This is an optimization exercise on Yosys and OpenROAD, whose aim is small area, not a production implementation.
Where RTL was checked, it was by simulation tests only, not by an equivalence proof against the original.
Not every run is shown, and edits may drop behaviour that the tests do not exercise.
For run 8, only the layout was checked, not whether the RTL still works.

Figure 1. Cell density map (run 1).
The bar under the picture is 100 microns long. The die is cut into 26 by 26 equal tiles; dark purple is low, yellow is high, 0 to 100% covered.
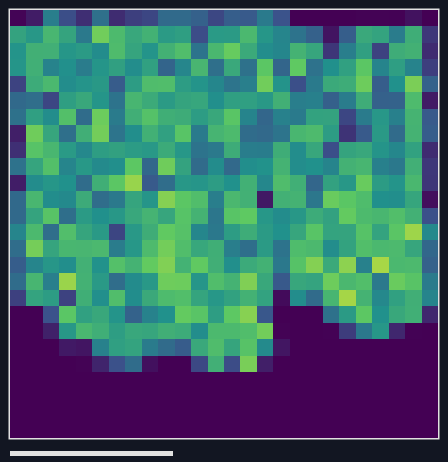
Figure 2. Selected gate families (run 1).
The bar under the picture is 100 microns long.
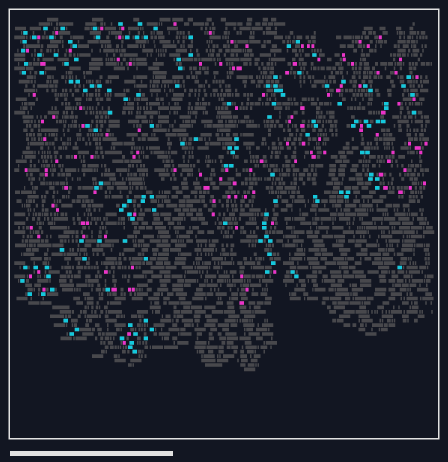
Figure 3. Metal layers overlaid (run 1).
The bar under the picture is 100 microns long. Only two layers are drawn.
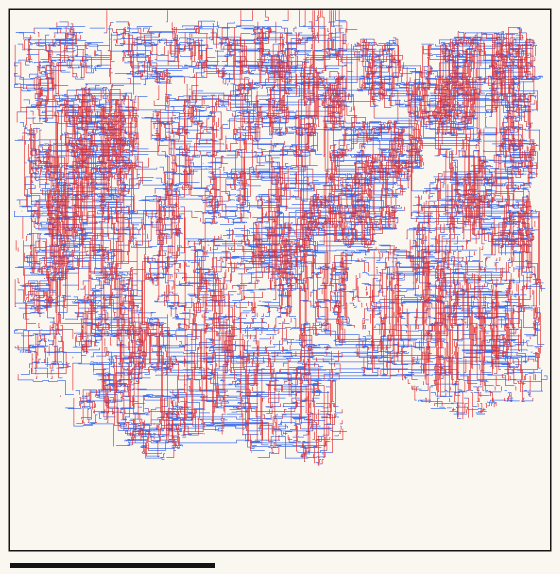
**design/flow/design.v**
```verilog
module i2c_master  
    (input clk,
    input rst,
    output Sda_Out,
    input Sda_In,
    input Processor_Ready,
    input [6:0] Peripheral_Address,
    input [7:0] Command_Data_Frames,
    input Scl_Out,
    input i2c_writes,  
    input [3:0] SHT_Reads,
    input CRC_Error_Out,
    input [2:0] Scl_State_Out,
    output [3:0] Bytes_Received,
    output [7:0] Data_Received,
    output [3:0] Output_Received_Counter,
    output [2:0] Master_State_Out,
    input Scl_Flag_Out
    );
    parameter Master_Processor = 3'b000;
    parameter Master_Start = 3'b001;
    parameter Master_Transmit_Address = 3'b010;
    parameter Master_Receive = 3'b011;
    parameter Master_Write = 3'b100; 
    parameter Master_Ack = 3'b101;
    parameter Master_End = 3'b110;
    parameter Scl_Start = 3'b000;
    parameter Scl_Transmit = 3'b001;
    parameter Scl_Ack = 3'b010;
    parameter Scl_Stop = 3'b011;
    wire [6:0] Master_Address;
    wire [7:0] Master_Frames; 
    wire Sda_Counter_Ready;
    wire Sda_Falling_Edge;
    wire Sda_Rising_Edge;
    reg [18:0] Processor_Counter;
    reg [8:0] Sda_Counter;
    reg [2:0] Master_Writes;
    reg [3:0] Transmit_Counter;
    reg [2:0] Master_State;
    reg Master_Data;
    reg [3:0] Receive_Counter;
    reg [7:0] Received_Data;
    reg Scl_Edge_Checker;
    reg [3:0] Local_Bytes_Received;
    reg [3:0] Total_Receive_Counter;
    reg Write_Flag;
    reg Ack_Error, Ack_Pass;
    reg r_or_w;
    reg Write_State_Flag;
    assign Master_Address = Peripheral_Address;
    assign Master_Frames = Command_Data_Frames;
    assign Sda_Out = Master_Data;
    assign Bytes_Received = Local_Bytes_Received;
    assign Data_Received = Received_Data;
    assign Output_Received_Counter = Total_Receive_Counter;
    assign Master_State_Out = Master_State;
    wire Scl_Falling_Edge, Scl_Rising_Edge;
    assign Sda_Counter_Ready = (Sda_Counter == 480);
    assign Scl_Falling_Edge = (Scl_Edge_Checker && !Scl_Out);
    assign Scl_Rising_Edge = (!Scl_Edge_Checker && Scl_Out);
    always @(posedge clk) begin
        if (rst) begin
            Master_State <= Master_Processor;
            Sda_Counter <= 5'd0;
            Transmit_Counter <= 4'd0;
            Local_Bytes_Received <= 4'd0;
            Total_Receive_Counter <= 4'd0;
            Write_Flag <= 1'b0;
            Ack_Error <= 1'b0;
            Master_Data <= 1'b1;
            Ack_Pass <= 1'b0;
            r_or_w <= 1'b0;
            Receive_Counter <= 4'd0;
            Write_State_Flag <= 1'b0;
            Master_Writes <= 1;
            Processor_Counter <= 0;
            Received_Data <= 8'd0;
            Scl_Edge_Checker <= 1'b0;
        end
        else begin
        case(Master_State)
            Master_Processor: begin  
                Processor_Counter <= Processor_Counter + 1;
                if (Processor_Ready && Processor_Counter > 480) begin  
                    Ack_Error <= 0;
                    Processor_Counter <= 0;
                    Master_State <= Master_Start;
                end
            end
            Master_Start: begin  
                if (Sda_Counter < 480) begin  
                    Sda_Counter <= Sda_Counter + 1;
                end
                Write_State_Flag <= 0;
                if ((Sda_In || Sda_Counter_Ready) && Scl_State_Out == Scl_Start) begin 
                    if (Scl_Out && Sda_Counter_Ready) begin
                        Master_Data <= 0; 
                    end
                    if (Sda_Counter_Ready && Scl_Flag_Out) begin  
                        Sda_Counter <= 0;
                        Master_State <= Master_Transmit_Address; 
                    end
                end
                if (Scl_State_Out !== Scl_Start && Sda_Counter_Ready) begin
                    Sda_Counter <= 0;
                end
            end
            Master_Transmit_Address: begin  
                if (!Scl_Out && Transmit_Counter < 8 && Scl_State_Out == Scl_Transmit) begin  
                    if (Sda_Counter < 480) begin  
                        Sda_Counter <= Sda_Counter + 1;
                        if (Master_Address[6-Transmit_Counter] && Sda_Counter > 240 && Transmit_Counter !== 7) begin  
                            Transmit_Counter <= Transmit_Counter + 1; 
                            Sda_Counter <= 0;
                            Master_Data <= 1;
                        end
                        if (!Master_Address[6-Transmit_Counter] && Sda_Counter > 240 && Transmit_Counter !== 7) begin
                            Transmit_Counter <= Transmit_Counter + 1; 
                            Sda_Counter <= 0;
                            Master_Data <= 0;
                        end
                        if (Transmit_Counter == 7 && Sda_Counter > 240) begin
                            Transmit_Counter <= Transmit_Counter + 1; 
                            Sda_Counter <= 0;
                        end
                    end        
                end
                if (Scl_Out && Transmit_Counter < 8) begin
                    Sda_Counter <= 0;
                end
                if (Transmit_Counter == 8) begin  
                    if (Sda_Counter < 480) begin  
                        Sda_Counter <= Sda_Counter + 1;
                    end
                    Master_Data <= r_or_w ? 1 : 0;
                    if (Sda_Counter_Ready && !Scl_Out) begin
                        Transmit_Counter <= 0; 
                        Sda_Counter <= 0;
                        Master_State <= Master_Ack; 
                    end 	
                end
            end
            Master_Ack: begin  
                if (!Scl_Out && !Write_Flag) begin 
                    if (Sda_Counter < 480) begin  
                        Sda_Counter <= Sda_Counter + 1;
                    end
                    if (Sda_Counter > 240) begin
                        Master_Data <= 1;  
                        Write_Flag <= 1;  
                        Sda_Counter <= 0;
                    end
                end
                if (Write_Flag) begin 
                    if (Scl_Out && !Sda_In) begin  
                        Ack_Pass <= 1;
                    end
                    if (Scl_Out && Sda_In) begin
                        Write_Flag <= 0; 
                        Ack_Error <= 1;
                        Master_State <= Master_End;
                    end
                    if (Ack_Pass && Scl_State_Out == Scl_Ack) begin
                        if (Master_Writes == 0) begin  
                            if (Sda_Counter < 480) begin  
                                Sda_Counter <= Sda_Counter + 1;
                            end
                            if (!Write_State_Flag) begin  
                                Sda_Counter <= 0;
                                Write_Flag <= 0; 
                                Ack_Pass <= 0;
                                Master_State <= Master_Receive; 
                            end
                            if (Write_State_Flag && Sda_Counter > 240) begin
                                Sda_Counter <= 0;
                                Write_Flag <= 0; 
                                Ack_Pass <= 0;
                                Master_Data <= 0;
                                Master_State <= Master_End;
                            end
                        end
                        else begin  
                            Write_Flag <= 0; 
                            Ack_Pass <= 0;
                            Master_State <= Master_Write; 
                        end
                    end
                end
            end
            Master_Write: begin  
                if (!Scl_Out && Transmit_Counter < 8 && Scl_State_Out == Scl_Transmit) begin  
                    if (Sda_Counter < 480) begin 
                        Sda_Counter <= Sda_Counter + 1;
                    end
                        if (Transmit_Counter < 8) begin
                            if (Master_Frames[7 - Transmit_Counter] && Sda_Counter > 240) begin  
                                Transmit_Counter <= Transmit_Counter + 1; 
                                Sda_Counter <= 0;
                                Master_Data <= 1;
                            end
                            else if (!Master_Frames[7 - Transmit_Counter] && Sda_Counter > 240) begin 
                                Transmit_Counter <= Transmit_Counter + 1; 
                                Sda_Counter <= 0;
                                Master_Data <= 0;
                            end
                        end
                        if (Transmit_Counter == 7 && Sda_Counter > 240) begin
                            Transmit_Counter <= Transmit_Counter + 1; 
                            Sda_Counter <= 0;
                        end
                    end
                if (Scl_Out && Transmit_Counter < 8) begin
                    Sda_Counter <= 0;
                end
                if (Transmit_Counter == 8) begin
                    if (Sda_Counter < 480) begin 
                        Sda_Counter <= Sda_Counter + 1;
                    end
                    if (Master_Writes == 1) begin  
                        r_or_w <= 1;
                        Write_State_Flag <= 1;  
                    end
                    if (Sda_Counter_Ready && !Scl_Out) begin
                        Master_Writes <= Master_Writes - 1;  
                        Transmit_Counter <= 0;
                        Master_State <= Master_Ack;
                    end
                end
            end
            Master_Receive: begin                                 
                if (Scl_Out) begin
                    Sda_Counter <= 0;
                end
                Scl_Edge_Checker <= Scl_Out;
                if (Receive_Counter < 8 && Scl_Rising_Edge) begin  
		            Receive_Counter <= Receive_Counter + 1;  
		            Received_Data[7-Receive_Counter] <= Sda_In;  
	            end
                if (Receive_Counter == 8 && !Scl_Out && !Scl_Falling_Edge) begin 
                    if (Sda_Counter < 480) begin  
                        Sda_Counter <= Sda_Counter + 1;
                    end
                    if (Sda_Counter > 240 && SHT_Reads !== Total_Receive_Counter) begin
                        Master_Data <= 0; 
                        Receive_Counter <= Receive_Counter + 1; 
                        Sda_Counter <= 0;
                    end
                    if (Sda_Counter > 240 && SHT_Reads == Total_Receive_Counter) begin  
                        Receive_Counter <= Receive_Counter + 1; 
                        Sda_Counter <= 0;
                    end
                end
                if (Receive_Counter == 9 && !Scl_Out) begin  
                    if (Sda_Counter < 480) begin  
                        Sda_Counter <= Sda_Counter + 1;
                    end
                    if (Sda_Counter > 240) begin
                        Local_Bytes_Received <= Local_Bytes_Received + 1; 
                        Master_Data <= 1;    
                        Receive_Counter <= 0; 
                        Total_Receive_Counter <= Total_Receive_Counter + 1;  
                        Sda_Counter <= 0;
                        if (SHT_Reads == Total_Receive_Counter) begin  
                            Total_Receive_Counter <= 0;
                            Master_Data <= 0; 
                            r_or_w <= 0;
                            Master_Writes <= i2c_writes; 
                            Master_State <= Master_End;                         
                        end
                    end                    
                end
                if (CRC_Error_Out) begin  
                    Receive_Counter <= 0;  
                    Scl_Edge_Checker <= 0;
                    Total_Receive_Counter <= 0;
                    Master_State <= Master_End;
                end
            end
            Master_End: begin
                if (Sda_Counter < 480) begin  
                        Sda_Counter <= Sda_Counter + 1;
                end
                if (Scl_State_Out == Scl_Stop) begin  
                    if (Scl_Out && Sda_Counter_Ready) begin
                        Sda_Counter <= 0;
                        Master_Data <= 1; 
                    end
                end
                if (Scl_State_Out == Scl_Start && Sda_Counter_Ready) begin  
                    Sda_Counter <= 0;
                    Master_State <= Master_Processor; 
                end
                if (Scl_State_Out == Scl_Transmit) begin  
                    Sda_Counter <= 0;
                end
            end
        endcase
        end
    end
endmodule
module i2c_scl 
    (input clk,
    input rst,
    output Scl_Out,
    input Sda_In,
    input [3:0] SHT_Reads,
    input [3:0] Output_Received_Counter,
    input [2:0] Master_State_Out,
    output [2:0] Scl_State_Out,
    output Scl_Flag_Out
    );
    parameter Scl_Start = 3'b000;
    parameter Scl_Transmit = 3'b001;
    parameter Scl_Ack = 3'b010;
    parameter Scl_Stop = 3'b011;
    parameter Master_Processor = 3'b000;
    parameter Master_Start = 3'b001;
    parameter Master_Transmit_Address = 3'b010;
    parameter Master_Receive = 3'b011;
    parameter Master_Write = 3'b100; 
    parameter Master_Ack = 3'b101;
    parameter Master_End = 3'b110;
    reg [2:0] Scl_State;
    reg [8:0] Scl_Counter;
    reg Scl_Out_Local;
    reg [4:0] Scl_Transmit_Counter;
    reg Scl_Flag; 
    wire Scl_Counter_Ready;
    assign Scl_Out = Scl_Out_Local;
    assign Scl_State_Out = Scl_State;
    assign Scl_Counter_Ready = (Scl_Counter == 480);
    assign Scl_Flag_Out = Scl_Flag;
    always @(posedge clk) begin
        if (rst) begin
            Scl_Counter <= 5'd0;
            Scl_Transmit_Counter <= 5'd0;
            Scl_State <= Scl_Start;
            Scl_Out_Local <= 1;
            Scl_Flag <= 0;
        end
        else begin
        case (Scl_State)
            Scl_Start: begin  
                if (Master_State_Out == Master_Start) begin  
                    if (!Sda_In && !Scl_Flag) begin
                        Scl_Counter <= Scl_Counter + 1;
                        if (Scl_Counter_Ready) begin
                            Scl_Out_Local <= 0;
                            Scl_Counter <= 0;
                            Scl_Flag <= 1;
                        end
                    end
                end
                if (Scl_Flag == 1) begin
                    Scl_Counter <= Scl_Counter + 1;
                    if (Scl_Counter_Ready) begin
                        Scl_Counter <= 0;
                        Scl_Flag <= 0;
                        Scl_State <= Scl_Transmit;
                    end
                end                
            end
            Scl_Transmit: begin  
                if (Scl_Transmit_Counter < 18) begin  
                    if (Scl_Counter_Ready) begin
                        if (Scl_Out) begin
                            Scl_Out_Local <= 0;
                            Scl_Counter <= 0;
                            Scl_Transmit_Counter <= Scl_Transmit_Counter + 1;
                        end
                        else begin
                            Scl_Out_Local <= 1;
                            Scl_Counter <= 0;
                            Scl_Transmit_Counter <= Scl_Transmit_Counter + 1;
                        end
                    end
                    else begin
                        Scl_Counter <= Scl_Counter + 1;
                    end
                end
                else begin
                    Scl_Counter <= 0;
                    Scl_Transmit_Counter <= 0; 
                    Scl_State <= Scl_Ack;
                end
            end
            Scl_Ack: begin  
                if (Master_State_Out == Master_End) begin 
                    Scl_State <= Scl_Stop;
                end
                if (Master_State_Out == Master_Start) begin
                    Scl_Counter <= Scl_Counter + 1;
                    if (Scl_Counter_Ready) begin
                        Scl_Out_Local <= 1;
                        Scl_Counter <= 0;
                        Scl_State <= Scl_Start;
                    end
                end
                else if ((Master_State_Out == Master_Receive && SHT_Reads != Output_Received_Counter) || Master_State_Out == Master_Transmit_Address || Master_State_Out == Master_Write) begin  
                    Scl_State <= Scl_Transmit;
                end
            end
            Scl_Stop: begin  
                if (Master_State_Out == Master_End) begin
                    Scl_Counter <= Scl_Counter + 1;
                    if (Scl_Counter > 240) begin
                        Scl_Counter <= 0;
                        Scl_Out_Local <= 1;
                    end
                end
                if (Sda_In && Scl_Out_Local) begin
                    Scl_State <= Scl_Start;
                end
            end
        endcase
        end
    end
endmodule
module i2c_sht40
    (
        input clk,
        input rst,
        input [3:0] Output_Received_Counter,
        input [7:0] Data_Received, 
        output [3:0] SHT_Reads,
        output [15:0] Temperature_Output,
        output [15:0] Humidity_Output,
        output Temp_Ready_Out, RH_Ready_Out,
        output CRC_Error_Out
    );
    parameter SHT_Initial = 3'b000;
    parameter SHT_1 = 3'b001;
    parameter SHT_2 = 3'b010;
    parameter SHT_3 = 3'b011;
    wire Sht_Writes;
    wire [2:0] Sht_Reads;
    wire [1:0] Sht_Checksum;
    wire [5:0] Poly;
    reg [7:0] Temp_CRC; 
    reg [2:0] SHT_State;
    reg CRC_Error;
    reg SHT1_Counter;
    reg SHT2_Counter;
    reg Temp_Ready, RH_Ready;
    reg [15:0] Temperature, Humidity;
    reg [3:0] CRC_Counter;
    reg SHT1_Flag, SHT2_Flag; 
    assign Sht_Writes = 1'b1;  
    assign Sht_Checksum = 2'd3;  
    assign Poly = 6'b110001;  
    assign SHT_Reads = 4'd5;
    assign Temperature_Output = Temperature;
    assign Humidity_Output = Humidity;
    assign Temp_Ready_Out = Temp_Ready;
    assign RH_Ready_Out = RH_Ready;
    assign CRC_Error_Out = CRC_Error;
    always @(posedge clk) begin
        if (rst) begin
            SHT_State <= SHT_Initial;
            CRC_Error <= 1'b0;
            SHT1_Counter <= 1'b0;
            SHT2_Counter <= 1'b0;
            CRC_Counter <= 4'd0;
            SHT1_Flag <= 0;
            SHT2_Flag <= 0;
            RH_Ready <= 0;
            Temp_Ready <= 0;
            Temp_CRC <= 8'd0;
            Temperature <= 16'd0;
            Humidity <= 16'd0;
        end
        else begin
        case (SHT_State)
            SHT_Initial: begin
                CRC_Error <= 0;
                if (Output_Received_Counter == 1) begin 
                    SHT_State <= SHT_1;
                    RH_Ready <= 0;
                end
                if (Output_Received_Counter == 4) begin 
                    Temp_Ready <= 0;
                    SHT_State <= SHT_1;
                end
            end
            SHT_1: begin
                if (Output_Received_Counter == 1 && ~SHT1_Flag) begin
                    Temperature[15:8] <= Data_Received;
                    SHT1_Flag <= 1;
                end
                if (Output_Received_Counter == 4 && ~SHT1_Flag) begin
                    Humidity[15:8] <= Data_Received;
                    SHT1_Flag <= 1;
                end
                if (~SHT1_Counter) begin  
                    Temp_CRC <= (8'b11111111 ^ Data_Received); 
                    SHT1_Counter <= 1;
                end  
                if (CRC_Counter < 8 && SHT1_Counter) begin
                    CRC_Counter <= CRC_Counter + 1;
                    if (Temp_CRC[7] == 1'b0) begin
                        Temp_CRC <= {Temp_CRC[6:0], 1'b0};
                    end
                    else begin
                        Temp_CRC <= {Temp_CRC[6:0], 1'b0} ^ Poly;	
                    end
                end
                if (Output_Received_Counter == 2 || Output_Received_Counter == 5) begin
                    SHT1_Counter <= 0;
                    CRC_Counter <= 0;
                    SHT1_Flag <= 0;
                    SHT_State <= SHT_2; 
                end
            end
            SHT_2: begin
                if (Output_Received_Counter == 2 && ~SHT2_Flag) begin
                    Temperature[7:0] <= Data_Received;
                    SHT2_Flag <= 1;
                end
                if (Output_Received_Counter == 5 && ~SHT2_Flag) begin
                    Humidity[7:0] <= Data_Received;
                    SHT2_Flag <= 1;
                end
                if (~SHT2_Counter) begin  
                    Temp_CRC <= Temp_CRC ^ Data_Received;
                    SHT2_Counter <= 1;
                end
                if (CRC_Counter < 8 && SHT2_Counter) begin
                    CRC_Counter <= CRC_Counter + 1;
                    if (Temp_CRC[7] == 0) begin
                        Temp_CRC <= {Temp_CRC[6:0], 1'b0};
                    end
                    else begin
                        Temp_CRC <= {Temp_CRC[6:0], 1'b0} ^ Poly;	
                    end
                end
                if (Output_Received_Counter == 3 || Output_Received_Counter == 0) begin
                    SHT2_Counter <= 0;
                    CRC_Counter <= 0;
                    SHT2_Flag <= 0;
                    SHT_State <= SHT_3; 
                end              
            end
            SHT_3: begin  
                if (Temp_CRC == Data_Received) begin
                    if (Output_Received_Counter == 3) begin
                        Temp_Ready <= 1;
                        SHT_State <= SHT_Initial;
                    end
                    if (Output_Received_Counter == 0) begin
                        RH_Ready <= 1;
                        SHT_State <= SHT_Initial;
                    end            
                end
                if (Temp_CRC !== Data_Received) begin  
                    CRC_Error <= 1;
                    SHT_State <= SHT_Initial;
                end
            end
        endcase
        end
    end
endmodule
module segdisplay 
    (
        input clk,
        input rst,
        input [15:0] i_temp, i_rh,
        input i_r_temp, i_r_rh,
        output reg an7, an6, an5, an4, an3, an2, an1, an0,  
        output reg ca, cb, cc, cd, ce, cf, cg, dp  
    );
    parameter zero = 7'b0000001;
    parameter one = 7'b1001111;
    parameter two = 7'b0010010;
    parameter three = 7'b0000110;
    parameter four = 7'b1001100;
    parameter five = 7'b0100100;
    parameter six = 7'b0100000;
    parameter seven = 7'b0001111;
    parameter eight = 7'b0000000;
    parameter nine = 7'b0000100;
    parameter f_letter = 7'b0111000;
    parameter h_letter = 7'b1001000;
    parameter blank = 7'b1111111;
    wire [6:0] digit_lut [15:0];
    assign digit_lut[15] = blank;
    assign digit_lut[14] = blank;
    assign digit_lut[13] = blank;
    assign digit_lut[12] = blank;
    assign digit_lut[11] = blank;
    assign digit_lut[10] = blank;
    assign digit_lut[9] = nine;
    assign digit_lut[8] = eight;
    assign digit_lut[7] = seven;
    assign digit_lut[6] = six;
    assign digit_lut[5] = five;
    assign digit_lut[4] = four;
    assign digit_lut[3] = three;
    assign digit_lut[2] = two;
    assign digit_lut[1] = one;
    assign digit_lut[0] = zero;
    wire [3:0] temp_deci;
    wire [6:0] temp_int;
    wire [31:0] temp_temp;
    wire [31:0] temp_rh;
    wire [3:0] rh_deci;
    wire [6:0] rh_int;
    reg [3:0] out_digit;
    reg [3:0] temp_bcd_shifts;
    reg [14:0] double_dabble_temp;  
    reg [3:0] temp_tens;
    reg [3:0] temp_ones;
    reg [3:0] rh_bcd_shifts;
    reg [14:0] double_dabble_rh;  
    reg [3:0] rh_tens;
    reg [3:0] rh_ones;
    reg [20:0] counter;
    reg dd_temp_flag;
    reg dd_rh_flag;
    reg i_r_temp_flag;
    reg i_r_rh_flag;
    reg digit_out_flag;
    assign temp_rh = (i_rh * 1250) >> 16;  
    assign rh_deci = temp_rh % 10;  
    assign rh_int = ((i_rh * 125) >> 16) - 6;  
    assign temp_temp = (i_temp * 3150) >> 16; 
    assign temp_deci = temp_temp % 10;  
    assign temp_int = ((i_temp * 315) >> 16) - 49;  
    always @(posedge clk) begin
        if (rst) begin
            double_dabble_temp <= 15'd0;
            temp_bcd_shifts <= 0;
            temp_tens <= 4'd0;
            temp_ones <= 4'd0;
            dd_temp_flag <= 0;
            i_r_temp_flag <= 0;
        end
        else begin
        if (i_r_temp && ~i_r_temp_flag) begin  
            if (dd_temp_flag == 0) begin
                double_dabble_temp [6:0] <= temp_int;
                double_dabble_temp [14:7] <= 0;
                dd_temp_flag <= 1;
            end
            if (temp_bcd_shifts < 7 && dd_temp_flag == 1) begin
                temp_bcd_shifts <= temp_bcd_shifts + 1;
                double_dabble_temp <= {double_dabble_temp[13:0], 1'b0};
                if (double_dabble_temp[9:6] > 4 && temp_bcd_shifts !== 6) begin  
                    double_dabble_temp[10:7] <= double_dabble_temp[9:6] + 3;
                end               
            end
            if (temp_bcd_shifts == 7) begin 
                temp_bcd_shifts <= 0;
                dd_temp_flag <= 0;
                temp_tens <= double_dabble_temp [14:11];
                temp_ones <= double_dabble_temp [10:7];
                i_r_temp_flag <= 1;
            end
        end
        if (~i_r_temp)
            i_r_temp_flag <= 0;
        end
    end
    always @(posedge clk) begin
        if (rst) begin
            double_dabble_rh <= 15'd0;
            rh_bcd_shifts <= 0;
            rh_tens <= 4'd0;
            rh_ones <= 4'd0;
            dd_rh_flag <= 0;
            i_r_rh_flag <= 0;
        end
        else begin
        if (i_r_rh && ~i_r_rh_flag) begin  
            if (dd_rh_flag == 0) begin
                double_dabble_rh [6:0] <= rh_int;
                double_dabble_rh [14:7] <= 0;
                dd_rh_flag <= 1;
            end
            if (rh_bcd_shifts < 7 && dd_rh_flag == 1) begin 
                rh_bcd_shifts <= rh_bcd_shifts + 1;
                double_dabble_rh <= {double_dabble_rh[13:0], 1'b0};
                if (double_dabble_rh[9:6] > 4 && rh_bcd_shifts !== 6) begin  
                    double_dabble_rh[10:7] <= double_dabble_rh[9:6] + 3;
                end               
            end
            if (rh_bcd_shifts == 7) begin 
                rh_bcd_shifts <= 0;
                dd_rh_flag <= 0;
                rh_tens <= double_dabble_rh [14:11];
                rh_ones <= double_dabble_rh [10:7];
                i_r_rh_flag <= 1;
            end
        end
        if (~i_r_rh)
            i_r_rh_flag <= 0;
        end
    end
    always @(posedge clk) begin
        if (rst) begin
            {an7, an6, an5, an4, an3, an2, an1, an0} <= 8'hFF;
            {ca, cb, cc, cd, ce, cf, cg, dp} <= 8'hFF;
            out_digit <= 1;
            counter <= 0;
            digit_out_flag <= 0;
        end
        else begin
        case (out_digit)  
            1: begin
                if (~digit_out_flag) begin
                    {an7, an6, an5, an4, an3, an2, an1, an0} <= 8'b01111111;
                    {ca, cb, cc, cd, ce, cf, cg} <= digit_lut[temp_tens];
                    dp <= 1;
                    digit_out_flag <= 1;
                end
                counter <= counter + 1;
                if (counter > 2000) begin
                    digit_out_flag <= 0;
                    counter <= 0;
                    out_digit <= 2;
                end
            end
            2: begin
                if (~digit_out_flag) begin
                    {an7, an6, an5, an4, an3, an2, an1, an0} <= 8'b10111111;
                    {ca, cb, cc, cd, ce, cf, cg} <= digit_lut[temp_ones];
                    dp <= 0;
                    digit_out_flag <= 1;
                end
                counter <= counter + 1;
                if (counter > 2000) begin
                    digit_out_flag <= 0;
                    counter <= 0;
                    out_digit <= 3;
                end
            end
            3: begin
                if (~digit_out_flag) begin
                    {an7, an6, an5, an4, an3, an2, an1, an0} <= 8'b11011111;
                    {ca, cb, cc, cd, ce, cf, cg} <= digit_lut[temp_deci];
                    dp <= 1;
                    digit_out_flag <= 1;      
                end 
                counter <= counter + 1;
                if (counter > 2000) begin
                    digit_out_flag <= 0;
                    counter <= 0;
                    out_digit <= 4;
                end         
            end
            4: begin  
                if (~digit_out_flag) begin              
                    {an7, an6, an5, an4, an3, an2, an1, an0} <= 8'b11101111;
                    {ca, cb, cc, cd, ce, cf, cg} <= f_letter;
                    dp <= 1;
                    digit_out_flag <= 1;
                end
                counter <= counter + 1;
                if (counter > 2000) begin
                    digit_out_flag <= 0;
                    counter <= 0;
                    out_digit <= 5;
                end
            end
            5: begin
                if (~digit_out_flag) begin
                    {an7, an6, an5, an4, an3, an2, an1, an0} <= 8'b11110111;
                    {ca, cb, cc, cd, ce, cf, cg} <= digit_lut[rh_tens];
                    dp <= 1;
                    digit_out_flag <= 1;
                end
                counter <= counter + 1;
                if (counter > 2000) begin
                    digit_out_flag <= 0;
                    counter <= 0;
                    out_digit <= 6;
                end
            end
            6: begin
                if (~digit_out_flag) begin
                    {an7, an6, an5, an4, an3, an2, an1, an0} <= 8'b11111011;
                    {ca, cb, cc, cd, ce, cf, cg} <= digit_lut[rh_ones];
                    dp <= 0;
                    digit_out_flag <= 1;
                end
                counter <= counter + 1;
                if (counter > 2000) begin
                    digit_out_flag <= 0;
                    counter <= 0;
                    out_digit <= 7;
                end
            end
            7: begin
                if (~digit_out_flag) begin
                    {an7, an6, an5, an4, an3, an2, an1, an0} <= 8'b11111101;
                    {ca, cb, cc, cd, ce, cf, cg} <= digit_lut[rh_deci];
                    dp <= 1;
                    digit_out_flag <= 1;
                end
                counter <= counter + 1;
                if (counter > 2000) begin
                    digit_out_flag <= 0;
                    counter <= 0;
                    out_digit <= 8;
                end
            end
            8: begin
                if (~digit_out_flag) begin
                    {an7, an6, an5, an4, an3, an2, an1, an0} <= 8'b11111110;
                    {ca, cb, cc, cd, ce, cf, cg} <= h_letter;
                    dp <= 1;
                    digit_out_flag <= 1;
                end
                counter <= counter + 1;
                if (counter > 2000) begin
                    digit_out_flag <= 0;
                    counter <= 0;
                    out_digit <= 1;
                end
            end
        endcase
        end
    end
endmodule
module I2C_Top
    (
        input clk,
        input rst,  
        input processor,
        input Sda_In,  
        output Sda_Out,  
        output Scl_Out,  
        output an7, an6, an5, an4, an3, an2, an1, an0, ca, cb, cc, cd, ce, cf, cg, dp
    );
    wire [6:0] Address;
    wire [7:0] Data_Frames;
    wire writes;
    wire [3:0] shtreads, bytesreceived, outputreceivedcounter;
    wire [2:0] masterstateout;
    wire [7:0] datareceived;
    wire [15:0] tempoutput, rhoutput;
    wire tempreadyout, rhreadyout;
    wire [2:0] sclstateout;
    wire CRC_Error_Out;
    wire Scl_Flag_Out;
    i2c_master master1 (
        .clk (clk),
        .rst (rst),
        .Sda_Out(Sda_Out),
        .Sda_In(Sda_In),
        .Processor_Ready(processor),
        .Command_Data_Frames(Data_Frames),
        .Peripheral_Address(Address),
        .Scl_Out(Scl_Out),
        .i2c_writes(writes),
        .SHT_Reads(shtreads),
        .Bytes_Received(bytesreceived),
        .Data_Received(datareceived),
        .Output_Received_Counter(outputreceivedcounter),
        .Master_State_Out(masterstateout),
        .Scl_State_Out(sclstateout),
        .CRC_Error_Out(CRC_Error_Out),
        .Scl_Flag_Out(Scl_Flag_Out)
        );
    i2c_sht40 peripheral1 (
        .clk (clk),
        .rst (rst),
        .Output_Received_Counter(outputreceivedcounter),
        .Data_Received(datareceived),
        .SHT_Reads(shtreads),
        .Temperature_Output(tempoutput),
        .Humidity_Output(rhoutput),
        .Temp_Ready_Out(tempreadyout),
        .RH_Ready_Out(rhreadyout),
        .CRC_Error_Out(CRC_Error_Out)
        );
    i2c_scl scl1 (
        .clk(clk),
        .rst (rst),
        .Scl_Out(Scl_Out),
        .Sda_In(Sda_In),
        .SHT_Reads(shtreads),
        .Output_Received_Counter(outputreceivedcounter),
        .Master_State_Out(masterstateout),
        .Scl_State_Out(sclstateout),
        .Scl_Flag_Out(Scl_Flag_Out)
    );
    segdisplay segdisplay1 (
        .clk(clk),
        .rst (rst),
        .i_temp(tempoutput),
        .i_rh(rhoutput),
        .i_r_temp(tempreadyout),
        .i_r_rh(rhreadyout),
        .an7(an7),
        .an6(an6),
        .an5(an5),
        .an4(an4),
        .an3(an3),
        .an2(an2),
        .an1(an1),
        .an0(an0),
        .ca(ca),
        .cb(cb),
        .cc(cc),
        .cd(cd),
        .ce(ce),
        .cf(cf),
        .cg(cg),
        .dp(dp)
    );
    assign Address = 7'b1000100;  
    assign Data_Frames = 8'b11100000;  
    assign writes = 1'b1;
endmodule
```
**design/flow/run.sh**
```bash
#!/bin/bash
# synth_recipe.tcl (not shown) runs the flow's synth.tcl, then flattens the netlist and writes it again
# the make line also repeats each setting of config.mk as NAME=value (left out here)
make -C /OpenROAD-flow-scripts/flow DESIGN_CONFIG=/design/flow/config.mk WORK_HOME=/design/flow/orfs CLKGATE_MAP_FILE= SYNTH_SCRIPT=/design/flow/synth_recipe.tcl finish
```
**design/flow/config.mk**
```make
export PLATFORM = sky130hd
export DESIGN_NAME = I2C_Top
export DESIGN_NICKNAME = I2C_Top
export VERILOG_FILES = /design/flow/design.v
export SDC_FILE = /design/flow/constraint.sdc
export NUM_CORES = 4
export LEC_CHECK = 0
export CAP_MARGIN = 20
export CORE_MARGIN = 2
export CORE_UTILIZATION = 40
export SLEW_MARGIN = 20
```
**design/flow/constraint.sdc**
```tcl
create_clock -name core_clock -period 15.0 [get_ports {clk}]
set_input_delay 3.0000 -clock core_clock [delete_from_list [all_inputs] [get_ports {clk}]]
set_output_delay 3.0000 -clock core_clock [all_outputs]
set_load 0.01 [all_outputs]
```
==> impl_results.md, run 1 <==
* Adder-cell share of the synthesized area at 25.9%
* Unrepaired setup endpoints after global routing: false
* DR iter-0 viols at 1763
* Antenna cells at 0
* Synth top area share at 17.3%
* Synth unique cells at 120
* Count leader, synth: nor2_1
* Minimum clock period at 11560 ps
* Die height at 263 microns
* First-pass GRT wire length at 116000 microns
* GR Util met1 at 26.7%
* Area added between synthesis and finish at 6.91%
* Slew @ Worst Pin at 941 ps
* Met2 usage at 33.0%
* Ports at 22
* Post-Synthesis Cell Area at 26800 sq um
* Leading area contributor after synthesis: dfxtp_1
* Reg2reg setup slack at 3440 ps
* Final hold violation count at 0
* DRC at 0
* Initial antenna violation count at 0
* Worst Hold Slack at 455 ps
* Clk slew on worst S/H paths at 60 ps
* Finished Layout Cells at 4182
* Skew final at 15.3 ps
* Synth Register Bits at 232
* Synth Area in Compound Gates at 22.4%
* DR pass1 iterations at 6
* Die width at 263 microns
* Area contributors post-synth: dfxtp_1 17%, ha_1 13%, fa_1 12%
* Critical path's slowest cell: dfxtp_1
* Worst Setup End Kind: flip-flop
* Most frequent CP cell: ha_1
* GRT overflow at 0
* Maximum clock rate at 86.5 MHz
* Syn nets at 3832
* CTS Buf Count at 29
* Vias per cell at 5.74
* Worst-skew pair later-pin latency at 570 ps
* Hpwl dp at 52400 microns
* CTS sink count at 232
* Slew headroom at 37.3%
* Simple-gate area share of the yosys netlist at 20.0%
* Layout Nets at 3746
* Hold bufs inserted after CTS at 0
* Outcome: complete, no violations
* Share of cells above drive strength 1 at 5.00%
* MaxCap Viol Count at 0
* Period utilisation layout at 77.1%
* Clock buffer depth at 3
* Busiest grt layer: met2
* XOR/XNOR Fraction of Synth Area at 4.76%
* Post-synthesis mux area share at 2.71%
* Inst Count DP at 4128
* Post-CTS Setup Repair Bufs at 0
* Vias in the first global route at 22900
* Die area at 69100 sq um
* RD Place Congestion at 0.923
* Final ANT Viol Nets at 0
* WP data arrival at 11980 ps
* Top Family by Delay on Critical Path: adder cells
* Seq/Total Area, Yosys at 17.3%
* Setup violators final at 0
* Synth warn at 4
* Synth cell count leaders: 362 x nor2_1, 320 x inv_1, 280 x ha_1
* Row Count at 94
* Post-CTS sizing at 0
* Ys async rst share at 0%
* H-Tree Level Count at 1
* Delay of the slowest critical-path stage at 650 ps
* Crit start category: flip-flop
* Hold Crit Class: reg2reg
* Largest net degree at the start of global routing at 69
Notes on Figure 1 above:
23% of the tiles are nearly empty. The mean over all tiles is 40%. The fullest tile reaches 87%. The emptiest ninth of the die: lower right.
Finished Core Util: 43.4%
starting density of the core: 40.6%
Core ar.: 66100 sq um

Notes on Figure 2 above:
Key: cyan = xor and xnor cells [cells 145, most used xnor2_1]; magenta = and/or cells [cells 126, most used and3_1]

Notes on Figure 3 above:
Key: blue = metal 1 [wire length 32.1 mm]; red = metal 2 [wire length 31.7 mm]
routed length per instance: 16.4 microns
Total Wirelength: 68400 microns

==> run 1: per-stage QoR <==
stage | area [sq um] | setup slack, ps | utilization, %
6_report | 28700 | 3440 | 43.4
3_3_place_gp | 27600 | 3860 | 41.8
4_1_cts | 28700 | 3520 | 43.4
2_1_floorplan | 26800 | 5070 | -
3_5_place_dp | 27600 | 3570 | 41.8
5_1_grt | 28700 | 2410 | 43.4
==> run 1: registers in the layout, summed over array words and instances (netlist names), 5 cells and up <==
| register | count |
|---|---|
| segdisplay1.double_dabble_rh | 15 |
| segdisplay1.counter | 21 |
| scl1.Scl_Transmit_Counter | 5 |
| master1.Sda_Counter | 9 |
| master1.Received_Data | 8 |
| master1.Processor_Counter | 19 |
| segdisplay1.double_dabble_temp | 15 |
| peripheral1.Temp_CRC | 8 |
| peripheral1.Temperature | 16 |
| peripheral1.Humidity | 16 |
| scl1.Scl_Counter | 9 |
==> run 1: path summary, 6_finish.rpt <==
| kind | from | end | depth (start not counted) |
|---|---|---|---|
| worst max-delay path | peripheral1.Humidity[7] | segdisplay1.cc | 38 |
| worst min-delay path | segdisplay1.double_dabble_rh[5] | segdisplay1.double_dabble_rh[5] | 2 |
| worst max register to register | peripheral1.Humidity[7] | segdisplay1.cc | 38 |
| worst min register to register | segdisplay1.double_dabble_rh[5] | segdisplay1.double_dabble_rh[5] | 2 |
==> run 1: routing by layer <==
metal / part of all wire, % / vias to the layer above
met5: 0 / -
met4: 2.0 / 0
met3: 4.8 / 125
met2: 46 / 620
met1: 47 / 11400
li1: - / 11900
==> run 1: kinds of logic (layout without fill, tap and decap cells) <==
family,after synthesis,after routing
adder cells (fa/ha/maj),456,456
AO/OA/AOI/OAI,890,890
multiplexers,71,71
buffers and inverters,482,419
XOR/XNOR,145,145
AND/OR/NAND/NOR,1105,1105
flip-flops,232,232
==> run 1: final cells by class <==
cell class	instances	area, sq um	share of cell area, %
flip-flops and latches	232	4640	16.2
clock inverters	13	205	0.716
inverters	323	1210	4.23
well taps	864	1080	3.77
multi-input cells	2667	20300	70.9
repair buffers	42	369	1.29
clock buffers	41	821	2.86
==> run 1: tightest hold or removal path, delay by kind of cell, from the launching register on <==
family / cells / cell delay (ps)
flops: 1 / 310
simple gates: 1 / 50
compound gates: 1 / 50
==> run 1: cells in the final DEF, fill, tap and decap left out, types with 88 or more instances in the layout <==
cell / netlist / routed
ha_1: 280 / 280
nand2_1: 250 / 250
inv_1: 320 / 320
a21oi_1: 237 / 236
o21ai_0: 147 / 147
dfxtp_1: 232 / 232
nor2_1: 362 / 362
xnor2_1: 88 / 88
nor3_1: 94 / 94
fa_1: 167 / 167
nand3_1: 101 / 101
## Run 2: what changed since run 1
--- a/design/flow/design.v
+++ b/design/flow/design.v
@@ -569,95 +569,29 @@
         input i_r_temp, i_r_rh,
-        output reg an7, an6, an5, an4, an3, an2, an1, an0,  
-        output reg ca, cb, cc, cd, ce, cf, cg, dp  
+        output an7, an6, an5, an4, an3, an2, an1, an0,  
+        output ca, cb, cc, cd, ce, cf, cg, dp  
     );
-    parameter zero = 7'b0000001;
-    parameter one = 7'b1001111;
-    parameter two = 7'b0010010;
-    parameter three = 7'b0000110;
-    parameter four = 7'b1001100;
-    parameter five = 7'b0100100;
-    parameter six = 7'b0100000;
-    parameter seven = 7'b0001111;
-    parameter eight = 7'b0000000;
-    parameter nine = 7'b0000100;
-    parameter f_letter = 7'b0111000;
-    parameter h_letter = 7'b1001000;
-    parameter blank = 7'b1111111;
-    wire [6:0] digit_lut [15:0];
-    assign digit_lut[15] = blank;
-    assign digit_lut[14] = blank;
-    assign digit_lut[13] = blank;
-    assign digit_lut[12] = blank;
-    assign digit_lut[11] = blank;
-    assign digit_lut[10] = blank;
-    assign digit_lut[9] = nine;
-    assign digit_lut[8] = eight;
-    assign digit_lut[7] = seven;
-    assign digit_lut[6] = six;
-    assign digit_lut[5] = five;
-    assign digit_lut[4] = four;
-    assign digit_lut[3] = three;
-    assign digit_lut[2] = two;
-    assign digit_lut[1] = one;
-    assign digit_lut[0] = zero;
-    wire [3:0] temp_deci;
-    wire [6:0] temp_int;
-    wire [31:0] temp_temp;
-    wire [31:0] temp_rh;
-    wire [3:0] rh_deci;
-    wire [6:0] rh_int;
-    reg [3:0] out_digit;
-    reg [3:0] temp_bcd_shifts;
-    reg [14:0] double_dabble_temp;  
-    reg [3:0] temp_tens;
-    reg [3:0] temp_ones;
-    reg [3:0] rh_bcd_shifts;
-    reg [14:0] double_dabble_rh;  
-    reg [3:0] rh_tens;
-    reg [3:0] rh_ones;
-    reg [20:0] counter;
-    reg dd_temp_flag;
-    reg dd_rh_flag;
-    reg i_r_temp_flag;
-    reg i_r_rh_flag;
-    reg digit_out_flag;
-    assign temp_rh = (i_rh * 1250) >> 16;  
-    assign rh_deci = temp_rh % 10;  
-    assign rh_int = ((i_rh * 125) >> 16) - 6;  
-    assign temp_temp = (i_temp * 3150) >> 16; 
-    assign temp_deci = temp_temp % 10;  
-    assign temp_int = ((i_temp * 315) >> 16) - 49;  
+    wire [18:0] t5 = {3'b000, i_temp} + {1'b0, i_temp, 2'b00};
+    wire [24:0] pt = {t5, 6'b0} - {6'b0, t5};
+    wire [18:0] dt = {3'b0, pt[15:0]} + {1'b0, pt[15:0], 2'b00};
+    wire [3:0] temp_deci = dt[18:15];
+    wire [17:0] h3 = {2'b00, i_rh} + {1'b0, i_rh, 1'b0};
+    wire [22:0] ph = {i_rh, 7'b0} - {5'b0, h3};
+    wire [18:0] dh = {3'b0, ph[15:0]} + {1'b0, ph[15:0], 2'b00};
+    wire [3:0] rh_deci = dh[18:15];
+    reg [6:0] ut, uh;
+    reg [3:0] kt, kh;
+    reg ft, fh;
     always @(posedge clk) begin
         if (rst) begin
-            double_dabble_temp <= 15'd0;
-            temp_bcd_shifts <= 0;
-            temp_tens <= 4'd0;
-            temp_ones <= 4'd0;
-            dd_temp_flag <= 0;
-            i_r_temp_flag <= 0;
-        end
-        else begin
-        if (i_r_temp && ~i_r_temp_flag) begin  
-            if (dd_temp_flag == 0) begin
-                double_dabble_temp [6:0] <= temp_int;
-                double_dabble_temp [14:7] <= 0;
-                dd_temp_flag <= 1;
-            end
-            if (temp_bcd_shifts < 7 && dd_temp_flag == 1) begin
-                temp_bcd_shifts <= temp_bcd_shifts + 1;
-                double_dabble_temp <= {double_dabble_temp[13:0], 1'b0};
-                if (double_dabble_temp[9:6] > 4 && temp_bcd_shifts !== 6) begin  
-                    double_dabble_temp[10:7] <= double_dabble_temp[9:6] + 3;
-                end               
-            end
-            if (temp_bcd_shifts == 7) begin 
-                temp_bcd_shifts <= 0;
-                dd_temp_flag <= 0;
-                temp_tens <= double_dabble_temp [14:11];
-                temp_ones <= double_dabble_temp [10:7];
-                i_r_temp_flag <= 1;
+            ut <= 7'd49; kt <= 0; ft <= 0;
+        end else begin
+            if (i_r_temp && ~ft) begin
+                if (kt == 8) begin
+                    kt <= 0;
+                    ut <= pt[22:16];
+                    ft <= 1;
+                end else
+                    kt <= kt + 1;
             end
-        end
-        if (~i_r_temp)
-            i_r_temp_flag <= 0;
+            if (~i_r_temp) ft <= 0;
         end
@@ -666,160 +600,76 @@
         if (rst) begin
-            double_dabble_rh <= 15'd0;
-            rh_bcd_shifts <= 0;
-            rh_tens <= 4'd0;
-            rh_ones <= 4'd0;
-            dd_rh_flag <= 0;
-            i_r_rh_flag <= 0;
-        end
-        else begin
-        if (i_r_rh && ~i_r_rh_flag) begin  
-            if (dd_rh_flag == 0) begin
-                double_dabble_rh [6:0] <= rh_int;
-                double_dabble_rh [14:7] <= 0;
-                dd_rh_flag <= 1;
+            uh <= 7'd6; kh <= 0; fh <= 0;
+        end else begin
+            if (i_r_rh && ~fh) begin
+                if (kh == 8) begin
+                    kh <= 0;
+                    uh <= ph[22:16];
+                    fh <= 1;
+                end else
+                    kh <= kh + 1;
             end
-            if (rh_bcd_shifts < 7 && dd_rh_flag == 1) begin 
-                rh_bcd_shifts <= rh_bcd_shifts + 1;
-                double_dabble_rh <= {double_dabble_rh[13:0], 1'b0};
-                if (double_dabble_rh[9:6] > 4 && rh_bcd_shifts !== 6) begin  
-                    double_dabble_rh[10:7] <= double_dabble_rh[9:6] + 3;
-                end               
-            end
-            if (rh_bcd_shifts == 7) begin 
-                rh_bcd_shifts <= 0;
-                dd_rh_flag <= 0;
-                rh_tens <= double_dabble_rh [14:11];
-                rh_ones <= double_dabble_rh [10:7];
-                i_r_rh_flag <= 1;
-            end
-        end
-        if (~i_r_rh)
-            i_r_rh_flag <= 0;
+            if (~i_r_rh) fh <= 0;
         end
     end
+    reg [10:0] cnt;
+    reg [2:0] sd;
+    reg blank;
+    reg [3:0] code;
+    wire [2:0] nd = sd + 1;
+    wire [6:0] v = nd[2] ? (uh - 7'd6) : (ut - 7'd49);
+    wire [3:0] tens = (v >= 100) ? 4'd15 : v / 10;
+    wire [3:0] ones = v % 10;
+    reg [3:0] ncode;
+    always @(*) begin
+        case (nd[1:0])
+            2'd0: ncode = tens;
+            2'd1: ncode = ones;
+            2'd2: ncode = nd[2] ? rh_deci : temp_deci;
+            default: ncode = nd[2] ? 4'd11 : 4'd10;
+        endcase
+    end
     always @(posedge clk) begin
         if (rst) begin
-            {an7, an6, an5, an4, an3, an2, an1, an0} <= 8'hFF;
-            {ca, cb, cc, cd, ce, cf, cg, dp} <= 8'hFF;
-            out_digit <= 1;
-            counter <= 0;
-            digit_out_flag <= 0;
+            cnt <= 11'd2001;
+            sd <= 3'd7;
+            blank <= 1;
+            code <= 4'd15;
+        end else begin
+            if (cnt == 11'd2001) begin
+                cnt <= 0;
+                sd <= nd;
+                blank <= 0;
+                code <= ncode;
+            end else
+                cnt <= cnt + 1;
         end
-        else begin
-        case (out_digit)  
-            1: begin
-                if (~digit_out_flag) begin
-                    {an7, an6, an5, an4, an3, an2, an1, an0} <= 8'b01111111;
-                    {ca, cb, cc, cd, ce, cf, cg} <= digit_lut[temp_tens];
-                    dp <= 1;
-                    digit_out_flag <= 1;
-                end
-                counter <= counter + 1;
-                if (counter > 2000) begin
-                    digit_out_flag <= 0;
-                    counter <= 0;
-                    out_digit <= 2;
-                end
-            end
-            2: begin
-                if (~digit_out_flag) begin
-                    {an7, an6, an5, an4, an3, an2, an1, an0} <= 8'b10111111;
-                    {ca, cb, cc, cd, ce, cf, cg} <= digit_lut[temp_ones];
-                    dp <= 0;
-                    digit_out_flag <= 1;
-                end
-                counter <= counter + 1;
-                if (counter > 2000) begin
-                    digit_out_flag <= 0;
-                    counter <= 0;
-                    out_digit <= 3;
-                end
-            end
-            3: begin
-                if (~digit_out_flag) begin
-                    {an7, an6, an5, an4, an3, an2, an1, an0} <= 8'b11011111;
-                    {ca, cb, cc, cd, ce, cf, cg} <= digit_lut[temp_deci];
-                    dp <= 1;
-                    digit_out_flag <= 1;      
-                end 
-                counter <= counter + 1;
-                if (counter > 2000) begin
-                    digit_out_flag <= 0;
-                    counter <= 0;
-                    out_digit <= 4;
-                end         
-            end
-            4: begin  
-                if (~digit_out_flag) begin              
-                    {an7, an6, an5, an4, an3, an2, an1, an0} <= 8'b11101111;
-                    {ca, cb, cc, cd, ce, cf, cg} <= f_letter;
-                    dp <= 1;
-                    digit_out_flag <= 1;
-                end
-                counter <= counter + 1;
-                if (counter > 2000) begin
-                    digit_out_flag <= 0;
-                    counter <= 0;
-                    out_digit <= 5;
-                end
-            end
-            5: begin
-                if (~digit_out_flag) begin
-                    {an7, an6, an5, an4, an3, an2, an1, an0} <= 8'b11110111;
-                    {ca, cb, cc, cd, ce, cf, cg} <= digit_lut[rh_tens];
-                    dp <= 1;
-                    digit_out_flag <= 1;
-                end
-                counter <= counter + 1;
-                if (counter > 2000) begin
-                    digit_out_flag <= 0;
-                    counter <= 0;
-                    out_digit <= 6;
-                end
-            end
-            6: begin
-                if (~digit_out_flag) begin
-                    {an7, an6, an5, an4, an3, an2, an1, an0} <= 8'b11111011;
-                    {ca, cb, cc, cd, ce, cf, cg} <= digit_lut[rh_ones];
-                    dp <= 0;
-                    digit_out_flag <= 1;
-                end
-                counter <= counter + 1;
-                if (counter > 2000) begin
-                    digit_out_flag <= 0;
-                    counter <= 0;
-                    out_digit <= 7;
-                end
-            end
-            7: begin
-                if (~digit_out_flag) begin
-                    {an7, an6, an5, an4, an3, an2, an1, an0} <= 8'b11111101;
-                    {ca, cb, cc, cd, ce, cf, cg} <= digit_lut[rh_deci];
-                    dp <= 1;
-                    digit_out_flag <= 1;
-                end
-                counter <= counter + 1;
-                if (counter > 2000) begin
-                    digit_out_flag <= 0;
-                    counter <= 0;
-                    out_digit <= 8;
-                end
-            end
-            8: begin
-                if (~digit_out_flag) begin
-                    {an7, an6, an5, an4, an3, an2, an1, an0} <= 8'b11111110;
-                    {ca, cb, cc, cd, ce, cf, cg} <= h_letter;
-                    dp <= 1;
-                    digit_out_flag <= 1;
-                end
-                counter <= counter + 1;
-                if (counter > 2000) begin
-                    digit_out_flag <= 0;
-                    counter <= 0;
-                    out_digit <= 1;
-                end
-            end
+    end
+    assign an7 = blank | (sd != 3'd0);
+    assign an6 = blank | (sd != 3'd1);
+    assign an5 = blank | (sd != 3'd2);
+    assign an4 = blank | (sd != 3'd3);
+    assign an3 = blank | (sd != 3'd4);
+    assign an2 = blank | (sd != 3'd5);
+    assign an1 = blank | (sd != 3'd6);
+    assign an0 = blank | (sd != 3'd7);
+    assign dp = an6 & an2;
+    reg [6:0] seg;
+    always @(*) begin
+        case (code)
+            4'd0: seg = 7'b0000001;
+            4'd1: seg = 7'b1001111;
+            4'd2: seg = 7'b0010010;
+            4'd3: seg = 7'b0000110;
+            4'd4: seg = 7'b1001100;
+            4'd5: seg = 7'b0100100;
+            4'd6: seg = 7'b0100000;
+            4'd7: seg = 7'b0001111;
+            4'd8: seg = 7'b0000000;
+            4'd9: seg = 7'b0000100;
+            4'd10: seg = 7'b0111000;
+            4'd11: seg = 7'b1001000;
+            default: seg = 7'b1111111;
         endcase
-        end
     end
+    assign {ca, cb, cc, cd, ce, cf, cg} = seg;
 endmodule
==> impl_results.md, run 2 <==
* Outcome: complete, no violations
* RD Place Congestion at 0.918
* Area added between synthesis and finish at 7.51%
* Worst Setup End Kind: flip-flop
* Ports at 22
* Antenna cells at 0
* Final ANT Viol Nets at 0
* Minimum clock period at 7090 ps
* H-Tree Level Count at 4
* Die width at 195 microns
* Slew Limit Fails at 0
* Delay of the slowest critical-path stage at 500 ps
* EDFF count, synth at 0
* Min-delay src: master1.Ack_Pass
* Slew @ Worst Pin at 1070 ps
* Final hold violation count at 0
* Commonest non-fill, non-tap cell in the layout: nor2_1
* Unrepaired setup endpoints after global routing: false
* Hold depth at 1
* Most frequent cells in the layout: 224 x nor2_1, 182 x dfxtp_1, 155 x nand2_1, 146 x a21oi_1, 133 x ha_1
* Starting density of the core at 40.8%
* Synth warn at 4
* Skew final at 12.1 ps
* DR iter-0 viols at 978
* Post-Synthesis Cell Area at 14600 sq um
* R2R cell count at 30
* DRC at 0
* Layout Nets at 2013
* Hold Crit Class: reg2reg
* Avg Inst Size Synth at 7.65 sq um
* Syn nets at 2054
* Kind of critical path: reg2reg
* Critical path's slowest cell: a31oi_1
* Hpwl dp at 27100 microns
* Maximum clock rate at 141 MHz
* # port buffers at 21
* Worst-skew pair later-pin latency at 460 ps
* Largest register by flop count: master1.Processor_Counter
* First-pass GRT wire length at 63600 microns
* Total Wirelength at 37500 microns
* Clk slew on worst S/H paths at 70 ps
* Synth Register Bits at 182
* Core ar. at 35700 sq um
* Vias in the first global route at 12600
* Leading area contributor after synthesis: dfxtp_1
* Regs by FF count: master1.Processor_Counter (19), peripheral1.Humidity (16), peripheral1.Temperature (16)
* Hold bufs inserted after CTS at 0
* DR pass1 iterations at 5
* Vias per cell at 5.78
* WP data arrival at 7470 ps
* Root Buffer: clkbuf_16
* CP Launch Point: peripheral1.Temperature[0]
* Synth top area share at 25.0%
* Setup violators final at 0
* TNS Setup at 0 ps
* Area contributors post-synth: dfxtp_1 25%, ha_1 11%, nor2_1 5.8%
* CTS tree: yes
* Die area at 38000 sq um
* Die height at 195 microns
* Placement Cell Area at 15100 sq um
* R2r startpoint: peripheral1.Temperature[0]
* Largest net degree at the start of global routing at 73
* Syn Inst Count at 1907
* Max reg flops at 19
* Post-CTS Setup Repair Bufs at 0
* Period utilisation layout at 47.3%
* Synth unique cells at 91
* Slew headroom at 28.4%
* Initial antenna violation count at 0
* Main synth FF type: dfxtp_1
* Row Count at 69
* MaxCap Viol Count at 0
* Design Area, Final at 15700 sq um
* CTS Buf Count at 17
* Ys async rst share at 0%
* Layout fillers at 3645
* Crit path required time at 15380 ps
* CTS sink count at 182
* Share of cells above drive strength 1 at 4.20%
* Clock buffer depth at 2
* Count leader, synth: nor2_1
* Post-CTS sizing at 0
* GRT overflow at 0
* Seq/Total Area, Yosys at 25.0%
* Worst-path maximum fanout at 6
* Crit start category: flip-flop
* Synth cell count leaders: 224 x nor2_1, 182 x dfxtp_1, 155 x nand2_1
[run 2: changes by cell type after synthesis, sizes merged, moves of 38 or more]
cell    previous run  this run
inv              321        97
ha               280       133
nand2            251       156
clkbuf           128        80
dfxtp            232       182
fa               167        10
a211oi            68        30
a21oi            242       147
nand3            102        58
nor2             368       225
o21ai            162       121
[run 2: stage by stage]
stage	util, %	setup WS (ps)	hold WS [ps]	std cells
2_1_floorplan	-	8790	438	1907
3_3_place_gp	42.2	8150	449	2308
3_5_place_dp	42.2	7980	455	2308
4_1_cts	43.8	7910	474	2340
5_1_grt	43.9	7450	496	2340
6_report	43.9	7910	473	2340
[run 2: worst paths after layout]
| kind | end | slack [ps] |
|---|---|---|
| max | segdisplay1.seg[1] | 7910 |
| max reg2reg | segdisplay1.seg[1] | 7910 |
| min reg2reg | master1.Ack_Pass | 470 |
| min | master1.Ack_Pass | 470 |
[run 2: kinds of logic (layout without fill, tap and decap cells)]
| family | count (synthesis) | after routing | share of synthesized area (%) |
|---|---|---|---|
| adder cells (fa/ha/maj) | 144 | 144 | 12.9 |
| XOR/XNOR | 114 | 114 | 6.85 |
| AND/OR/NAND/NOR | 703 | 703 | 23.1 |
| flip-flops | 182 | 182 | 25.0 |
| multiplexers | 67 | 67 | 4.70 |
| AO/OA/AOI/OAI | 509 | 509 | 22.6 |
| buffers and inverters | 188 | 160 | 4.91 |
[run 2: area by class of cell]
class | instances | area, sq um | share of cell area [%]
Multi-Input combinational cell | 1537 | 10200 | 65.2
Sequential cell | 182 | 3640 | 23.2
Tap cell | 461 | 577 | 3.68
Clock buffer | 17 | 425 | 2.71
Inverter | 97 | 367 | 2.34
Timing Repair Buffer | 31 | 283 | 1.80
Clock inverter | 15 | 155 | 0.990
[run 2: critical path, delay by kind of cell, from the launching register on]
| family | cells | cell delay, ps |
|---|---|---|
| AOI/OAI and AO/OA | 14 | 3260 |
| xor gates and xnor gates | 2 | 340 |
| adders and majority gates | 5 | 1490 |
| buffers and inverters | 2 | 240 |
| DFF | 1 | 380 |
| and+or+nand+nor | 7 | 1290 |
[run 2: layer usage]
metal  share of wire [%]  track usage (%)  vias up
li1                    -                -     6793
met1                  49             28.0     6364
met2                  45             31.5      331
met3                 5.4             3.42       42
met4                 1.3             5.51        0
met5                   0                0        -
Figure 4. Cell density map (run 2).
The bar under the picture is 50 microns long. The die is cut into 19 by 19 equal tiles; dark purple is low, yellow is high, 0 to 100% covered.
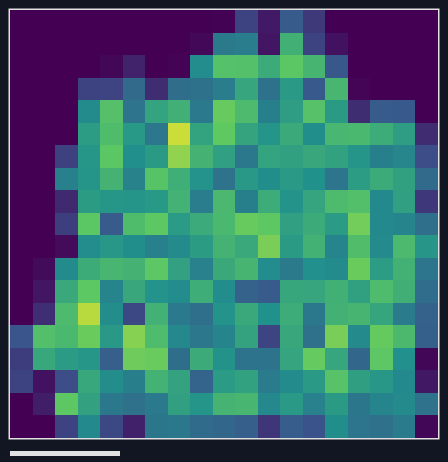
19% of the tiles are nearly empty. 4.4% of the tiles are over 75% full. The fullest tile reaches 92%. The emptiest ninth of the die: upper left. The mean over all tiles is 40%.

Figure 5. Cell classes on the final placement (run 2).
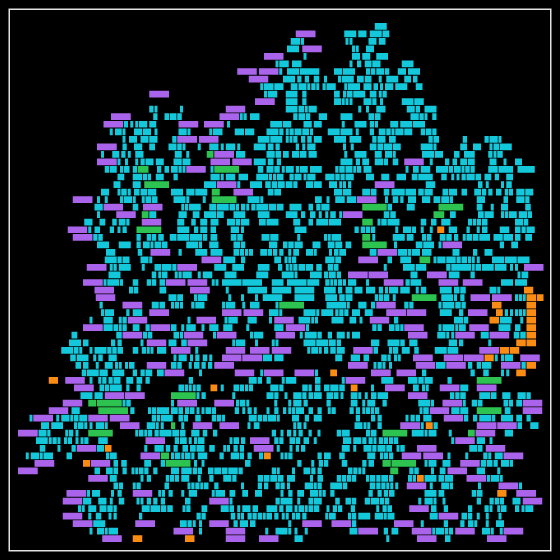
Key: cyan = combinational and other logic [cells 1634]; orange = remaining buffers and delay cells [cells 31]; green = clock drivers and dummy loads [cells 32]; purple = sequential cells [cells 182]

Figure 6. Metal layers overlaid (run 2).
The bar under the picture is 50 microns long. Only two layers are drawn.
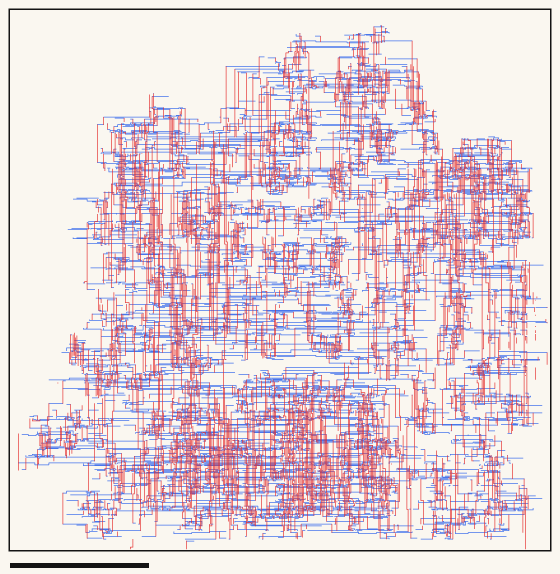
Key: blue = metal 1 [wire length 18300 microns]; red = metal 2 [wire length 16700 microns]
GRT Overall Usage: 20.0%
routed length per instance: 16.0 microns
vias: 13500

==> run 3: a larger rewrite; changed files in full <==
==> design/flow/design.v <==
module i2c_master  
    (input clk,
    input rst,
    output Sda_Out,
    input Sda_In,
    input Processor_Ready,
    input [6:0] Peripheral_Address,
    input [7:0] Command_Data_Frames,
    input Scl_Out,
    input i2c_writes,  
    input [3:0] SHT_Reads,
    input CRC_Error_Out,
    input [2:0] Scl_State_Out,
    output [3:0] Bytes_Received,
    output [7:0] Data_Received,
    output [3:0] Output_Received_Counter,
    output [2:0] Master_State_Out,
    input Scl_Flag_Out,
    output Bit_Strobe,      
    output Byte_Done        
    );
    localparam [6:0] Address_Bits = 7'b1000100;  
    localparam [7:0] Command_Bits = 8'b11100000;  
    parameter Master_Processor = 3'b000;
    parameter Master_Start = 3'b001;
    parameter Master_Transmit_Address = 3'b010;
    parameter Master_Receive = 3'b011;
    parameter Master_Write = 3'b100; 
    parameter Master_Ack = 3'b101;
    parameter Master_End = 3'b110;
    parameter Scl_Start = 3'b000;
    parameter Scl_Transmit = 3'b001;
    parameter Scl_Ack = 3'b010;
    parameter Scl_Stop = 3'b011;
    reg [18:0] Counter;
    reg [3:0] Bit_Counter;
    reg [2:0] Master_State;
    reg Master_Data;
    reg [7:0] Received_Data;
    reg Scl_Edge_Checker;
    reg [2:0] Total_Receive_Counter;
    reg Write_Flag;
    reg Ack_Pass;
    reg r_or_w;  
    reg Write_State_Flag;
    wire [8:0] Sda_Counter = Counter[8:0];
    wire [3:0] Transmit_Counter = Bit_Counter;
    wire [3:0] Receive_Counter = Bit_Counter;
    wire Sda_Counter_Ready = (Sda_Counter == 480);
    wire Sda_Inc_Ok = (Sda_Counter < 480);
    wire Sda_Half = (Sda_Counter > 240);
    wire [18:0] Sda_Inc = {10'd0, Sda_Counter + 9'd1};
    wire Last_Read = (Total_Receive_Counter == 3'd5);
    assign Sda_Out = Master_Data;
    assign Bytes_Received = 4'd0;
    assign Data_Received = Received_Data;
    assign Output_Received_Counter = {1'b0, Total_Receive_Counter};
    assign Master_State_Out = Master_State;
    wire Scl_Falling_Edge = (Scl_Edge_Checker && !Scl_Out);
    wire Scl_Rising_Edge = (!Scl_Edge_Checker && Scl_Out);
    wire In_Receive = (Master_State == Master_Receive);
    assign Bit_Strobe = In_Receive && Receive_Counter < 8 && Scl_Rising_Edge;
    assign Byte_Done = In_Receive && Receive_Counter == 9 && !Scl_Out && Sda_Half;
    always @(posedge clk) begin
        if (rst) begin
            Master_State <= Master_Processor;
            Counter <= 19'd0;
            Bit_Counter <= 4'd0;
            Total_Receive_Counter <= 3'd0;
            Write_Flag <= 1'b0;
            Master_Data <= 1'b1;
            Ack_Pass <= 1'b0;
            r_or_w <= 1'b0;
            Write_State_Flag <= 1'b0;
            Received_Data <= 8'd0;
            Scl_Edge_Checker <= 1'b0;
        end
        else begin
        case(Master_State)
            Master_Processor: begin
                Counter <= Counter + 1;
                if (Processor_Ready && Counter > 480) begin
                    Counter <= 0;
                    Master_State <= Master_Start;
                end
            end
            Master_Start: begin
                if (Sda_Inc_Ok) Counter <= Sda_Inc;
                Write_State_Flag <= 0;
                if ((Sda_In || Sda_Counter_Ready) && Scl_State_Out == Scl_Start) begin 
                    if (Scl_Out && Sda_Counter_Ready) Master_Data <= 0; 
                    if (Sda_Counter_Ready && Scl_Flag_Out) begin
                        Counter <= 0;
                        Master_State <= Master_Transmit_Address; 
                    end
                end
                if (Scl_State_Out != Scl_Start && Sda_Counter_Ready) Counter <= 0;
            end
            Master_Transmit_Address: begin
                if (!Scl_Out && Transmit_Counter < 8 && Scl_State_Out == Scl_Transmit) begin
                    if (Sda_Inc_Ok) begin
                        Counter <= Sda_Inc;
                        if (Sda_Half) begin
                            Bit_Counter <= Transmit_Counter + 1; 
                            Counter <= 0;
                            if (Transmit_Counter != 7)
                                Master_Data <= Address_Bits[3'd6 - Transmit_Counter[2:0]];
                        end
                    end        
                end
                if (Scl_Out && Transmit_Counter < 8) Counter <= 0;
                if (Transmit_Counter == 8) begin
                    if (Sda_Inc_Ok) Counter <= Sda_Inc;
                    Master_Data <= r_or_w;
                    if (Sda_Counter_Ready && !Scl_Out) begin
                        Bit_Counter <= 0; 
                        Counter <= 0;
                        Master_State <= Master_Ack; 
                    end 	
                end
            end
            Master_Ack: begin
                if (!Scl_Out && !Write_Flag) begin 
                    if (Sda_Inc_Ok) Counter <= Sda_Inc;
                    if (Sda_Half) begin
                        Master_Data <= 1;
                        Write_Flag <= 1;
                        Counter <= 0;
                    end
                end
                if (Write_Flag) begin 
                    if (Scl_Out && !Sda_In) Ack_Pass <= 1;
                    if (Scl_Out && Sda_In) begin
                        Write_Flag <= 0; 
                        Master_State <= Master_End;
                    end
                    if (Ack_Pass && Scl_State_Out == Scl_Ack) begin
                        if (r_or_w) begin
                            if (Sda_Inc_Ok) Counter <= Sda_Inc;
                            if (!Write_State_Flag) begin
                                Counter <= 0;
                                Write_Flag <= 0; 
                                Ack_Pass <= 0;
                                Master_State <= Master_Receive; 
                            end
                            if (Write_State_Flag && Sda_Half) begin
                                Counter <= 0;
                                Write_Flag <= 0; 
                                Ack_Pass <= 0;
                                Master_Data <= 0;
                                Master_State <= Master_End;
                            end
                        end
                        else begin
                            Write_Flag <= 0; 
                            Ack_Pass <= 0;
                            Master_State <= Master_Write; 
                        end
                    end
                end
            end
            Master_Write: begin
                if (!Scl_Out && Transmit_Counter < 8 && Scl_State_Out == Scl_Transmit) begin
                    if (Sda_Inc_Ok) Counter <= Sda_Inc;
                    if (Sda_Half) begin
                        Bit_Counter <= Transmit_Counter + 1; 
                        Counter <= 0;
                        Master_Data <= Command_Bits[3'd7 - Transmit_Counter[2:0]];
                    end
                end
                if (Scl_Out && Transmit_Counter < 8) Counter <= 0;
                if (Transmit_Counter == 8) begin
                    if (Sda_Inc_Ok) Counter <= Sda_Inc;
                    if (!r_or_w) begin
                        r_or_w <= 1;
                        Write_State_Flag <= 1;
                    end
                    if (Sda_Counter_Ready && !Scl_Out) begin
                        Bit_Counter <= 0;
                        Master_State <= Master_Ack;
                    end
                end
            end
            Master_Receive: begin                                 
                if (Scl_Out) Counter <= 0;
                Scl_Edge_Checker <= Scl_Out;
                if (Receive_Counter < 8 && Scl_Rising_Edge) begin
		            Bit_Counter <= Receive_Counter + 1;
		            Received_Data[3'd7 - Receive_Counter[2:0]] <= Sda_In;
	            end
                if (Receive_Counter == 8 && !Scl_Out && !Scl_Falling_Edge) begin 
                    if (Sda_Inc_Ok) Counter <= Sda_Inc;
                    if (Sda_Half) begin
                        if (!Last_Read) Master_Data <= 0; 
                        Bit_Counter <= Receive_Counter + 1; 
                        Counter <= 0;
                    end
                end
                if (Receive_Counter == 9 && !Scl_Out) begin
                    if (Sda_Inc_Ok) Counter <= Sda_Inc;
                    if (Sda_Half) begin
                        Master_Data <= 1;    
                        Bit_Counter <= 0; 
                        Total_Receive_Counter <= Total_Receive_Counter + 1;
                        Counter <= 0;
                        if (Last_Read) begin
                            Total_Receive_Counter <= 0;
                            Master_Data <= 0; 
                            r_or_w <= 0;
                            Master_State <= Master_End;                         
                        end
                    end                    
                end
                if (CRC_Error_Out) begin
                    Bit_Counter <= 0;
                    Scl_Edge_Checker <= 0;
                    Total_Receive_Counter <= 0;
                    Master_State <= Master_End;
                end
            end
            Master_End: begin
                if (Sda_Inc_Ok) Counter <= Sda_Inc;
                if (Scl_State_Out == Scl_Stop) begin
                    if (Scl_Out && Sda_Counter_Ready) begin
                        Counter <= 0;
                        Master_Data <= 1; 
                    end
                end
                if (Scl_State_Out == Scl_Start && Sda_Counter_Ready) begin
                    Counter <= 0;
                    Master_State <= Master_Processor; 
                end
                if (Scl_State_Out == Scl_Transmit) Counter <= 0;
            end
            default: ;
        endcase
        end
    end
endmodule
module i2c_scl 
    (input clk,
    input rst,
    output Scl_Out,
    input Sda_In,
    input [3:0] SHT_Reads,
    input [3:0] Output_Received_Counter,
    input [2:0] Master_State_Out,
    output [2:0] Scl_State_Out,
    output Scl_Flag_Out
    );
    parameter Scl_Start = 3'b000;
    parameter Scl_Transmit = 3'b001;
    parameter Scl_Ack = 3'b010;
    parameter Scl_Stop = 3'b011;
    parameter Master_Processor = 3'b000;
    parameter Master_Start = 3'b001;
    parameter Master_Transmit_Address = 3'b010;
    parameter Master_Receive = 3'b011;
    parameter Master_Write = 3'b100; 
    parameter Master_Ack = 3'b101;
    parameter Master_End = 3'b110;
    reg [2:0] Scl_State;
    reg [8:0] Scl_Counter;
    reg Scl_Out_Local;
    reg [4:0] Scl_Transmit_Counter;
    reg Scl_Flag; 
    wire Scl_Counter_Ready;
    assign Scl_Out = Scl_Out_Local;
    assign Scl_State_Out = Scl_State;
    assign Scl_Counter_Ready = (Scl_Counter == 480);
    assign Scl_Flag_Out = Scl_Flag;
    always @(posedge clk) begin
        if (rst) begin
            Scl_Counter <= 5'd0;
            Scl_Transmit_Counter <= 5'd0;
            Scl_State <= Scl_Start;
            Scl_Out_Local <= 1;
            Scl_Flag <= 0;
        end
        else begin
        case (Scl_State)
            Scl_Start: begin  
                if (Master_State_Out == Master_Start) begin  
                    if (!Sda_In && !Scl_Flag) begin
                        Scl_Counter <= Scl_Counter + 1;
                        if (Scl_Counter_Ready) begin
                            Scl_Out_Local <= 0;
                            Scl_Counter <= 0;
                            Scl_Flag <= 1;
                        end
                    end
                end
                if (Scl_Flag == 1) begin
                    Scl_Counter <= Scl_Counter + 1;
                    if (Scl_Counter_Ready) begin
                        Scl_Counter <= 0;
                        Scl_Flag <= 0;
                        Scl_State <= Scl_Transmit;
                    end
                end                
            end
            Scl_Transmit: begin  
                if (Scl_Transmit_Counter < 18) begin  
                    if (Scl_Counter_Ready) begin
                        if (Scl_Out) begin
                            Scl_Out_Local <= 0;
                            Scl_Counter <= 0;
                            Scl_Transmit_Counter <= Scl_Transmit_Counter + 1;
                        end
                        else begin
                            Scl_Out_Local <= 1;
                            Scl_Counter <= 0;
                            Scl_Transmit_Counter <= Scl_Transmit_Counter + 1;
                        end
                    end
                    else begin
                        Scl_Counter <= Scl_Counter + 1;
                    end
                end
                else begin
                    Scl_Counter <= 0;
                    Scl_Transmit_Counter <= 0; 
                    Scl_State <= Scl_Ack;
                end
            end
            Scl_Ack: begin  
                if (Master_State_Out == Master_End) begin 
                    Scl_State <= Scl_Stop;
                end
                if (Master_State_Out == Master_Start) begin
                    Scl_Counter <= Scl_Counter + 1;
                    if (Scl_Counter_Ready) begin
                        Scl_Out_Local <= 1;
                        Scl_Counter <= 0;
                        Scl_State <= Scl_Start;
                    end
                end
                else if ((Master_State_Out == Master_Receive && SHT_Reads != Output_Received_Counter) || Master_State_Out == Master_Transmit_Address || Master_State_Out == Master_Write) begin  
                    Scl_State <= Scl_Transmit;
                end
            end
            Scl_Stop: begin  
                if (Master_State_Out == Master_End) begin
                    Scl_Counter <= Scl_Counter + 1;
                    if (Scl_Counter > 240) begin
                        Scl_Counter <= 0;
                        Scl_Out_Local <= 1;
                    end
                end
                if (Sda_In && Scl_Out_Local) begin
                    Scl_State <= Scl_Start;
                end
            end
        endcase
        end
    end
endmodule
module i2c_sht40
    (
        input clk,
        input rst,
        input [3:0] Output_Received_Counter,
        input [7:0] Data_Received, 
        input Bit_Strobe,
        input Bit_In,
        input Byte_Done,
        output [3:0] SHT_Reads,
        output [15:0] Temperature_Output,
        output [15:0] Humidity_Output,
        output Temp_Ready_Out, RH_Ready_Out,
        output CRC_Error_Out
    );
    reg Done1, Done2;
    reg [7:0] CRC;
    reg CRC_Error;
    reg Temp_Ready, RH_Ready;
    reg [15:0] Temperature, Humidity;
    wire [2:0] ORC = Output_Received_Counter[2:0];
    assign SHT_Reads = 4'd5;
    assign Temperature_Output = Temperature;
    assign Humidity_Output = Humidity;
    assign Temp_Ready_Out = Temp_Ready;
    assign RH_Ready_Out = RH_Ready;
    assign CRC_Error_Out = CRC_Error;
    wire Check = Done2 && (ORC == 3'd3 || ORC == 3'd0);
    wire CRC_Ok = (CRC == 8'd0);
    always @(posedge clk) begin
        if (rst) begin
            Done1 <= 1'b0;
            Done2 <= 1'b0;
            CRC <= 8'hFF;
            CRC_Error <= 1'b0;
            RH_Ready <= 0;
            Temp_Ready <= 0;
            Temperature <= 16'd0;
            Humidity <= 16'd0;
        end
        else begin
            Done1 <= Byte_Done;
            Done2 <= Done1;
            CRC_Error <= Check && !CRC_Ok;
            if (Done1 && ORC == 3'd1) RH_Ready <= 0;
            if (Done1 && ORC == 3'd4) Temp_Ready <= 0;
            if (Done2 && ORC == 3'd1) Temperature[15:8] <= Data_Received;
            if (Done2 && ORC == 3'd2) Temperature[7:0] <= Data_Received;
            if (Done2 && ORC == 3'd4) Humidity[15:8] <= Data_Received;
            if (Done2 && ORC == 3'd5) Humidity[7:0] <= Data_Received;
            if (Check && CRC_Ok && ORC == 3'd3) Temp_Ready <= 1;
            if (Check && CRC_Ok && ORC == 3'd0) RH_Ready <= 1;
            if (Bit_Strobe)
                CRC <= {CRC[6:0], 1'b0} ^ ((CRC[7] ^ Bit_In) ? 8'h31 : 8'h00);
            if (Check)
                CRC <= 8'hFF;
        end
    end
endmodule
module seg_rca #(parameter W = 8)
    (input [W-1:0] a, input [W-1:0] b, input ci, output [W-1:0] s);
    wire [W:0] c;
    assign c[0] = ci;
    genvar i;
    generate for (i = 0; i < W; i = i + 1) begin : bit_
        assign s[i] = a[i] ^ b[i] ^ c[i];
        assign c[i+1] = (a[i] & b[i]) | (c[i] & (a[i] ^ b[i]));
    end endgenerate
endmodule
module segdisplay 
    (
        input clk,
        input rst,
        input [15:0] i_temp, i_rh,
        input i_r_temp, i_r_rh,
        output an7, an6, an5, an4, an3, an2, an1, an0,  
        output ca, cb, cc, cd, ce, cf, cg, dp  
    );
    wire [18:0] t5;
    seg_rca #(19) a_t5 (.a({3'b0, i_temp}), .b({1'b0, i_temp, 2'b0}), .ci(1'b0), .s(t5));
    wire [22:0] pt;
    seg_rca #(23) a_pt (.a({t5[16:0], 6'b0}), .b(~{4'b0, t5}), .ci(1'b1), .s(pt));
    wire [18:0] dt;
    seg_rca #(19) a_dt (.a({3'b0, pt[15:0]}), .b({1'b0, pt[15:0], 2'b0}), .ci(1'b0), .s(dt));
    wire [3:0] temp_deci = dt[18:15];
    wire [17:0] h3;
    seg_rca #(18) a_h3 (.a({2'b0, i_rh}), .b({1'b0, i_rh, 1'b0}), .ci(1'b0), .s(h3));
    wire [22:0] ph;
    seg_rca #(23) a_ph (.a({i_rh, 7'b0}), .b(~{5'b0, h3}), .ci(1'b1), .s(ph));
    wire [18:0] dh;
    seg_rca #(19) a_dh (.a({3'b0, ph[15:0]}), .b({1'b0, ph[15:0], 2'b0}), .ci(1'b0), .s(dh));
    wire [3:0] rh_deci = dh[18:15];
    reg [10:0] cnt;
    reg [2:0] sd;
    reg blank;
    reg [3:0] code;
    reg [6:0] ut, uh;
    wire load_ok = (cnt < 11'd1993);
    always @(posedge clk) begin
        if (rst) begin
            ut <= 7'd49;
            uh <= 7'd6;
        end else begin
            if (i_r_temp && load_ok) ut <= pt[22:16];
            if (i_r_rh && load_ok) uh <= ph[22:16];
        end
    end
    wire [2:0] nd = sd + 1;
    wire [6:0] v = nd[2] ? (uh - 7'd6) : (ut - 7'd49);
    wire [3:0] tens = (v >= 100) ? 4'd15 : v / 10;
    wire [3:0] ones = v % 10;
    wire [3:0] ncode = (nd[1:0] == 2'd0) ? tens :
                       (nd[1:0] == 2'd1) ? ones :
                       (nd[1:0] == 2'd2) ? (nd[2] ? rh_deci : temp_deci) :
                       (nd[2] ? 4'd11 : 4'd10);
    always @(posedge clk) begin
        if (rst) begin
            cnt <= 11'd2001;
            sd <= 3'd7;
            blank <= 1;
            code <= 4'd15;
        end else begin
            if (cnt == 11'd2001) begin
                cnt <= 0;
                sd <= nd;
                blank <= 0;
                code <= ncode;
            end else
                cnt <= cnt + 1;
        end
    end
    assign an7 = blank | (sd != 3'd0);
    assign an6 = blank | (sd != 3'd1);
    assign an5 = blank | (sd != 3'd2);
    assign an4 = blank | (sd != 3'd3);
    assign an3 = blank | (sd != 3'd4);
    assign an2 = blank | (sd != 3'd5);
    assign an1 = blank | (sd != 3'd6);
    assign an0 = blank | (sd != 3'd7);
    assign dp = an6 & an2;
    wire [6:0] seg =
        (code == 4'd0) ? 7'b0000001 :
        (code == 4'd1) ? 7'b1001111 :
        (code == 4'd2) ? 7'b0010010 :
        (code == 4'd3) ? 7'b0000110 :
        (code == 4'd4) ? 7'b1001100 :
        (code == 4'd5) ? 7'b0100100 :
        (code == 4'd6) ? 7'b0100000 :
        (code == 4'd7) ? 7'b0001111 :
        (code == 4'd8) ? 7'b0000000 :
        (code == 4'd9) ? 7'b0000100 :
        (code == 4'd10) ? 7'b0111000 :
        (code == 4'd11) ? 7'b1001000 : 7'b1111111;
    assign {ca, cb, cc, cd, ce, cf, cg} = seg;
endmodule
module I2C_Top
    (
        input clk,
        input rst,  
        input processor,
        input Sda_In,  
        output Sda_Out,  
        output Scl_Out,  
        output an7, an6, an5, an4, an3, an2, an1, an0, ca, cb, cc, cd, ce, cf, cg, dp
    );
    wire [6:0] Address;
    wire [7:0] Data_Frames;
    wire writes;
    wire [3:0] shtreads, bytesreceived, outputreceivedcounter;
    wire [2:0] masterstateout;
    wire [7:0] datareceived;
    wire [15:0] tempoutput, rhoutput;
    wire tempreadyout, rhreadyout;
    wire [2:0] sclstateout;
    wire CRC_Error_Out;
    wire Scl_Flag_Out;
    wire bitstrobe, bytedone;
    i2c_master master1 (
        .clk (clk),
        .rst (rst),
        .Sda_Out(Sda_Out),
        .Sda_In(Sda_In),
        .Processor_Ready(processor),
        .Command_Data_Frames(Data_Frames),
        .Peripheral_Address(Address),
        .Scl_Out(Scl_Out),
        .i2c_writes(writes),
        .SHT_Reads(shtreads),
        .Bytes_Received(bytesreceived),
        .Data_Received(datareceived),
        .Output_Received_Counter(outputreceivedcounter),
        .Master_State_Out(masterstateout),
        .Scl_State_Out(sclstateout),
        .CRC_Error_Out(CRC_Error_Out),
        .Scl_Flag_Out(Scl_Flag_Out),
        .Bit_Strobe(bitstrobe),
        .Byte_Done(bytedone)
        );
    i2c_sht40 peripheral1 (
        .clk (clk),
        .rst (rst),
        .Output_Received_Counter(outputreceivedcounter),
        .Data_Received(datareceived),
        .Bit_Strobe(bitstrobe),
        .Bit_In(Sda_In),
        .Byte_Done(bytedone),
        .SHT_Reads(shtreads),
        .Temperature_Output(tempoutput),
        .Humidity_Output(rhoutput),
        .Temp_Ready_Out(tempreadyout),
        .RH_Ready_Out(rhreadyout),
        .CRC_Error_Out(CRC_Error_Out)
        );
    i2c_scl scl1 (
        .clk(clk),
        .rst (rst),
        .Scl_Out(Scl_Out),
        .Sda_In(Sda_In),
        .SHT_Reads(shtreads),
        .Output_Received_Counter(outputreceivedcounter),
        .Master_State_Out(masterstateout),
        .Scl_State_Out(sclstateout),
        .Scl_Flag_Out(Scl_Flag_Out)
    );
    segdisplay segdisplay1 (
        .clk(clk),
        .rst (rst),
        .i_temp(tempoutput),
        .i_rh(rhoutput),
        .i_r_temp(tempreadyout),
        .i_r_rh(rhreadyout),
        .an7(an7),
        .an6(an6),
        .an5(an5),
        .an4(an4),
        .an3(an3),
        .an2(an2),
        .an1(an1),
        .an0(an0),
        .ca(ca),
        .cb(cb),
        .cc(cc),
        .cd(cd),
        .ce(ce),
        .cf(cf),
        .cg(cg),
        .dp(dp)
    );
    assign Address = 7'b1000100;  
    assign Data_Frames = 8'b11100000;  
    assign writes = 1'b1;
endmodule
==> design/flow/config.mk <==
export PLATFORM = sky130hd
export DESIGN_NAME = I2C_Top
export DESIGN_NICKNAME = I2C_Top
export VERILOG_FILES = /design/flow/design.v
export SDC_FILE = /design/flow/constraint.sdc
export NUM_CORES = 4
export LEC_CHECK = 0
export ABC_AREA = 1
export CAP_MARGIN = 20
export CORE_MARGIN = 2
export CORE_UTILIZATION = 85
export CTS_BUF_LIST = sky130_fd_sc_hd__clkbuf_2 sky130_fd_sc_hd__clkbuf_4
export PLACE_DENSITY = 0.92
export SLEW_MARGIN = 20
==> impl_results.md, run 3 <==
* Outcome: stopped before the end
* Fail Step: global placement
* First Err: [ERROR GPL-0301] Utilization 100.846 % exceeds 100%.
* Starting density of the core at 87.5%
* Ys async rst share at 0%
* Die width at 118 microns
* XOR/XNOR Fraction of Synth Area at 1.50%
* Synth unique cells at 55
* Leading area contributor after synthesis: dfxtp_1
* Synth Register Bits at 140
* EDFF count, synth at 0
* Adder-cell share of the synthesized area at 18.0%
* # port buffers at 21
* Ports at 22
* Die height at 118 microns
* Synth Area in Compound Gates at 21.4%
* Largest family of logic cells by synthesized area: simple AND/OR/NAND/NOR gates
* Post-synthesis mux area share at 0%
* Main synth FF type: dfxtp_1
* Count leader, synth: inv_1
* Syn nets at 1712
* Synth cell count leaders: 291 x inv_1, 231 x nand2_1, 151 x nor2_1
* Post-Synthesis Cell Area at 11100 sq um
* Row Count at 41
* Area contributors post-synth: dfxtp_1 25%, inv_1 9.9%, fa_1 9.6%
* Syn Inst Count at 1580
* Synth top area share at 25.3%
* Seq/Total Area, Yosys at 25.3%
* Synth warn at 4
* Avg Inst Size Synth at 7.01 sq um
* Simple-gate area share of the yosys netlist at 22.3%
## run 3: cell count changes after synthesis, sizes merged, moves of 32 or more
| cell | before | now |
|---|---|---|
| nand2 | 156 | 244 |
| xor2 | 49 | 17 |
| clkbuf | 80 | 26 |
| inv | 97 | 300 |
| nor2 | 225 | 157 |
| xnor2 | 65 | 2 |
| fa | 10 | 53 |
| nor3 | 73 | 34 |
| dfxtp | 182 | 140 |
| ha | 133 | 75 |
| mux2i | 61 | 0 |
## run 3: kinds of logic after synthesis
group / Yosys count
AOI/OAI and AO/OA: 403
buffers and inverters: 337
adders and majority gates: 128
xor gates and xnor gates: 19
and+or+nand+nor: 553
DFF: 140
## Run 4: what changed since run 3
--- a/design/flow/design.v
+++ b/design/flow/design.v
@@ -34,3 +34,4 @@
     parameter Scl_Stop = 3'b011;
-    reg [18:0] Counter;
+    reg [8:0] Counter;
+    reg [9:0] Proc_High;
     reg [3:0] Bit_Counter;
@@ -45,3 +46,3 @@
     reg Write_State_Flag;
-    wire [8:0] Sda_Counter = Counter[8:0];
+    wire [8:0] Sda_Counter = Counter;
     wire [3:0] Transmit_Counter = Bit_Counter;
@@ -51,3 +52,14 @@
     wire Sda_Half = (Sda_Counter > 240);
-    wire [18:0] Sda_Inc = {10'd0, Sda_Counter + 9'd1};
+    wire [8:0] Sda_Inc = Counter + 9'd1;
+    wire Proc_Done = Processor_Ready && (Proc_High != 10'd0 || Counter > 480);
+    always @(posedge clk) begin
+        if (rst)
+            Proc_High <= 10'd0;
+        else if (Master_State == Master_Processor && !Proc_Done) begin
+            if (Counter == 9'd511)
+                Proc_High <= {Proc_High[8:0], Proc_High[9] ^ Proc_High[6] ^ (Proc_High[8:0] == 9'd0)};
+        end
+        else
+            Proc_High <= 10'd0;
+    end
     wire Last_Read = (Total_Receive_Counter == 3'd5);
@@ -63,2 +75,4 @@
     assign Byte_Done = In_Receive && Receive_Counter == 9 && !Scl_Out && Sda_Half;
+    always @(posedge clk)
+        if (Bit_Strobe) Received_Data <= {Received_Data[6:0], Sda_In};
     always @(posedge clk) begin
@@ -66,3 +80,3 @@
             Master_State <= Master_Processor;
-            Counter <= 19'd0;
+            Counter <= 9'd0;
             Bit_Counter <= 4'd0;
@@ -74,3 +88,2 @@
             Write_State_Flag <= 1'b0;
-            Received_Data <= 8'd0;
             Scl_Edge_Checker <= 1'b0;
@@ -80,4 +93,4 @@
             Master_Processor: begin
-                Counter <= Counter + 1;
-                if (Processor_Ready && Counter > 480) begin
+                Counter <= Sda_Inc;
+                if (Proc_Done) begin
                     Counter <= 0;
@@ -188,3 +201,2 @@
 		            Bit_Counter <= Receive_Counter + 1;
-		            Received_Data[3'd7 - Receive_Counter[2:0]] <= Sda_In;
 	            end
@@ -435,16 +447,2 @@
     );
-    wire [18:0] t5;
-    seg_rca #(19) a_t5 (.a({3'b0, i_temp}), .b({1'b0, i_temp, 2'b0}), .ci(1'b0), .s(t5));
-    wire [22:0] pt;
-    seg_rca #(23) a_pt (.a({t5[16:0], 6'b0}), .b(~{4'b0, t5}), .ci(1'b1), .s(pt));
-    wire [18:0] dt;
-    seg_rca #(19) a_dt (.a({3'b0, pt[15:0]}), .b({1'b0, pt[15:0], 2'b0}), .ci(1'b0), .s(dt));
-    wire [3:0] temp_deci = dt[18:15];
-    wire [17:0] h3;
-    seg_rca #(18) a_h3 (.a({2'b0, i_rh}), .b({1'b0, i_rh, 1'b0}), .ci(1'b0), .s(h3));
-    wire [22:0] ph;
-    seg_rca #(23) a_ph (.a({i_rh, 7'b0}), .b(~{5'b0, h3}), .ci(1'b1), .s(ph));
-    wire [18:0] dh;
-    seg_rca #(19) a_dh (.a({3'b0, ph[15:0]}), .b({1'b0, ph[15:0], 2'b0}), .ci(1'b0), .s(dh));
-    wire [3:0] rh_deci = dh[18:15];
     reg [10:0] cnt;
@@ -455,2 +453,12 @@
     wire load_ok = (cnt < 11'd1993);
+    wire [2:0] nd = sd + 1;
+    wire sel_h = load_ok ? i_r_rh : nd[2];
+    wire [15:0] x = sel_h ? i_rh : i_temp;
+    wire [18:0] xm;
+    seg_rca #(19) a_xm (.a({3'b0, x}), .b(sel_h ? {2'b0, x, 1'b0} : {1'b0, x, 2'b0}), .ci(1'b0), .s(xm));
+    wire [22:0] p;
+    seg_rca #(23) a_p (.a(sel_h ? {x, 7'b0} : {xm[16:0], 6'b0}), .b(~{4'b0, xm}), .ci(1'b1), .s(p));
+    wire [18:0] d;
+    seg_rca #(19) a_d (.a({3'b0, p[15:0]}), .b({1'b0, p[15:0], 2'b0}), .ci(1'b0), .s(d));
+    wire [3:0] deci = d[18:15];
     always @(posedge clk) begin
@@ -460,7 +468,6 @@
         end else begin
-            if (i_r_temp && load_ok) ut <= pt[22:16];
-            if (i_r_rh && load_ok) uh <= ph[22:16];
+            if (i_r_temp && load_ok) ut <= p[22:16];
+            if (i_r_rh && load_ok) uh <= p[22:16];
         end
     end
-    wire [2:0] nd = sd + 1;
     wire [6:0] v = nd[2] ? (uh - 7'd6) : (ut - 7'd49);
@@ -470,3 +477,3 @@
                        (nd[1:0] == 2'd1) ? ones :
-                       (nd[1:0] == 2'd2) ? (nd[2] ? rh_deci : temp_deci) :
+                       (nd[1:0] == 2'd2) ? deci :
                        (nd[2] ? 4'd11 : 4'd10);
--- a/design/flow/config.mk
+++ b/design/flow/config.mk
@@ -10,5 +10,4 @@
 export CORE_MARGIN = 2
-export CORE_UTILIZATION = 85
-export CTS_BUF_LIST = sky130_fd_sc_hd__clkbuf_2 sky130_fd_sc_hd__clkbuf_4
-export PLACE_DENSITY = 0.92
+export CORE_UTILIZATION = 65
+export CTS_BUF_LIST = sky130_fd_sc_hd__clkbuf_4 sky130_fd_sc_hd__clkbuf_8
 export SLEW_MARGIN = 20
==> impl_results.md, run 4 <==
* Register area at 2880 sq um
* Root Buffer: clkbuf_8
* Post-synthesis mux area share at 0%
* Synth Area in Compound Gates at 22.8%
* Hold Crit Class: reg2reg
* First-pass GRT wire length at 41600 microns
* # port buffers at 21
* Period utilisation layout at 67.5%
* Initial antenna violation count at 0
* XOR/XNOR Fraction of Synth Area at 1.54%
* CTS tree: yes
* RD Place Congestion at 0.930
* Routed length per instance at 14.5 microns
* Syn nets at 1593
* Hold bufs inserted after CTS at 0
* Leading area contributor after synthesis: dfxtp_1
* DRC at 0
* Top Family by Delay on Critical Path: adder cells
* Multi-input logic area at 6000 sq um
* Ys async rst share at 0%
* CTS Buf Count at 17
* Commonest non-fill, non-tap cell in the layout: inv_1
* CTS sink count at 140
* Post-CTS Setup Repair Bufs at 0
* Main synth FF type: dfxtp_1
* Maximum clock rate at 98.8 MHz
* Reg2reg end: segdisplay1.uh[6]
* Die area at 16600 sq um
* Unrepaired setup endpoints after global routing: false
* Worst Setup End Kind: flip-flop
* WP data arrival at 10480 ps
* Seq/Total Area, Yosys at 28.4%
* Largest family of logic cells by synthesized area: simple AND/OR/NAND/NOR gates
* DR iter-0 viols at 716
* Share of cells above drive strength 1 at 5.43%
* Slew headroom at 43.6%
* Die width at 129 microns
* Final ANT Viol Nets at 0
* Most frequent CP cell: fa_1
* GRT Overall Usage at 31.1%
* Kind of critical path: reg2reg
* Synth unique cells at 63
* GRT overflow at 0
* Setup violators final at 0
* Synth warn at 4
* Crit start category: flip-flop
* Number of cells on the critical path at 37
* Worst Hold Slack at 450 ps
* Outcome: complete, no violations
* Delay of the slowest critical-path stage at 480 ps
* R2R cell count at 37
* Vias in the first global route at 8892
* Area contributors post-synth: dfxtp_1 26%, inv_1 10%, nand2_1 9.0%
* Avg Inst Size Synth at 6.72 sq um
* Min-delay src: peripheral1.Humidity[12]
* Most frequent cells in the layout: 283 x inv_1, 243 x nand2_1, 167 x o21ai_0, 146 x nor2_1, 132 x dfxtp_1
* Clk slew on worst S/H paths at 90 ps
* Core ar. at 15300 sq um
* R2r startpoint: segdisplay1.sd[0]
* Worst path bufs/invs at 7
* Clock buffer depth at 2
* Post-Synthesis Cell Area at 10200 sq um
* Simple-gate area share of the yosys netlist at 23.1%
* Regs by FF count: peripheral1.Humidity (16), peripheral1.Temperature (16), segdisplay1.cnt (11)
* Reg2reg setup slack at 4880 ps
* Adder-cell share of the synthesized area at 11.6%
* Largest net degree at the start of global routing at 44
* Syn Inst Count at 1512
* Hpwl dp at 18800 microns
* Die height at 129 microns
* Sink of the worst hold path: peripheral1.Humidity[12]
* Count leader, synth: inv_1
* Starting density of the core at 66.6%
* Layout fillers at 1344
* EDFF count, synth at 8
* Crit path required time at 15360 ps
* Ports at 22
* TNS Setup at 0 ps
* Worst-path maximum fanout at 43
* Row Count at 45
* Minimum clock period at 10120 ps
* Synth top area share at 26.0%
* Skew final at 18.9 ps
* Synth Register Bits at 140
* Synth cell count leaders: 283 x inv_1, 243 x nand2_1, 167 x o21ai_0
* H-Tree Level Count at 4
* Vias per cell at 5.67
* MaxCap Viol Count at 0
* Final hold violation count at 0
* Worst-skew pair later-pin latency at 470 ps
* DR pass1 iterations at 7
* Layout Nets at 1597
* Area added between synthesis and finish at 7.16%
* Slew @ Worst Pin at 843 ps
* Hold depth at 2
* Post-CTS sizing at 0
* Antenna cells at 0
* Critical path's slowest cell: nand2_1
* Slew Limit Fails at 0
[run 4: cell types whose count changed after synthesis, moves of 9 or more]
cell / change
fa_1: -25
o21ai_0: +19
clkbuf_1: +11
o22ai_1: +9
ha_1: -26
nand2_1: +12
[run 4: logic make-up after synthesis]
family / count (synthesis)
buffers and inverters: 335
AO/OA/AOI/OAI: 403
flip-flops: 140
adder cells (fa/ha/maj): 77
AND/OR/NAND/NOR: 540
XOR/XNOR: 17
[run 4: how the worst max path moves through the flow]
stage                        end         startpoint  slack (ps)
2_1_floorplan  segdisplay1.uh[6]  segdisplay1.sd[0]        5910
3_3_place_gp   segdisplay1.uh[5]  segdisplay1.sd[0]        5230
3_5_place_dp   segdisplay1.uh[5]  segdisplay1.sd[0]        4950
4_1_cts        segdisplay1.uh[5]  segdisplay1.sd[0]        4930
5_1_grt        segdisplay1.uh[6]  segdisplay1.sd[0]        4330
6_report       segdisplay1.uh[6]  segdisplay1.sd[0]        4880
[run 4: per-stage QoR]
step | setup WS, ps | instances | area [sq um] | utilization [%]
after floorplan | 5910 | 1512 | 10200 | -
after global placement | 5230 | 1708 | 10500 | 68.8
after detailed placement | 4950 | 1708 | 10500 | 68.8
after CTS | 4930 | 1740 | 10900 | 71.3
after global routing | 4330 | 1740 | 10900 | 71.3
final | 4880 | 1740 | 10900 | 71.3
[run 4: layer usage]
layer	part of all wire [%]	up-vias	global-route usage (%)	wire (microns)
li1	-	4996	-	-
met1	42	4459	38.5	10700
met2	47	346	52.7	12000
met3	7.1	65	6.11	1810
met4	3.1	0	13.5	787
met5	0	-	0	0
[run 4: worst register-to-register path: cells and delay by family, from the launching register on]
family	cells	cell delay, ps
XOR/XNOR	1	80
AND/OR/NAND/NOR	3	770
adder cells (fa/ha/maj)	24	7900
flip-flops	1	350
AO/OA/AOI/OAI	2	260
buffers and inverters	7	690
[run 4: layout make-up]
class                   instances  share of cell area (%)
repair buffers                 27                    2.35
clock buffers                  17                    2.15
clock inverters                15                    1.36
inverters                     293                    10.1
well taps                     211                    2.43
multi-input cells            1037                    55.1
flip-flops and latches        140                    26.5
Figure 7. Cell density map (run 4).
The bar under the picture is 50 microns long. The die is cut into 13 by 13 equal tiles; dark purple is low, yellow is high, 0 to 100% covered.
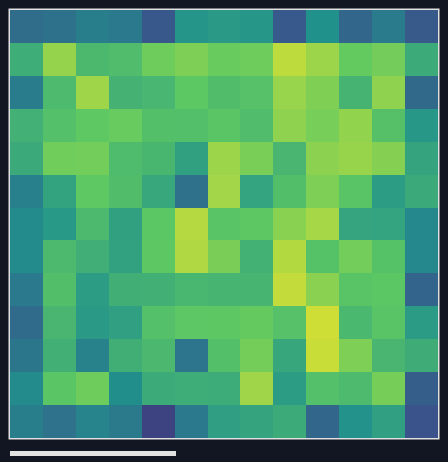
26% of the tiles are over 75% full. The fullest tile reaches 93%. The mean over all tiles is 64%. The emptiest ninth of the die: lower left.

Figure 8. Metal layers overlaid (run 4).
The bar under the picture is 50 microns long. Only two layers are drawn.
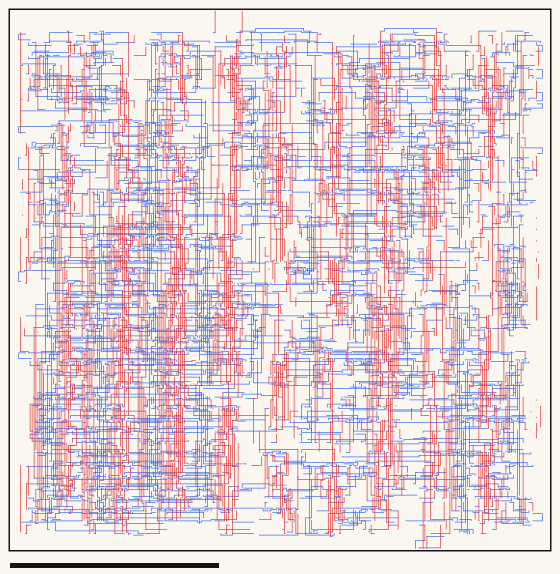
Key: blue = metal 1 [wire length 10700 microns]; red = metal 2 [wire length 12000 microns]
Total Wirelength: 25300 microns
vias: 9866

Figure 9. Selected gate families (run 4).
The bar under the picture is 50 microns long.
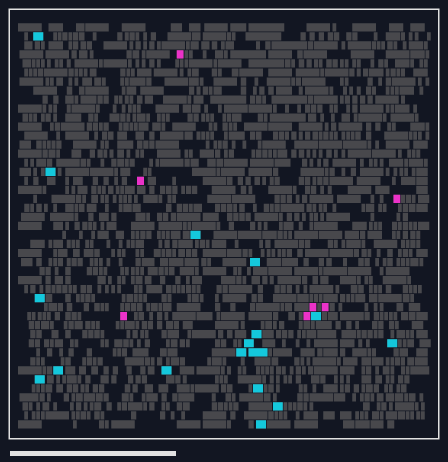
Key: magenta = and/or cells [cells 7, most used or2_2]; cyan = xor and xnor cells [cells 17, most used xor2_1]

## Run 5: what changed since run 4
--- a/design/flow/config.mk
+++ b/design/flow/config.mk
@@ -10,4 +10,4 @@
 export CORE_MARGIN = 2
-export CORE_UTILIZATION = 65
-export CTS_BUF_LIST = sky130_fd_sc_hd__clkbuf_4 sky130_fd_sc_hd__clkbuf_8
+export CORE_UTILIZATION = 60
+export CTS_BUF_LIST = sky130_fd_sc_hd__clkbuf_8
 export SLEW_MARGIN = 20
==> impl_results.md, run 5 <==
* Outcome: complete, no violations
* Share of cells above drive strength 1 at 5.42%
* Unrepaired setup endpoints after global routing: false
* Avg Inst Size Synth at 6.72 sq um
* GRT overflow at 0
* Post-CTS Setup Repair Bufs at 0
* Vias in the first global route at 9093
* Maximum clock rate at 99.6 MHz
* DR iter-0 viols at 886
* Register area at 2880 sq um
* Finished Layout Cells at 1751
* WP data arrival at 10430 ps
* Most frequent CP cell: fa_1
* TNS Setup at 0 ps
* Root Buffer: clkbuf_8
* Ports at 22
* Delay of the slowest critical-path stage at 490 ps
* Initial antenna violation count at 0
* MaxCap Viol Count at 0
* Crit start category: flip-flop
* Routed length per instance at 14.4 microns
* Syn Inst Count at 1512
* Layout Nets at 1599
* Slew @ Worst Pin at 1100 ps
* Area contributors post-synth: dfxtp_1 26%, inv_1 10%, nand2_1 9.0%
* Slew headroom at 26.1%
* Kind of critical path: reg2reg
* Hpwl dp at 18600 microns
* Layout fillers at 1555
* CTS Buf Count at 17
* Pre-CTS WS at 5010 ps
* EDFF count, synth at 8
* Inst Count DP at 1719
* Crit path required time at 15390 ps
* Die height at 134 microns
* Main synth FF type: dfxtp_1
* Hold bufs inserted after CTS at 0
* Synth Register Bits at 140
* Slew Limit Fails at 0
* Most frequent cells in the layout: 284 x inv_1, 243 x nand2_1, 167 x o21ai_0, 146 x nor2_1, 132 x dfxtp_1
* Area added between synthesis and finish at 7.36%
* Seq/Total Area, Yosys at 28.4%
* Final ANT Viol Nets at 0
* First-pass GRT wire length at 42800 microns
* Critical path's slowest cell: nand2_1
* Leading area contributor after synthesis: dfxtp_1
* DR pass1 iterations at 8
* # port buffers at 21
* Skew final at 16.4 ps
* CTS tree: yes
* Synth warn at 4
* Synth top area share at 26.0%
* Commonest non-fill, non-tap cell in the layout: inv_1
* Multi-input logic area at 5990 sq um
* Clock buffer depth at 2
* Worst-path maximum fanout at 43
* Worst Hold Slack at 450 ps
* Setup violators final at 0
* Placement Cell Area at 10500 sq um
* Count leader, synth: inv_1
* Period utilisation layout at 66.9%
* Final hold violation count at 0
* Post-Synthesis Cell Area at 10200 sq um
* RD Place Congestion at 0.977
* CTS sink count at 140
* Synth cell count leaders: 283 x inv_1, 243 x nand2_1, 167 x o21ai_0
* Die width at 134 microns
* Vias per cell at 5.61
* DRC at 0
* H-Tree Level Count at 4
* Hold Crit Class: reg2reg
* Regs by FF count: peripheral1.Humidity (16), peripheral1.Temperature (16), segdisplay1.cnt (11)
* Clk slew on worst S/H paths at 80 ps
* Synth unique cells at 63
* Crit path setup slack, layout at 4960 ps
* Post-CTS sizing at 0
* Antenna cells at 0
* Worst-skew pair later-pin latency at 470 ps
* Die area at 18000 sq um
* Worst Setup End Kind: flip-flop
* Ys async rst share at 0%
* Largest net degree at the start of global routing at 62
* Minimum clock period at 10040 ps
* Syn nets at 1593
==> run 5: path summary, 6_finish.rpt <==
| path | startpoint | endpoint | slack (ps) | cells past startpoint |
|---|---|---|---|---|
| worst min-delay path | peripheral1.Humidity[12] | peripheral1.Humidity[12] | 450 | 2 |
| worst min register to register | peripheral1.Humidity[12] | peripheral1.Humidity[12] | 450 | 2 |
| worst max register to register | segdisplay1.sd[0] | segdisplay1.uh[5] | 4960 | 37 |
| worst max-delay path | segdisplay1.sd[0] | segdisplay1.uh[5] | 4960 | 37 |
==> run 5: cell families after synthesis <==
| logic type | count (synthesis) | share of synthesized area (%) |
|---|---|---|
| AND/OR/NAND/NOR | 540 | 23.1 |
| flip-flops | 140 | 28.4 |
| XOR/XNOR | 17 | 1.54 |
| adder cells (fa/ha/maj) | 77 | 11.6 |
| buffers and inverters | 335 | 12.6 |
| AO/OA/AOI/OAI | 403 | 22.8 |
==> run 5: cell type report <==
cell class | instances | share of cell area [%]
multi-input cells | 1037 | 54.9
flip-flops and latches | 140 | 26.4
inverters | 293 | 10.1
well taps | 220 | 2.52
repair buffers | 29 | 2.48
clock buffers | 18 | 2.27
clock inverters | 14 | 1.22
==> run 5: worst max-delay path: cells and delay by family (launching register included) <==
kind                       cells  cell delay (ps)
buffers and inverters          7              670
AOI/OAI and AO/OA              3              290
and+or+nand+nor                3              770
adders and majority gates     24             7870
DFF                            1              350
==> run 5: routing by layer <==
layer  global-route usage [%]  part of all wire [%]  up-vias
met5                        0                     0        -
met4                     9.59                   2.7        0
met3                     5.29                   6.6       72
met2                     50.1                    47      345
met1                     37.0                    43     4403
li1                         -                     -     4997
Figure 10. Metal layers overlaid (run 5).
The bar under the picture is 50 microns long. Only two layers are drawn.
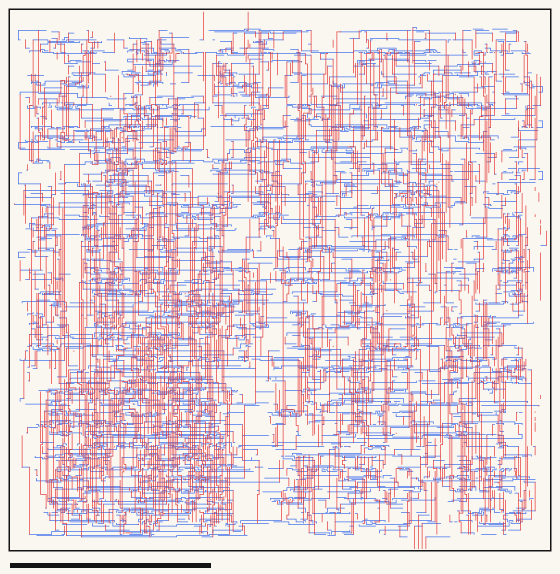
Key: red = metal 2 [wire length 11900 microns]; blue = metal 1 [wire length 10900 microns]
vias: 9817
Total Wirelength: 25100 microns
GRT Overall Usage: 29.1%

Figure 11. Cell density map (run 5).
The bar under the picture is 50 microns long. The die is cut into 13 by 13 equal tiles; dark purple is low, yellow is high, 0 to 100% covered.
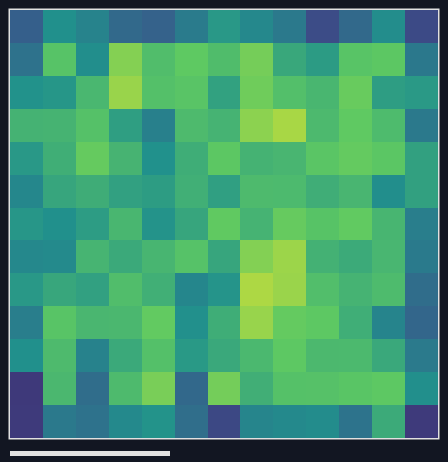
The fullest tile reaches 87%. 13% of the tiles are over 75% full. The mean over all tiles is 59%.
Finished Core Util: 65.7%
starting density of the core: 61.2%
Core ar.: 16600 sq um

Figure 12. Cell classes on the final placement (run 5).
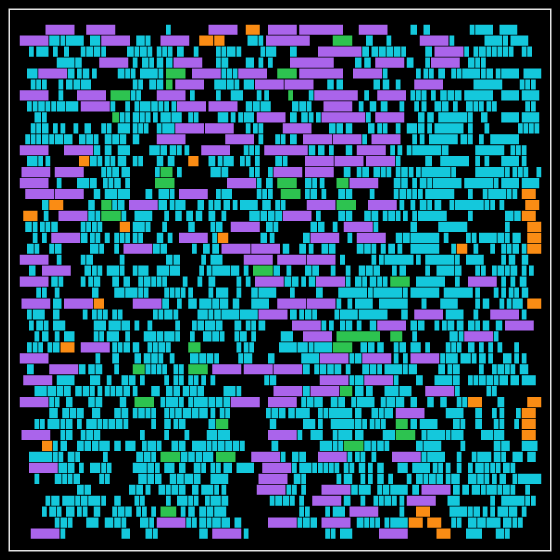
Key: green = clock drivers and dummy loads [cells 32]; orange = remaining buffers and delay cells [cells 29]; purple = sequential cells [cells 140]; cyan = combinational and other logic [cells 1330]
Row Count: 47
Seq/total area: 26.4%
Design Area, Final: 10900 sq um

## Run 6: what changed since run 5
==> design/flow/flow/run.sh (new file) <==
#!/bin/bash
# Own flow: the standard layout (standard.sh) throughout, except that the
# synthesis step reads a copy of ORFS's scripts in which abc_area.script is
# replaced by flow/abc_area.script (a stronger ABC area script). Synthesis
# still maps the flip-flops before ABC runs, so the registers, their names and
# cell types are those of the standard synthesis.
set -euo pipefail
W=$PWD
rm -rf "$W/scripts_mod"
cp -r "$FLOW_HOME/scripts" "$W/scripts_mod"
cp "$W/flow/abc_area.script" "$W/scripts_mod/abc_area.script"
bash standard.sh SCRIPTS_DIR="$W/scripts_mod" synth > "$W/standard_synth.log" 2>&1
bash standard.sh finish > "$W/standard_finish.log" 2>&1
==> design/flow/flow/abc_area.script (new file) <==
strash
&get -n
&deepsyn -T 60
&put
dch -f
map -a
topo
dnsize -c
==> design/flow/standard.sh (new file) <==
#!/bin/bash
# synth_recipe.tcl (not shown) runs the flow's synth.tcl, then flattens the netlist and writes it again
# the make line also repeats each setting of config.mk as NAME=value (left out here)
make -C /OpenROAD-flow-scripts/flow DESIGN_CONFIG=/design/flow/config.mk WORK_HOME=/design/flow/orfs CLKGATE_MAP_FILE= SYNTH_SCRIPT=/design/flow/synth_recipe.tcl "${@:-finish}"
--- a/design/flow/config.mk
+++ b/design/flow/config.mk
@@ -10,4 +10,6 @@
 export CORE_MARGIN = 2
-export CORE_UTILIZATION = 60
-export CTS_BUF_LIST = sky130_fd_sc_hd__clkbuf_8
+export CORE_UTILIZATION = 65
+export CTS_BUF_LIST = sky130_fd_sc_hd__clkbuf_4 sky130_fd_sc_hd__clkbuf_8
+export CTS_CLUSTER_DIAMETER = 100
+export CTS_CLUSTER_SIZE = 40
 export SLEW_MARGIN = 20
removed: design/flow/run.sh
Figure 13. Selected gate families (run 6).
The bar under the picture is 20 microns long.
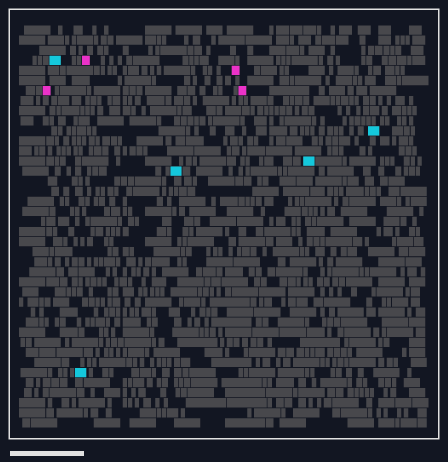
Key: cyan = xor and xnor cells [cells 5, most used xor2_1]; magenta = and/or cells [cells 4, most used and3_1]
Finished Layout Cells: 1301
fraction of area in multi-input gates: 48.2%

Figure 14. Metal layers overlaid (run 6).
The bar under the picture is 20 microns long. Only two layers are drawn.
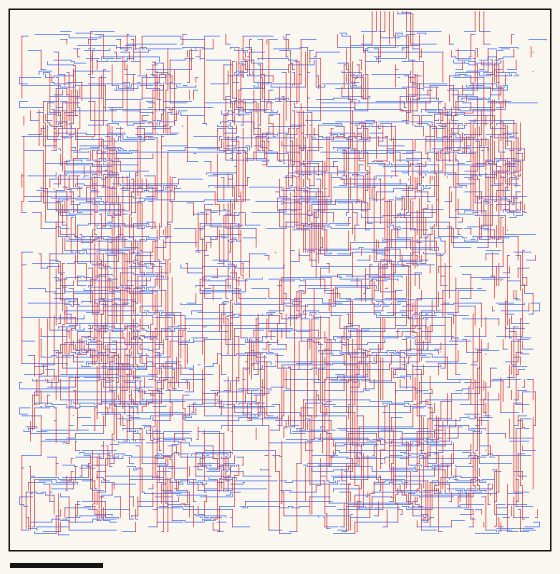
Key: blue = metal 1 [wire length 8120 microns]; red = metal 2 [wire length 8170 microns]

==> impl_results.md, run 6 <==
* Syn nets at 1157
* Starting density of the core at 67.1%
* Syn Inst Count at 1076
* Hold bufs inserted after CTS at 0
* Delay of the slowest critical-path stage at 450 ps
* Initial antenna violation count at 0
* Hpwl dp at 13500 microns
* Seq/Total Area, Yosys at 35.6%
* Root Buffer: clkbuf_8
* CP Launch Point: segdisplay1.cnt[7]
* Minimum clock period at 9960 ps
* Total Wirelength at 17700 microns
* Slew @ Worst Pin at 906 ps
* Area contributors post-synth: dfxtp_1 33%, clkinv_1 11%, ha_1 7.6%
* Layout fillers at 975
* Row Count at 40
* Avg Inst Size Synth at 7.52 sq um
* Min-delay src: peripheral1.Done1
* WP data arrival at 10290 ps
* Vias per cell at 5.63
* Synth unique cells at 41
* TNS Setup at 0 ps
* Commonest non-fill, non-tap cell in the layout: clkinv_1
* Setup violators final at 0
* EDFF count, synth at 8
* Register area at 2880 sq um
* Ys async rst share at 0%
* Final hold violation count at 0
* Inst Count DP at 1269
* Synth Register Bits at 140
* Worst-path maximum fanout at 36
* RD Place Congestion at 0.946
* # port buffers at 21
* GRT Overall Usage at 28.3%
* CTS sink count at 140
* Largest net degree at the start of global routing at 37
* H-Tree Level Count at 4
* Count leader, synth: clkinv_1
* Reg2reg setup slack at 5040 ps
* Die height at 116 microns
* Worst Hold Slack at 442 ps
* Ports at 22
* Regs by FF count: peripheral1.Humidity (16), peripheral1.Temperature (16), segdisplay1.cnt (11)
* Clock buffer depth at 2
* Area added between synthesis and finish at 10.9%
* Die width at 116 microns
* Worst Setup End Kind: flip-flop
* Crit path required time at 15330 ps
* MaxCap Viol Count at 0
* R2r startpoint: segdisplay1.cnt[7]
* Hold Crit Class: reg2reg
* Core ar. at 12100 sq um
* DR pass1 iterations at 5
* Top Family by Delay on Critical Path: adder cells
* First-pass GRT wire length at 30400 microns
* Crit start category: flip-flop
* DR iter-0 viols at 442
* Vias in the first global route at 6828
* Skew final at 13.5 ps
* Most frequent cells in the layout: 235 x clkinv_1, 139 x nor2_1, 132 x dfxtp_1, 104 x nand2_1, 84 x a21oi_1
* Synth warn at 4
* Slew Limit Fails at 0
* Worst-skew pair later-pin latency at 450 ps
* Kind of critical path: reg2reg
* Synth top area share at 32.6%
* Leading area contributor after synthesis: dfxtp_1
* Critical path's slowest cell: fa_1
* CTS tree: yes
* Die area at 13400 sq um
* Unrepaired setup endpoints after global routing: false
* Post-CTS sizing at 0
* GRT overflow at 0
* Vias at 7319
* DRC at 0
* Design Area, Final at 8980 sq um
* Routed length per instance at 13.6 microns
* Placement Cell Area at 8550 sq um
* Most frequent CP cell: fa_1
* Period utilisation layout at 66.4%
* Antenna cells at 0
* Share of cells above drive strength 1 at 3.35%
* Outcome: complete, no violations
* Post-Synthesis Cell Area at 8100 sq um
* Slew headroom at 39.0%
* Clk slew on worst S/H paths at 90 ps
* Final ANT Viol Nets at 0
* Maximum clock rate at 100 MHz
* CTS Buf Count at 17
* Layout Nets at 1201
* Multi-input logic area at 4330 sq um
* Worst path bufs/invs at 10
* Post-CTS Setup Repair Bufs at 0
* Synth cell count leaders: 235 x clkinv_1, 139 x nor2_1, 132 x dfxtp_1
* Main synth FF type: dfxtp_1
Figure 15. Cell density map (run 6).
The bar under the picture is 20 microns long. The die is cut into 12 by 12 equal tiles; dark purple is low, yellow is high, 0 to 100% covered.
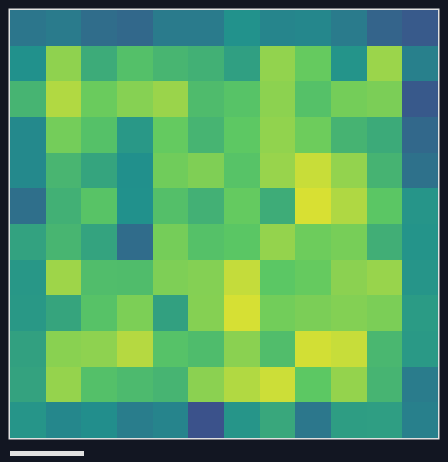
The fullest tile reaches 94%. The mean over all tiles is 66%. 36% of the tiles are over 75% full.

## run 6: changes by cell type after synthesis, moves of 21 or more
| cell | delta |
|---|---|
| a21oi_1 | -46 |
| clkbuf_1 | -37 |
| clkinv_1 | +234 |
| inv_1 | -283 |
| nand2_1 | -139 |
| nand3_1 | -21 |
| o21ai_0 | -107 |
| o22ai_1 | +36 |
## run 6: layer usage
metal	vias to the layer above	part of all wire [%]	GRT usage (%)
met2	196	46	45.8
met3	48	5.1	6.49
met4	0	2.9	12.2
met1	3313	46	36.7
met5	-	0	0
li1	3762	-	-
## run 6: layout make-up
cell class / instances / area share (%)
clock buffer: 19 / 2.84
clock inverter: 13 / 1.98
inverter: 235 / 9.82
multi-input combinational: 701 / 48.2
sequential: 140 / 32.1
tap: 168 / 2.34
timing repair buffer: 25 / 2.68
## run 6: final timing paths
check,depth (start not counted),to
worst max-delay path,41,segdisplay1.ut[6]
worst min-delay path,2,peripheral1.Done2
worst max register to register,41,segdisplay1.ut[6]
worst min register to register,2,peripheral1.Done2
## run 6: through the flow
step           utilization, %  worst slack (ps)
2_1_floorplan               -              4690
3_3_place_gp             70.9              5370
3_5_place_dp             70.9              5140
4_1_cts                  74.4              5070
5_1_grt                  74.4              4410
6_report                 74.4              5040
## run 6: kinds of logic (layout without fill, tap and decap cells)
group	count (synthesis)	count (layout)	share of synthesized area, %
flops	140	140	35.6
xor+xnor	5	5	0.541
fa+ha+maj	77	77	14.5
mux	1	1	0.124
simple gates	339	339	17.5
buf+inv	235	292	10.9
compound gates	279	279	20.8
## run 6: worst reg2reg max path, delay by kind of cell, from the launching register on
kind	cells	cell delay, ps
adder cells (fa/ha/maj)	22	7050
buffers and inverters	10	1190
AND/OR/NAND/NOR	5	820
flip-flops	1	320
AO/OA/AOI/OAI	3	270
XOR/XNOR	1	210
## Run 7: what changed since run 6
--- a/design/flow/config.mk
+++ b/design/flow/config.mk
@@ -12,4 +12,2 @@
 export CTS_BUF_LIST = sky130_fd_sc_hd__clkbuf_4 sky130_fd_sc_hd__clkbuf_8
-export CTS_CLUSTER_DIAMETER = 100
-export CTS_CLUSTER_SIZE = 40
 export SLEW_MARGIN = 20
==> impl_results.md, run 7 <==
* Synth unique cells at 41
* Post-Synthesis Cell Area at 8100 sq um
* Root Buffer: clkbuf_8
* Post-CTS Setup Repair Bufs at 0
* TNS Setup at 0 ps
* Slew @ Worst Pin at 906 ps
* Hold bufs inserted after CTS at 0
* Period utilisation layout at 66.4%
* Setup violators final at 0
* Count leader, synth: clkinv_1
* Slew headroom at 39.0%
* Syn nets at 1157
* Layout Nets at 1201
* Skew final at 13.5 ps
* Die width at 116 microns
* Syn Inst Count at 1076
* Synth cell count leaders: 235 x clkinv_1, 139 x nor2_1, 132 x dfxtp_1
* Most frequent CP cell: fa_1
* Hold Crit Class: reg2reg
* Crit start category: flip-flop
* First-pass GRT wire length at 30400 microns
* Vias in the first global route at 6828
* Seq/Total Area, Yosys at 35.6%
* Area added between synthesis and finish at 10.9%
* Worst path bufs/invs at 10
* DR pass1 iterations at 5
* Total Wirelength at 17700 microns
* Synth warn at 4
* Outcome: complete, no violations
* Area contributors post-synth: dfxtp_1 33%, clkinv_1 11%, ha_1 7.6%
* Top Family by Delay on Critical Path: adder cells
* Kind of critical path: reg2reg
* Ports at 22
* Antenna cells at 0
* DR iter-0 viols at 442
* Reg2reg setup slack at 5040 ps
* Clock buffer depth at 2
* Crit path required time at 15330 ps
* CTS tree: yes
* Synth top area share at 32.6%
* DRC at 0
* Main synth FF type: dfxtp_1
* Die height at 116 microns
* Delay of the slowest critical-path stage at 450 ps
* GRT Overall Usage at 28.3%
* Regs by FF count: peripheral1.Humidity (16), peripheral1.Temperature (16), segdisplay1.cnt (11)
* Worst-skew pair later-pin latency at 450 ps
* Post-CTS sizing at 0
* Vias per cell at 5.63
* Number of cells on the critical path at 41
* CTS Buf Count at 17
* Starting density of the core at 67.1%
* Die area at 13400 sq um
* Clk slew on worst S/H paths at 90 ps
* Ys async rst share at 0%
* Setup crit end: segdisplay1.ut[6]
* MaxCap Viol Count at 0
* Synth Register Bits at 140
* Routed length per instance at 13.6 microns
* WP data arrival at 10290 ps
run 7: cell counts in the layout (fill, tap and decap cells not counted):
No cell type changed its count.
run 7: final cells by class:
type,count,area [sq um],share of cell area [%]
multi-input combinational,701,4330,48.2
sequential,140,2880,32.1
inverter,235,882,9.82
clock buffer,19,255,2.84
timing repair buffer,25,240,2.68
tap,168,210,2.34
clock inverter,13,178,1.98
run 7: worst min path at each step:
stage	start	endpoint	slack [ps]	cells past startpoint
final	peripheral1.Done1	peripheral1.Done2	440	2
after global routing	peripheral1.Done1	peripheral1.Done2	470	2
after CTS	peripheral1.Done1	peripheral1.Done2	450	2
after detailed placement	master1.Received_Data[0]	master1.Received_Data[1]	450	0
after global placement	peripheral1.Done1	peripheral1.Done2	430	2
after floorplan	peripheral1.Done1	peripheral1.Done2	410	2
run 7: per-stage QoR:
| step | setup slack [ps] | hold WS [ps] | instances | instance area, sq um |
|---|---|---|---|---|
| 3_3_place_gp | 5370 | 425 | 1269 | 8550 |
| 6_report | 5040 | 442 | 1301 | 8980 |
| 2_1_floorplan | 4690 | 412 | 1076 | 8100 |
| 4_1_cts | 5070 | 449 | 1301 | 8980 |
| 3_5_place_dp | 5140 | 446 | 1269 | 8550 |
| 5_1_grt | 4410 | 472 | 1301 | 8980 |
run 7: kinds of logic (layout without fill, tap and decap cells):
kind of cell,after synthesis,count (layout),share of synthesized area (%)
AND/OR/NAND/NOR,339,339,17.5
AO/OA/AOI/OAI,279,279,20.8
buffers and inverters,235,292,10.9
flip-flops,140,140,35.6
adder cells (fa/ha/maj),77,77,14.5
XOR/XNOR,5,5,0.541
multiplexers,1,1,0.124
run 7: per-layer routing:
metal	global-route usage [%]	share of wire, %	vias up
li1	-	-	3762
met1	36.7	46	3313
met2	45.8	46	196
met3	6.49	5.1	48
met4	12.2	2.9	0
met5	0	0	-
run 7: worst min-delay path: cells and delay by family, from the launching register on:
kind / cells / cell delay (ps)
DFF: 1 / 330
buffers and inverters: 1 / 50
and+or+nand+nor: 1 / 30
Figure 16. Cell classes on the final placement (run 7).
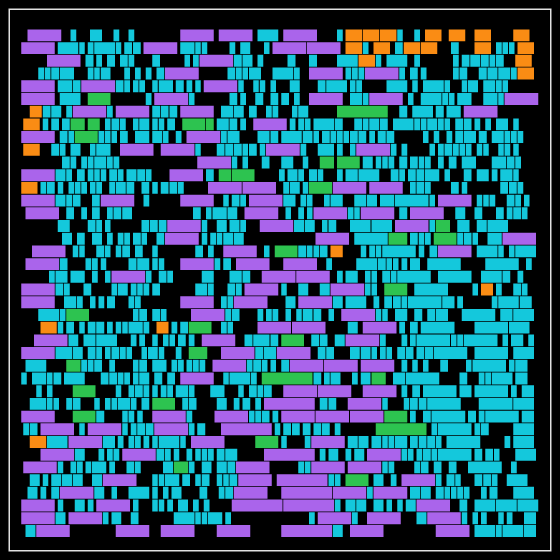
Finished Core Util: 74.4%
Row Count: 40
Seq/total area: 32.1%
Core ar.: 12100 sq um
Design Area, Final: 8980 sq um

## Run 8: what changed since run 7
--- a/design/flow/design.v
+++ b/design/flow/design.v
@@ -449,4 +449,5 @@
     reg [2:0] sd;
-    reg blank;
     reg [3:0] code;
+    wire blank = (cnt == 11'd2047);
+    wire next_digit = (cnt == 11'd2001) || blank;
     reg [6:0] ut, uh;
@@ -481,11 +482,9 @@
         if (rst) begin
-            cnt <= 11'd2001;
+            cnt <= 11'd2047;
             sd <= 3'd7;
-            blank <= 1;
             code <= 4'd15;
         end else begin
-            if (cnt == 11'd2001) begin
+            if (next_digit) begin
                 cnt <= 0;
                 sd <= nd;
-                blank <= 0;
                 code <= ncode;
==> design/flow/flow/run.sh (replaced) <==
#!/bin/bash
# Own flow: the standard layout (standard.sh) with two changes:
#  - synthesis reads a copy of ORFS's scripts in which abc_area.script is
#    replaced by flow/abc_area.script (a stronger ABC area script); the
#    flip-flops are mapped before ABC runs, so the registers, their names and
#    cell types are those of the standard synthesis;
#  - the port buffers that global placement inserts on every input and output
#    are sky130_fd_sc_hd__buf_1 cells.
set -euo pipefail
W=$PWD
rm -rf "$W/scripts_mod"
cp -r "$FLOW_HOME/scripts" "$W/scripts_mod"
cp "$W/flow/abc_area.script" "$W/scripts_mod/abc_area.script"
bash standard.sh SCRIPTS_DIR="$W/scripts_mod" synth > "$W/standard_synth.log" 2>&1
bash standard.sh BUFFER_PORTS_ARGS="-buffer_cell sky130_fd_sc_hd__buf_1" finish > "$W/standard_finish.log" 2>&1
Figure 17. Selected gate families (run 8).
The bar under the picture is 20 microns long.
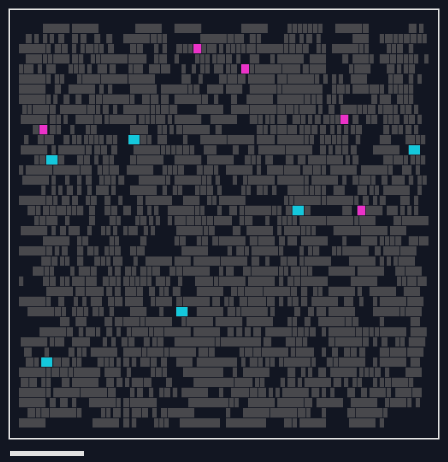
Key: magenta = and/or cells [cells 5, most used and2_1]; cyan = xor and xnor cells [cells 6, most used xor2_1]

Figure 18. Cell density map (run 8).
The bar under the picture is 20 microns long. The die is cut into 12 by 12 equal tiles; dark purple is low, yellow is high, 0 to 100% covered.
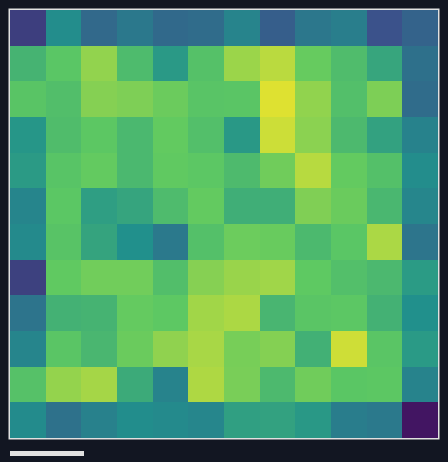
31% of the tiles are over 75% full. The fullest tile reaches 95%. The mean over all tiles is 64%.

Figure 19. Cell classes on the final placement (run 8).
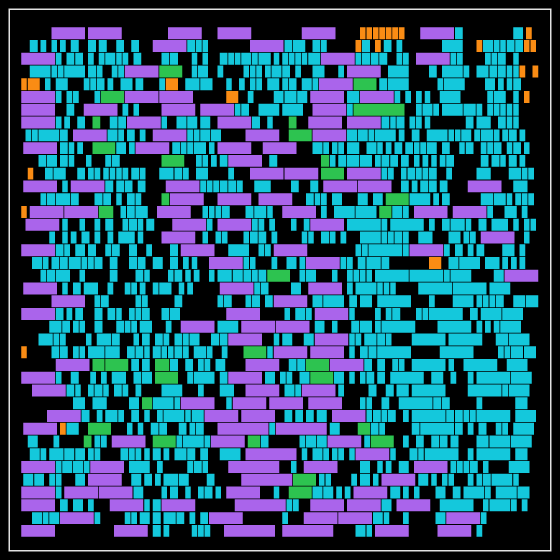
Key: green = clock drivers and dummy loads [cells 32]; purple = sequential cells [cells 139]; cyan = combinational and other logic [cells 921]; orange = remaining buffers and delay cells [cells 25]
Seq/total area: 32.9%
Finished Core Util: 72.4%

==> impl_results.md, run 8 <==
* Syn Inst Count at 1060
* Clk slew on worst S/H paths at 70 ps
* Vias at 7144
* Reg2reg setup slack at 5000 ps
* Crit path required time at 15320 ps
* Synth Register Bits at 139
* Most frequent CP cell: fa_1
* Post-Synthesis Cell Area at 8030 sq um
* Hold bufs inserted after CTS at 0
* Setup violators final at 0
* First-pass GRT wire length at 29200 microns
* Leading area contributor after synthesis: dfxtp_1
* Die width at 115 microns
* Core ar. at 12000 sq um
* Worst-skew pair later-pin latency at 440 ps
* H-Tree Level Count at 4
* Commonest non-fill, non-tap cell in the layout: clkinv_1
* Clock buffer depth at 2
* Synth unique cells at 39
* Maximum clock rate at 100 MHz
* Worst path bufs/invs at 9
* Hold Crit Class: reg2reg
* Critical path's slowest cell: ha_1
* Minimum clock period at 10000 ps
* GRT overflow at 0
* Sink of the worst hold path: peripheral1.Done2
* Post-CTS Setup Repair Bufs at 0
* Area added between synthesis and finish at 8.31%
* Synth cell count leaders: 227 x clkinv_1, 135 x nor2_1, 131 x dfxtp_1
* # port buffers at 21
* Min-delay src: peripheral1.Done1
* R2r startpoint: segdisplay1.sd[2]
* DR pass1 iterations at 5
* Syn nets at 1141
* Ports at 22
* CTS tree: yes
* Total Wirelength at 17000 microns
* Vias per cell at 5.65
* Antenna cells at 0
* Starting density of the core at 66.8%
* Outcome: complete, no violations
* DRC at 0
* CP Launch Point: segdisplay1.sd[2]
* RD Place Congestion at 0.954
* Avg Inst Size Synth at 7.57 sq um
* Synth top area share at 32.7%
* Main synth FF type: dfxtp_1
* Hpwl dp at 13200 microns
* Most frequent cells in the layout: 227 x clkinv_1, 135 x nor2_1, 131 x dfxtp_1, 92 x nand2_1, 83 x a21oi_1
* Die height at 115 microns
* TNS Setup at 0 ps
* Share of cells above drive strength 1 at 3.49%
* Largest net degree at the start of global routing at 37
* Die area at 13300 sq um
* EDFF count, synth at 8
* Routed length per instance at 13.5 microns
* MaxCap Viol Count at 0
* R2R cell count at 37
* Ys async rst share at 0%
* Seq/Total Area, Yosys at 35.7%
==> run 8: cell families after synthesis <==
logic type               share of synthesized area (%)
XOR/XNOR                                         0.655
AO/OA/AOI/OAI                                     21.0
buffers and inverters                             10.6
adder cells (fa/ha/maj)                           14.6
AND/OR/NAND/NOR                                   17.4
flip-flops                                        35.7
==> run 8: worst max path at each step <==
| stage | to | slack, ps | cells past startpoint |
|---|---|---|---|
| final | segdisplay1.ut[6] | 5000 | 37 |
| after global routing | segdisplay1.ut[6] | 4430 | 37 |
| after CTS | segdisplay1.ut[6] | 5030 | 37 |
| after detailed placement | segdisplay1.uh[6] | 5030 | 37 |
| after global placement | segdisplay1.ut[6] | 5340 | 37 |
| after floorplan | segdisplay1.ut[6] | 4780 | 35 |
==> run 8: metrics by stage <==
stage / setup WS [ps] / area (sq um) / hold slack, ps / util, % / cells
floorplan: 4780 / 8030 / 411 / - / 1060
global placement: 5340 / 8320 / 422 / 69.3 / 1232
detailed placement: 5030 / 8320 / 429 / 69.3 / 1232
CTS: 5030 / 8690 / 439 / 72.4 / 1264
global route: 4430 / 8690 / 446 / 72.4 / 1264
finish: 5000 / 8690 / 436 / 72.4 / 1264
==> run 8: area by class of cell <==
| type | instances | area, sq um |
|---|---|---|
| clock buffer | 21 | 277 |
| tap | 147 | 184 |
| inverter | 227 | 852 |
| fill | 1004 | 3320 |
| sequential | 139 | 2860 |
| multi-input combinational | 694 | 4320 |
| clock inverter | 11 | 93.8 |
| timing repair buffer | 25 | 109 |
==> run 8: worst reg2reg max path: cells and delay by family, from the launching register on <==
family | cells | cell delay, ps
fa+ha+maj | 23 | 7560
simple gates | 2 | 170
buf+inv | 9 | 1340
xor+xnor | 1 | 220
compound gates | 2 | 170
flops | 1 | 410
==> run 8: routing by layer <==
layer / track usage (%) / share of wire [%]
met3: 5.59 / 4.1
met4: 9.64 / 2.2
met1: 34.8 / 46
met5: 0 / 0
met2: 46.3 / 47

static timing again, ports no longer ideal:
The flow's constraints put no driver on any port. The routed layouts listed below were extracted and timed again, unchanged, in two steps. Step 1: set_driving_cell puts a clkbuf_16 on clk and a buf_2 on each other input, an assumption about the parent block. Step 2 times the ports against the registers' clock, not the clock port: input delays grow and output delays shrink by t, the midpoint of the rising clock arrivals with the driver on. Three values: ideal ports, drivers, drivers and shift; two values: the first two.
run | t (ns) | setup WS [ns] | latest minus earliest clock arrival (ns)
run 1 | 0.616 | 3.442 / 3.442 / 3.442 | 0.016 / 0.016
run 2 | 0.506 | 7.912 / 7.912 / 7.912 | 0.013 / 0.013
run 4 | 0.502 | 4.882 / 4.882 / 4.882 | 0.019 / 0.020
run 5 | 0.506 | 4.958 / 4.958 / 4.958 | 0.017 / 0.017
run 6 | 0.484 | 5.038 / 5.038 / 5.038 | 0.014 / 0.014
run 7 | 0.484 | 5.038 / 5.038 / 5.038 | 0.014 / 0.014
run 8 | 0.472 | 5.005 / 5.005 / 5.005 | 0.011 / 0.011
After both steps every run listed still meets setup and hold.
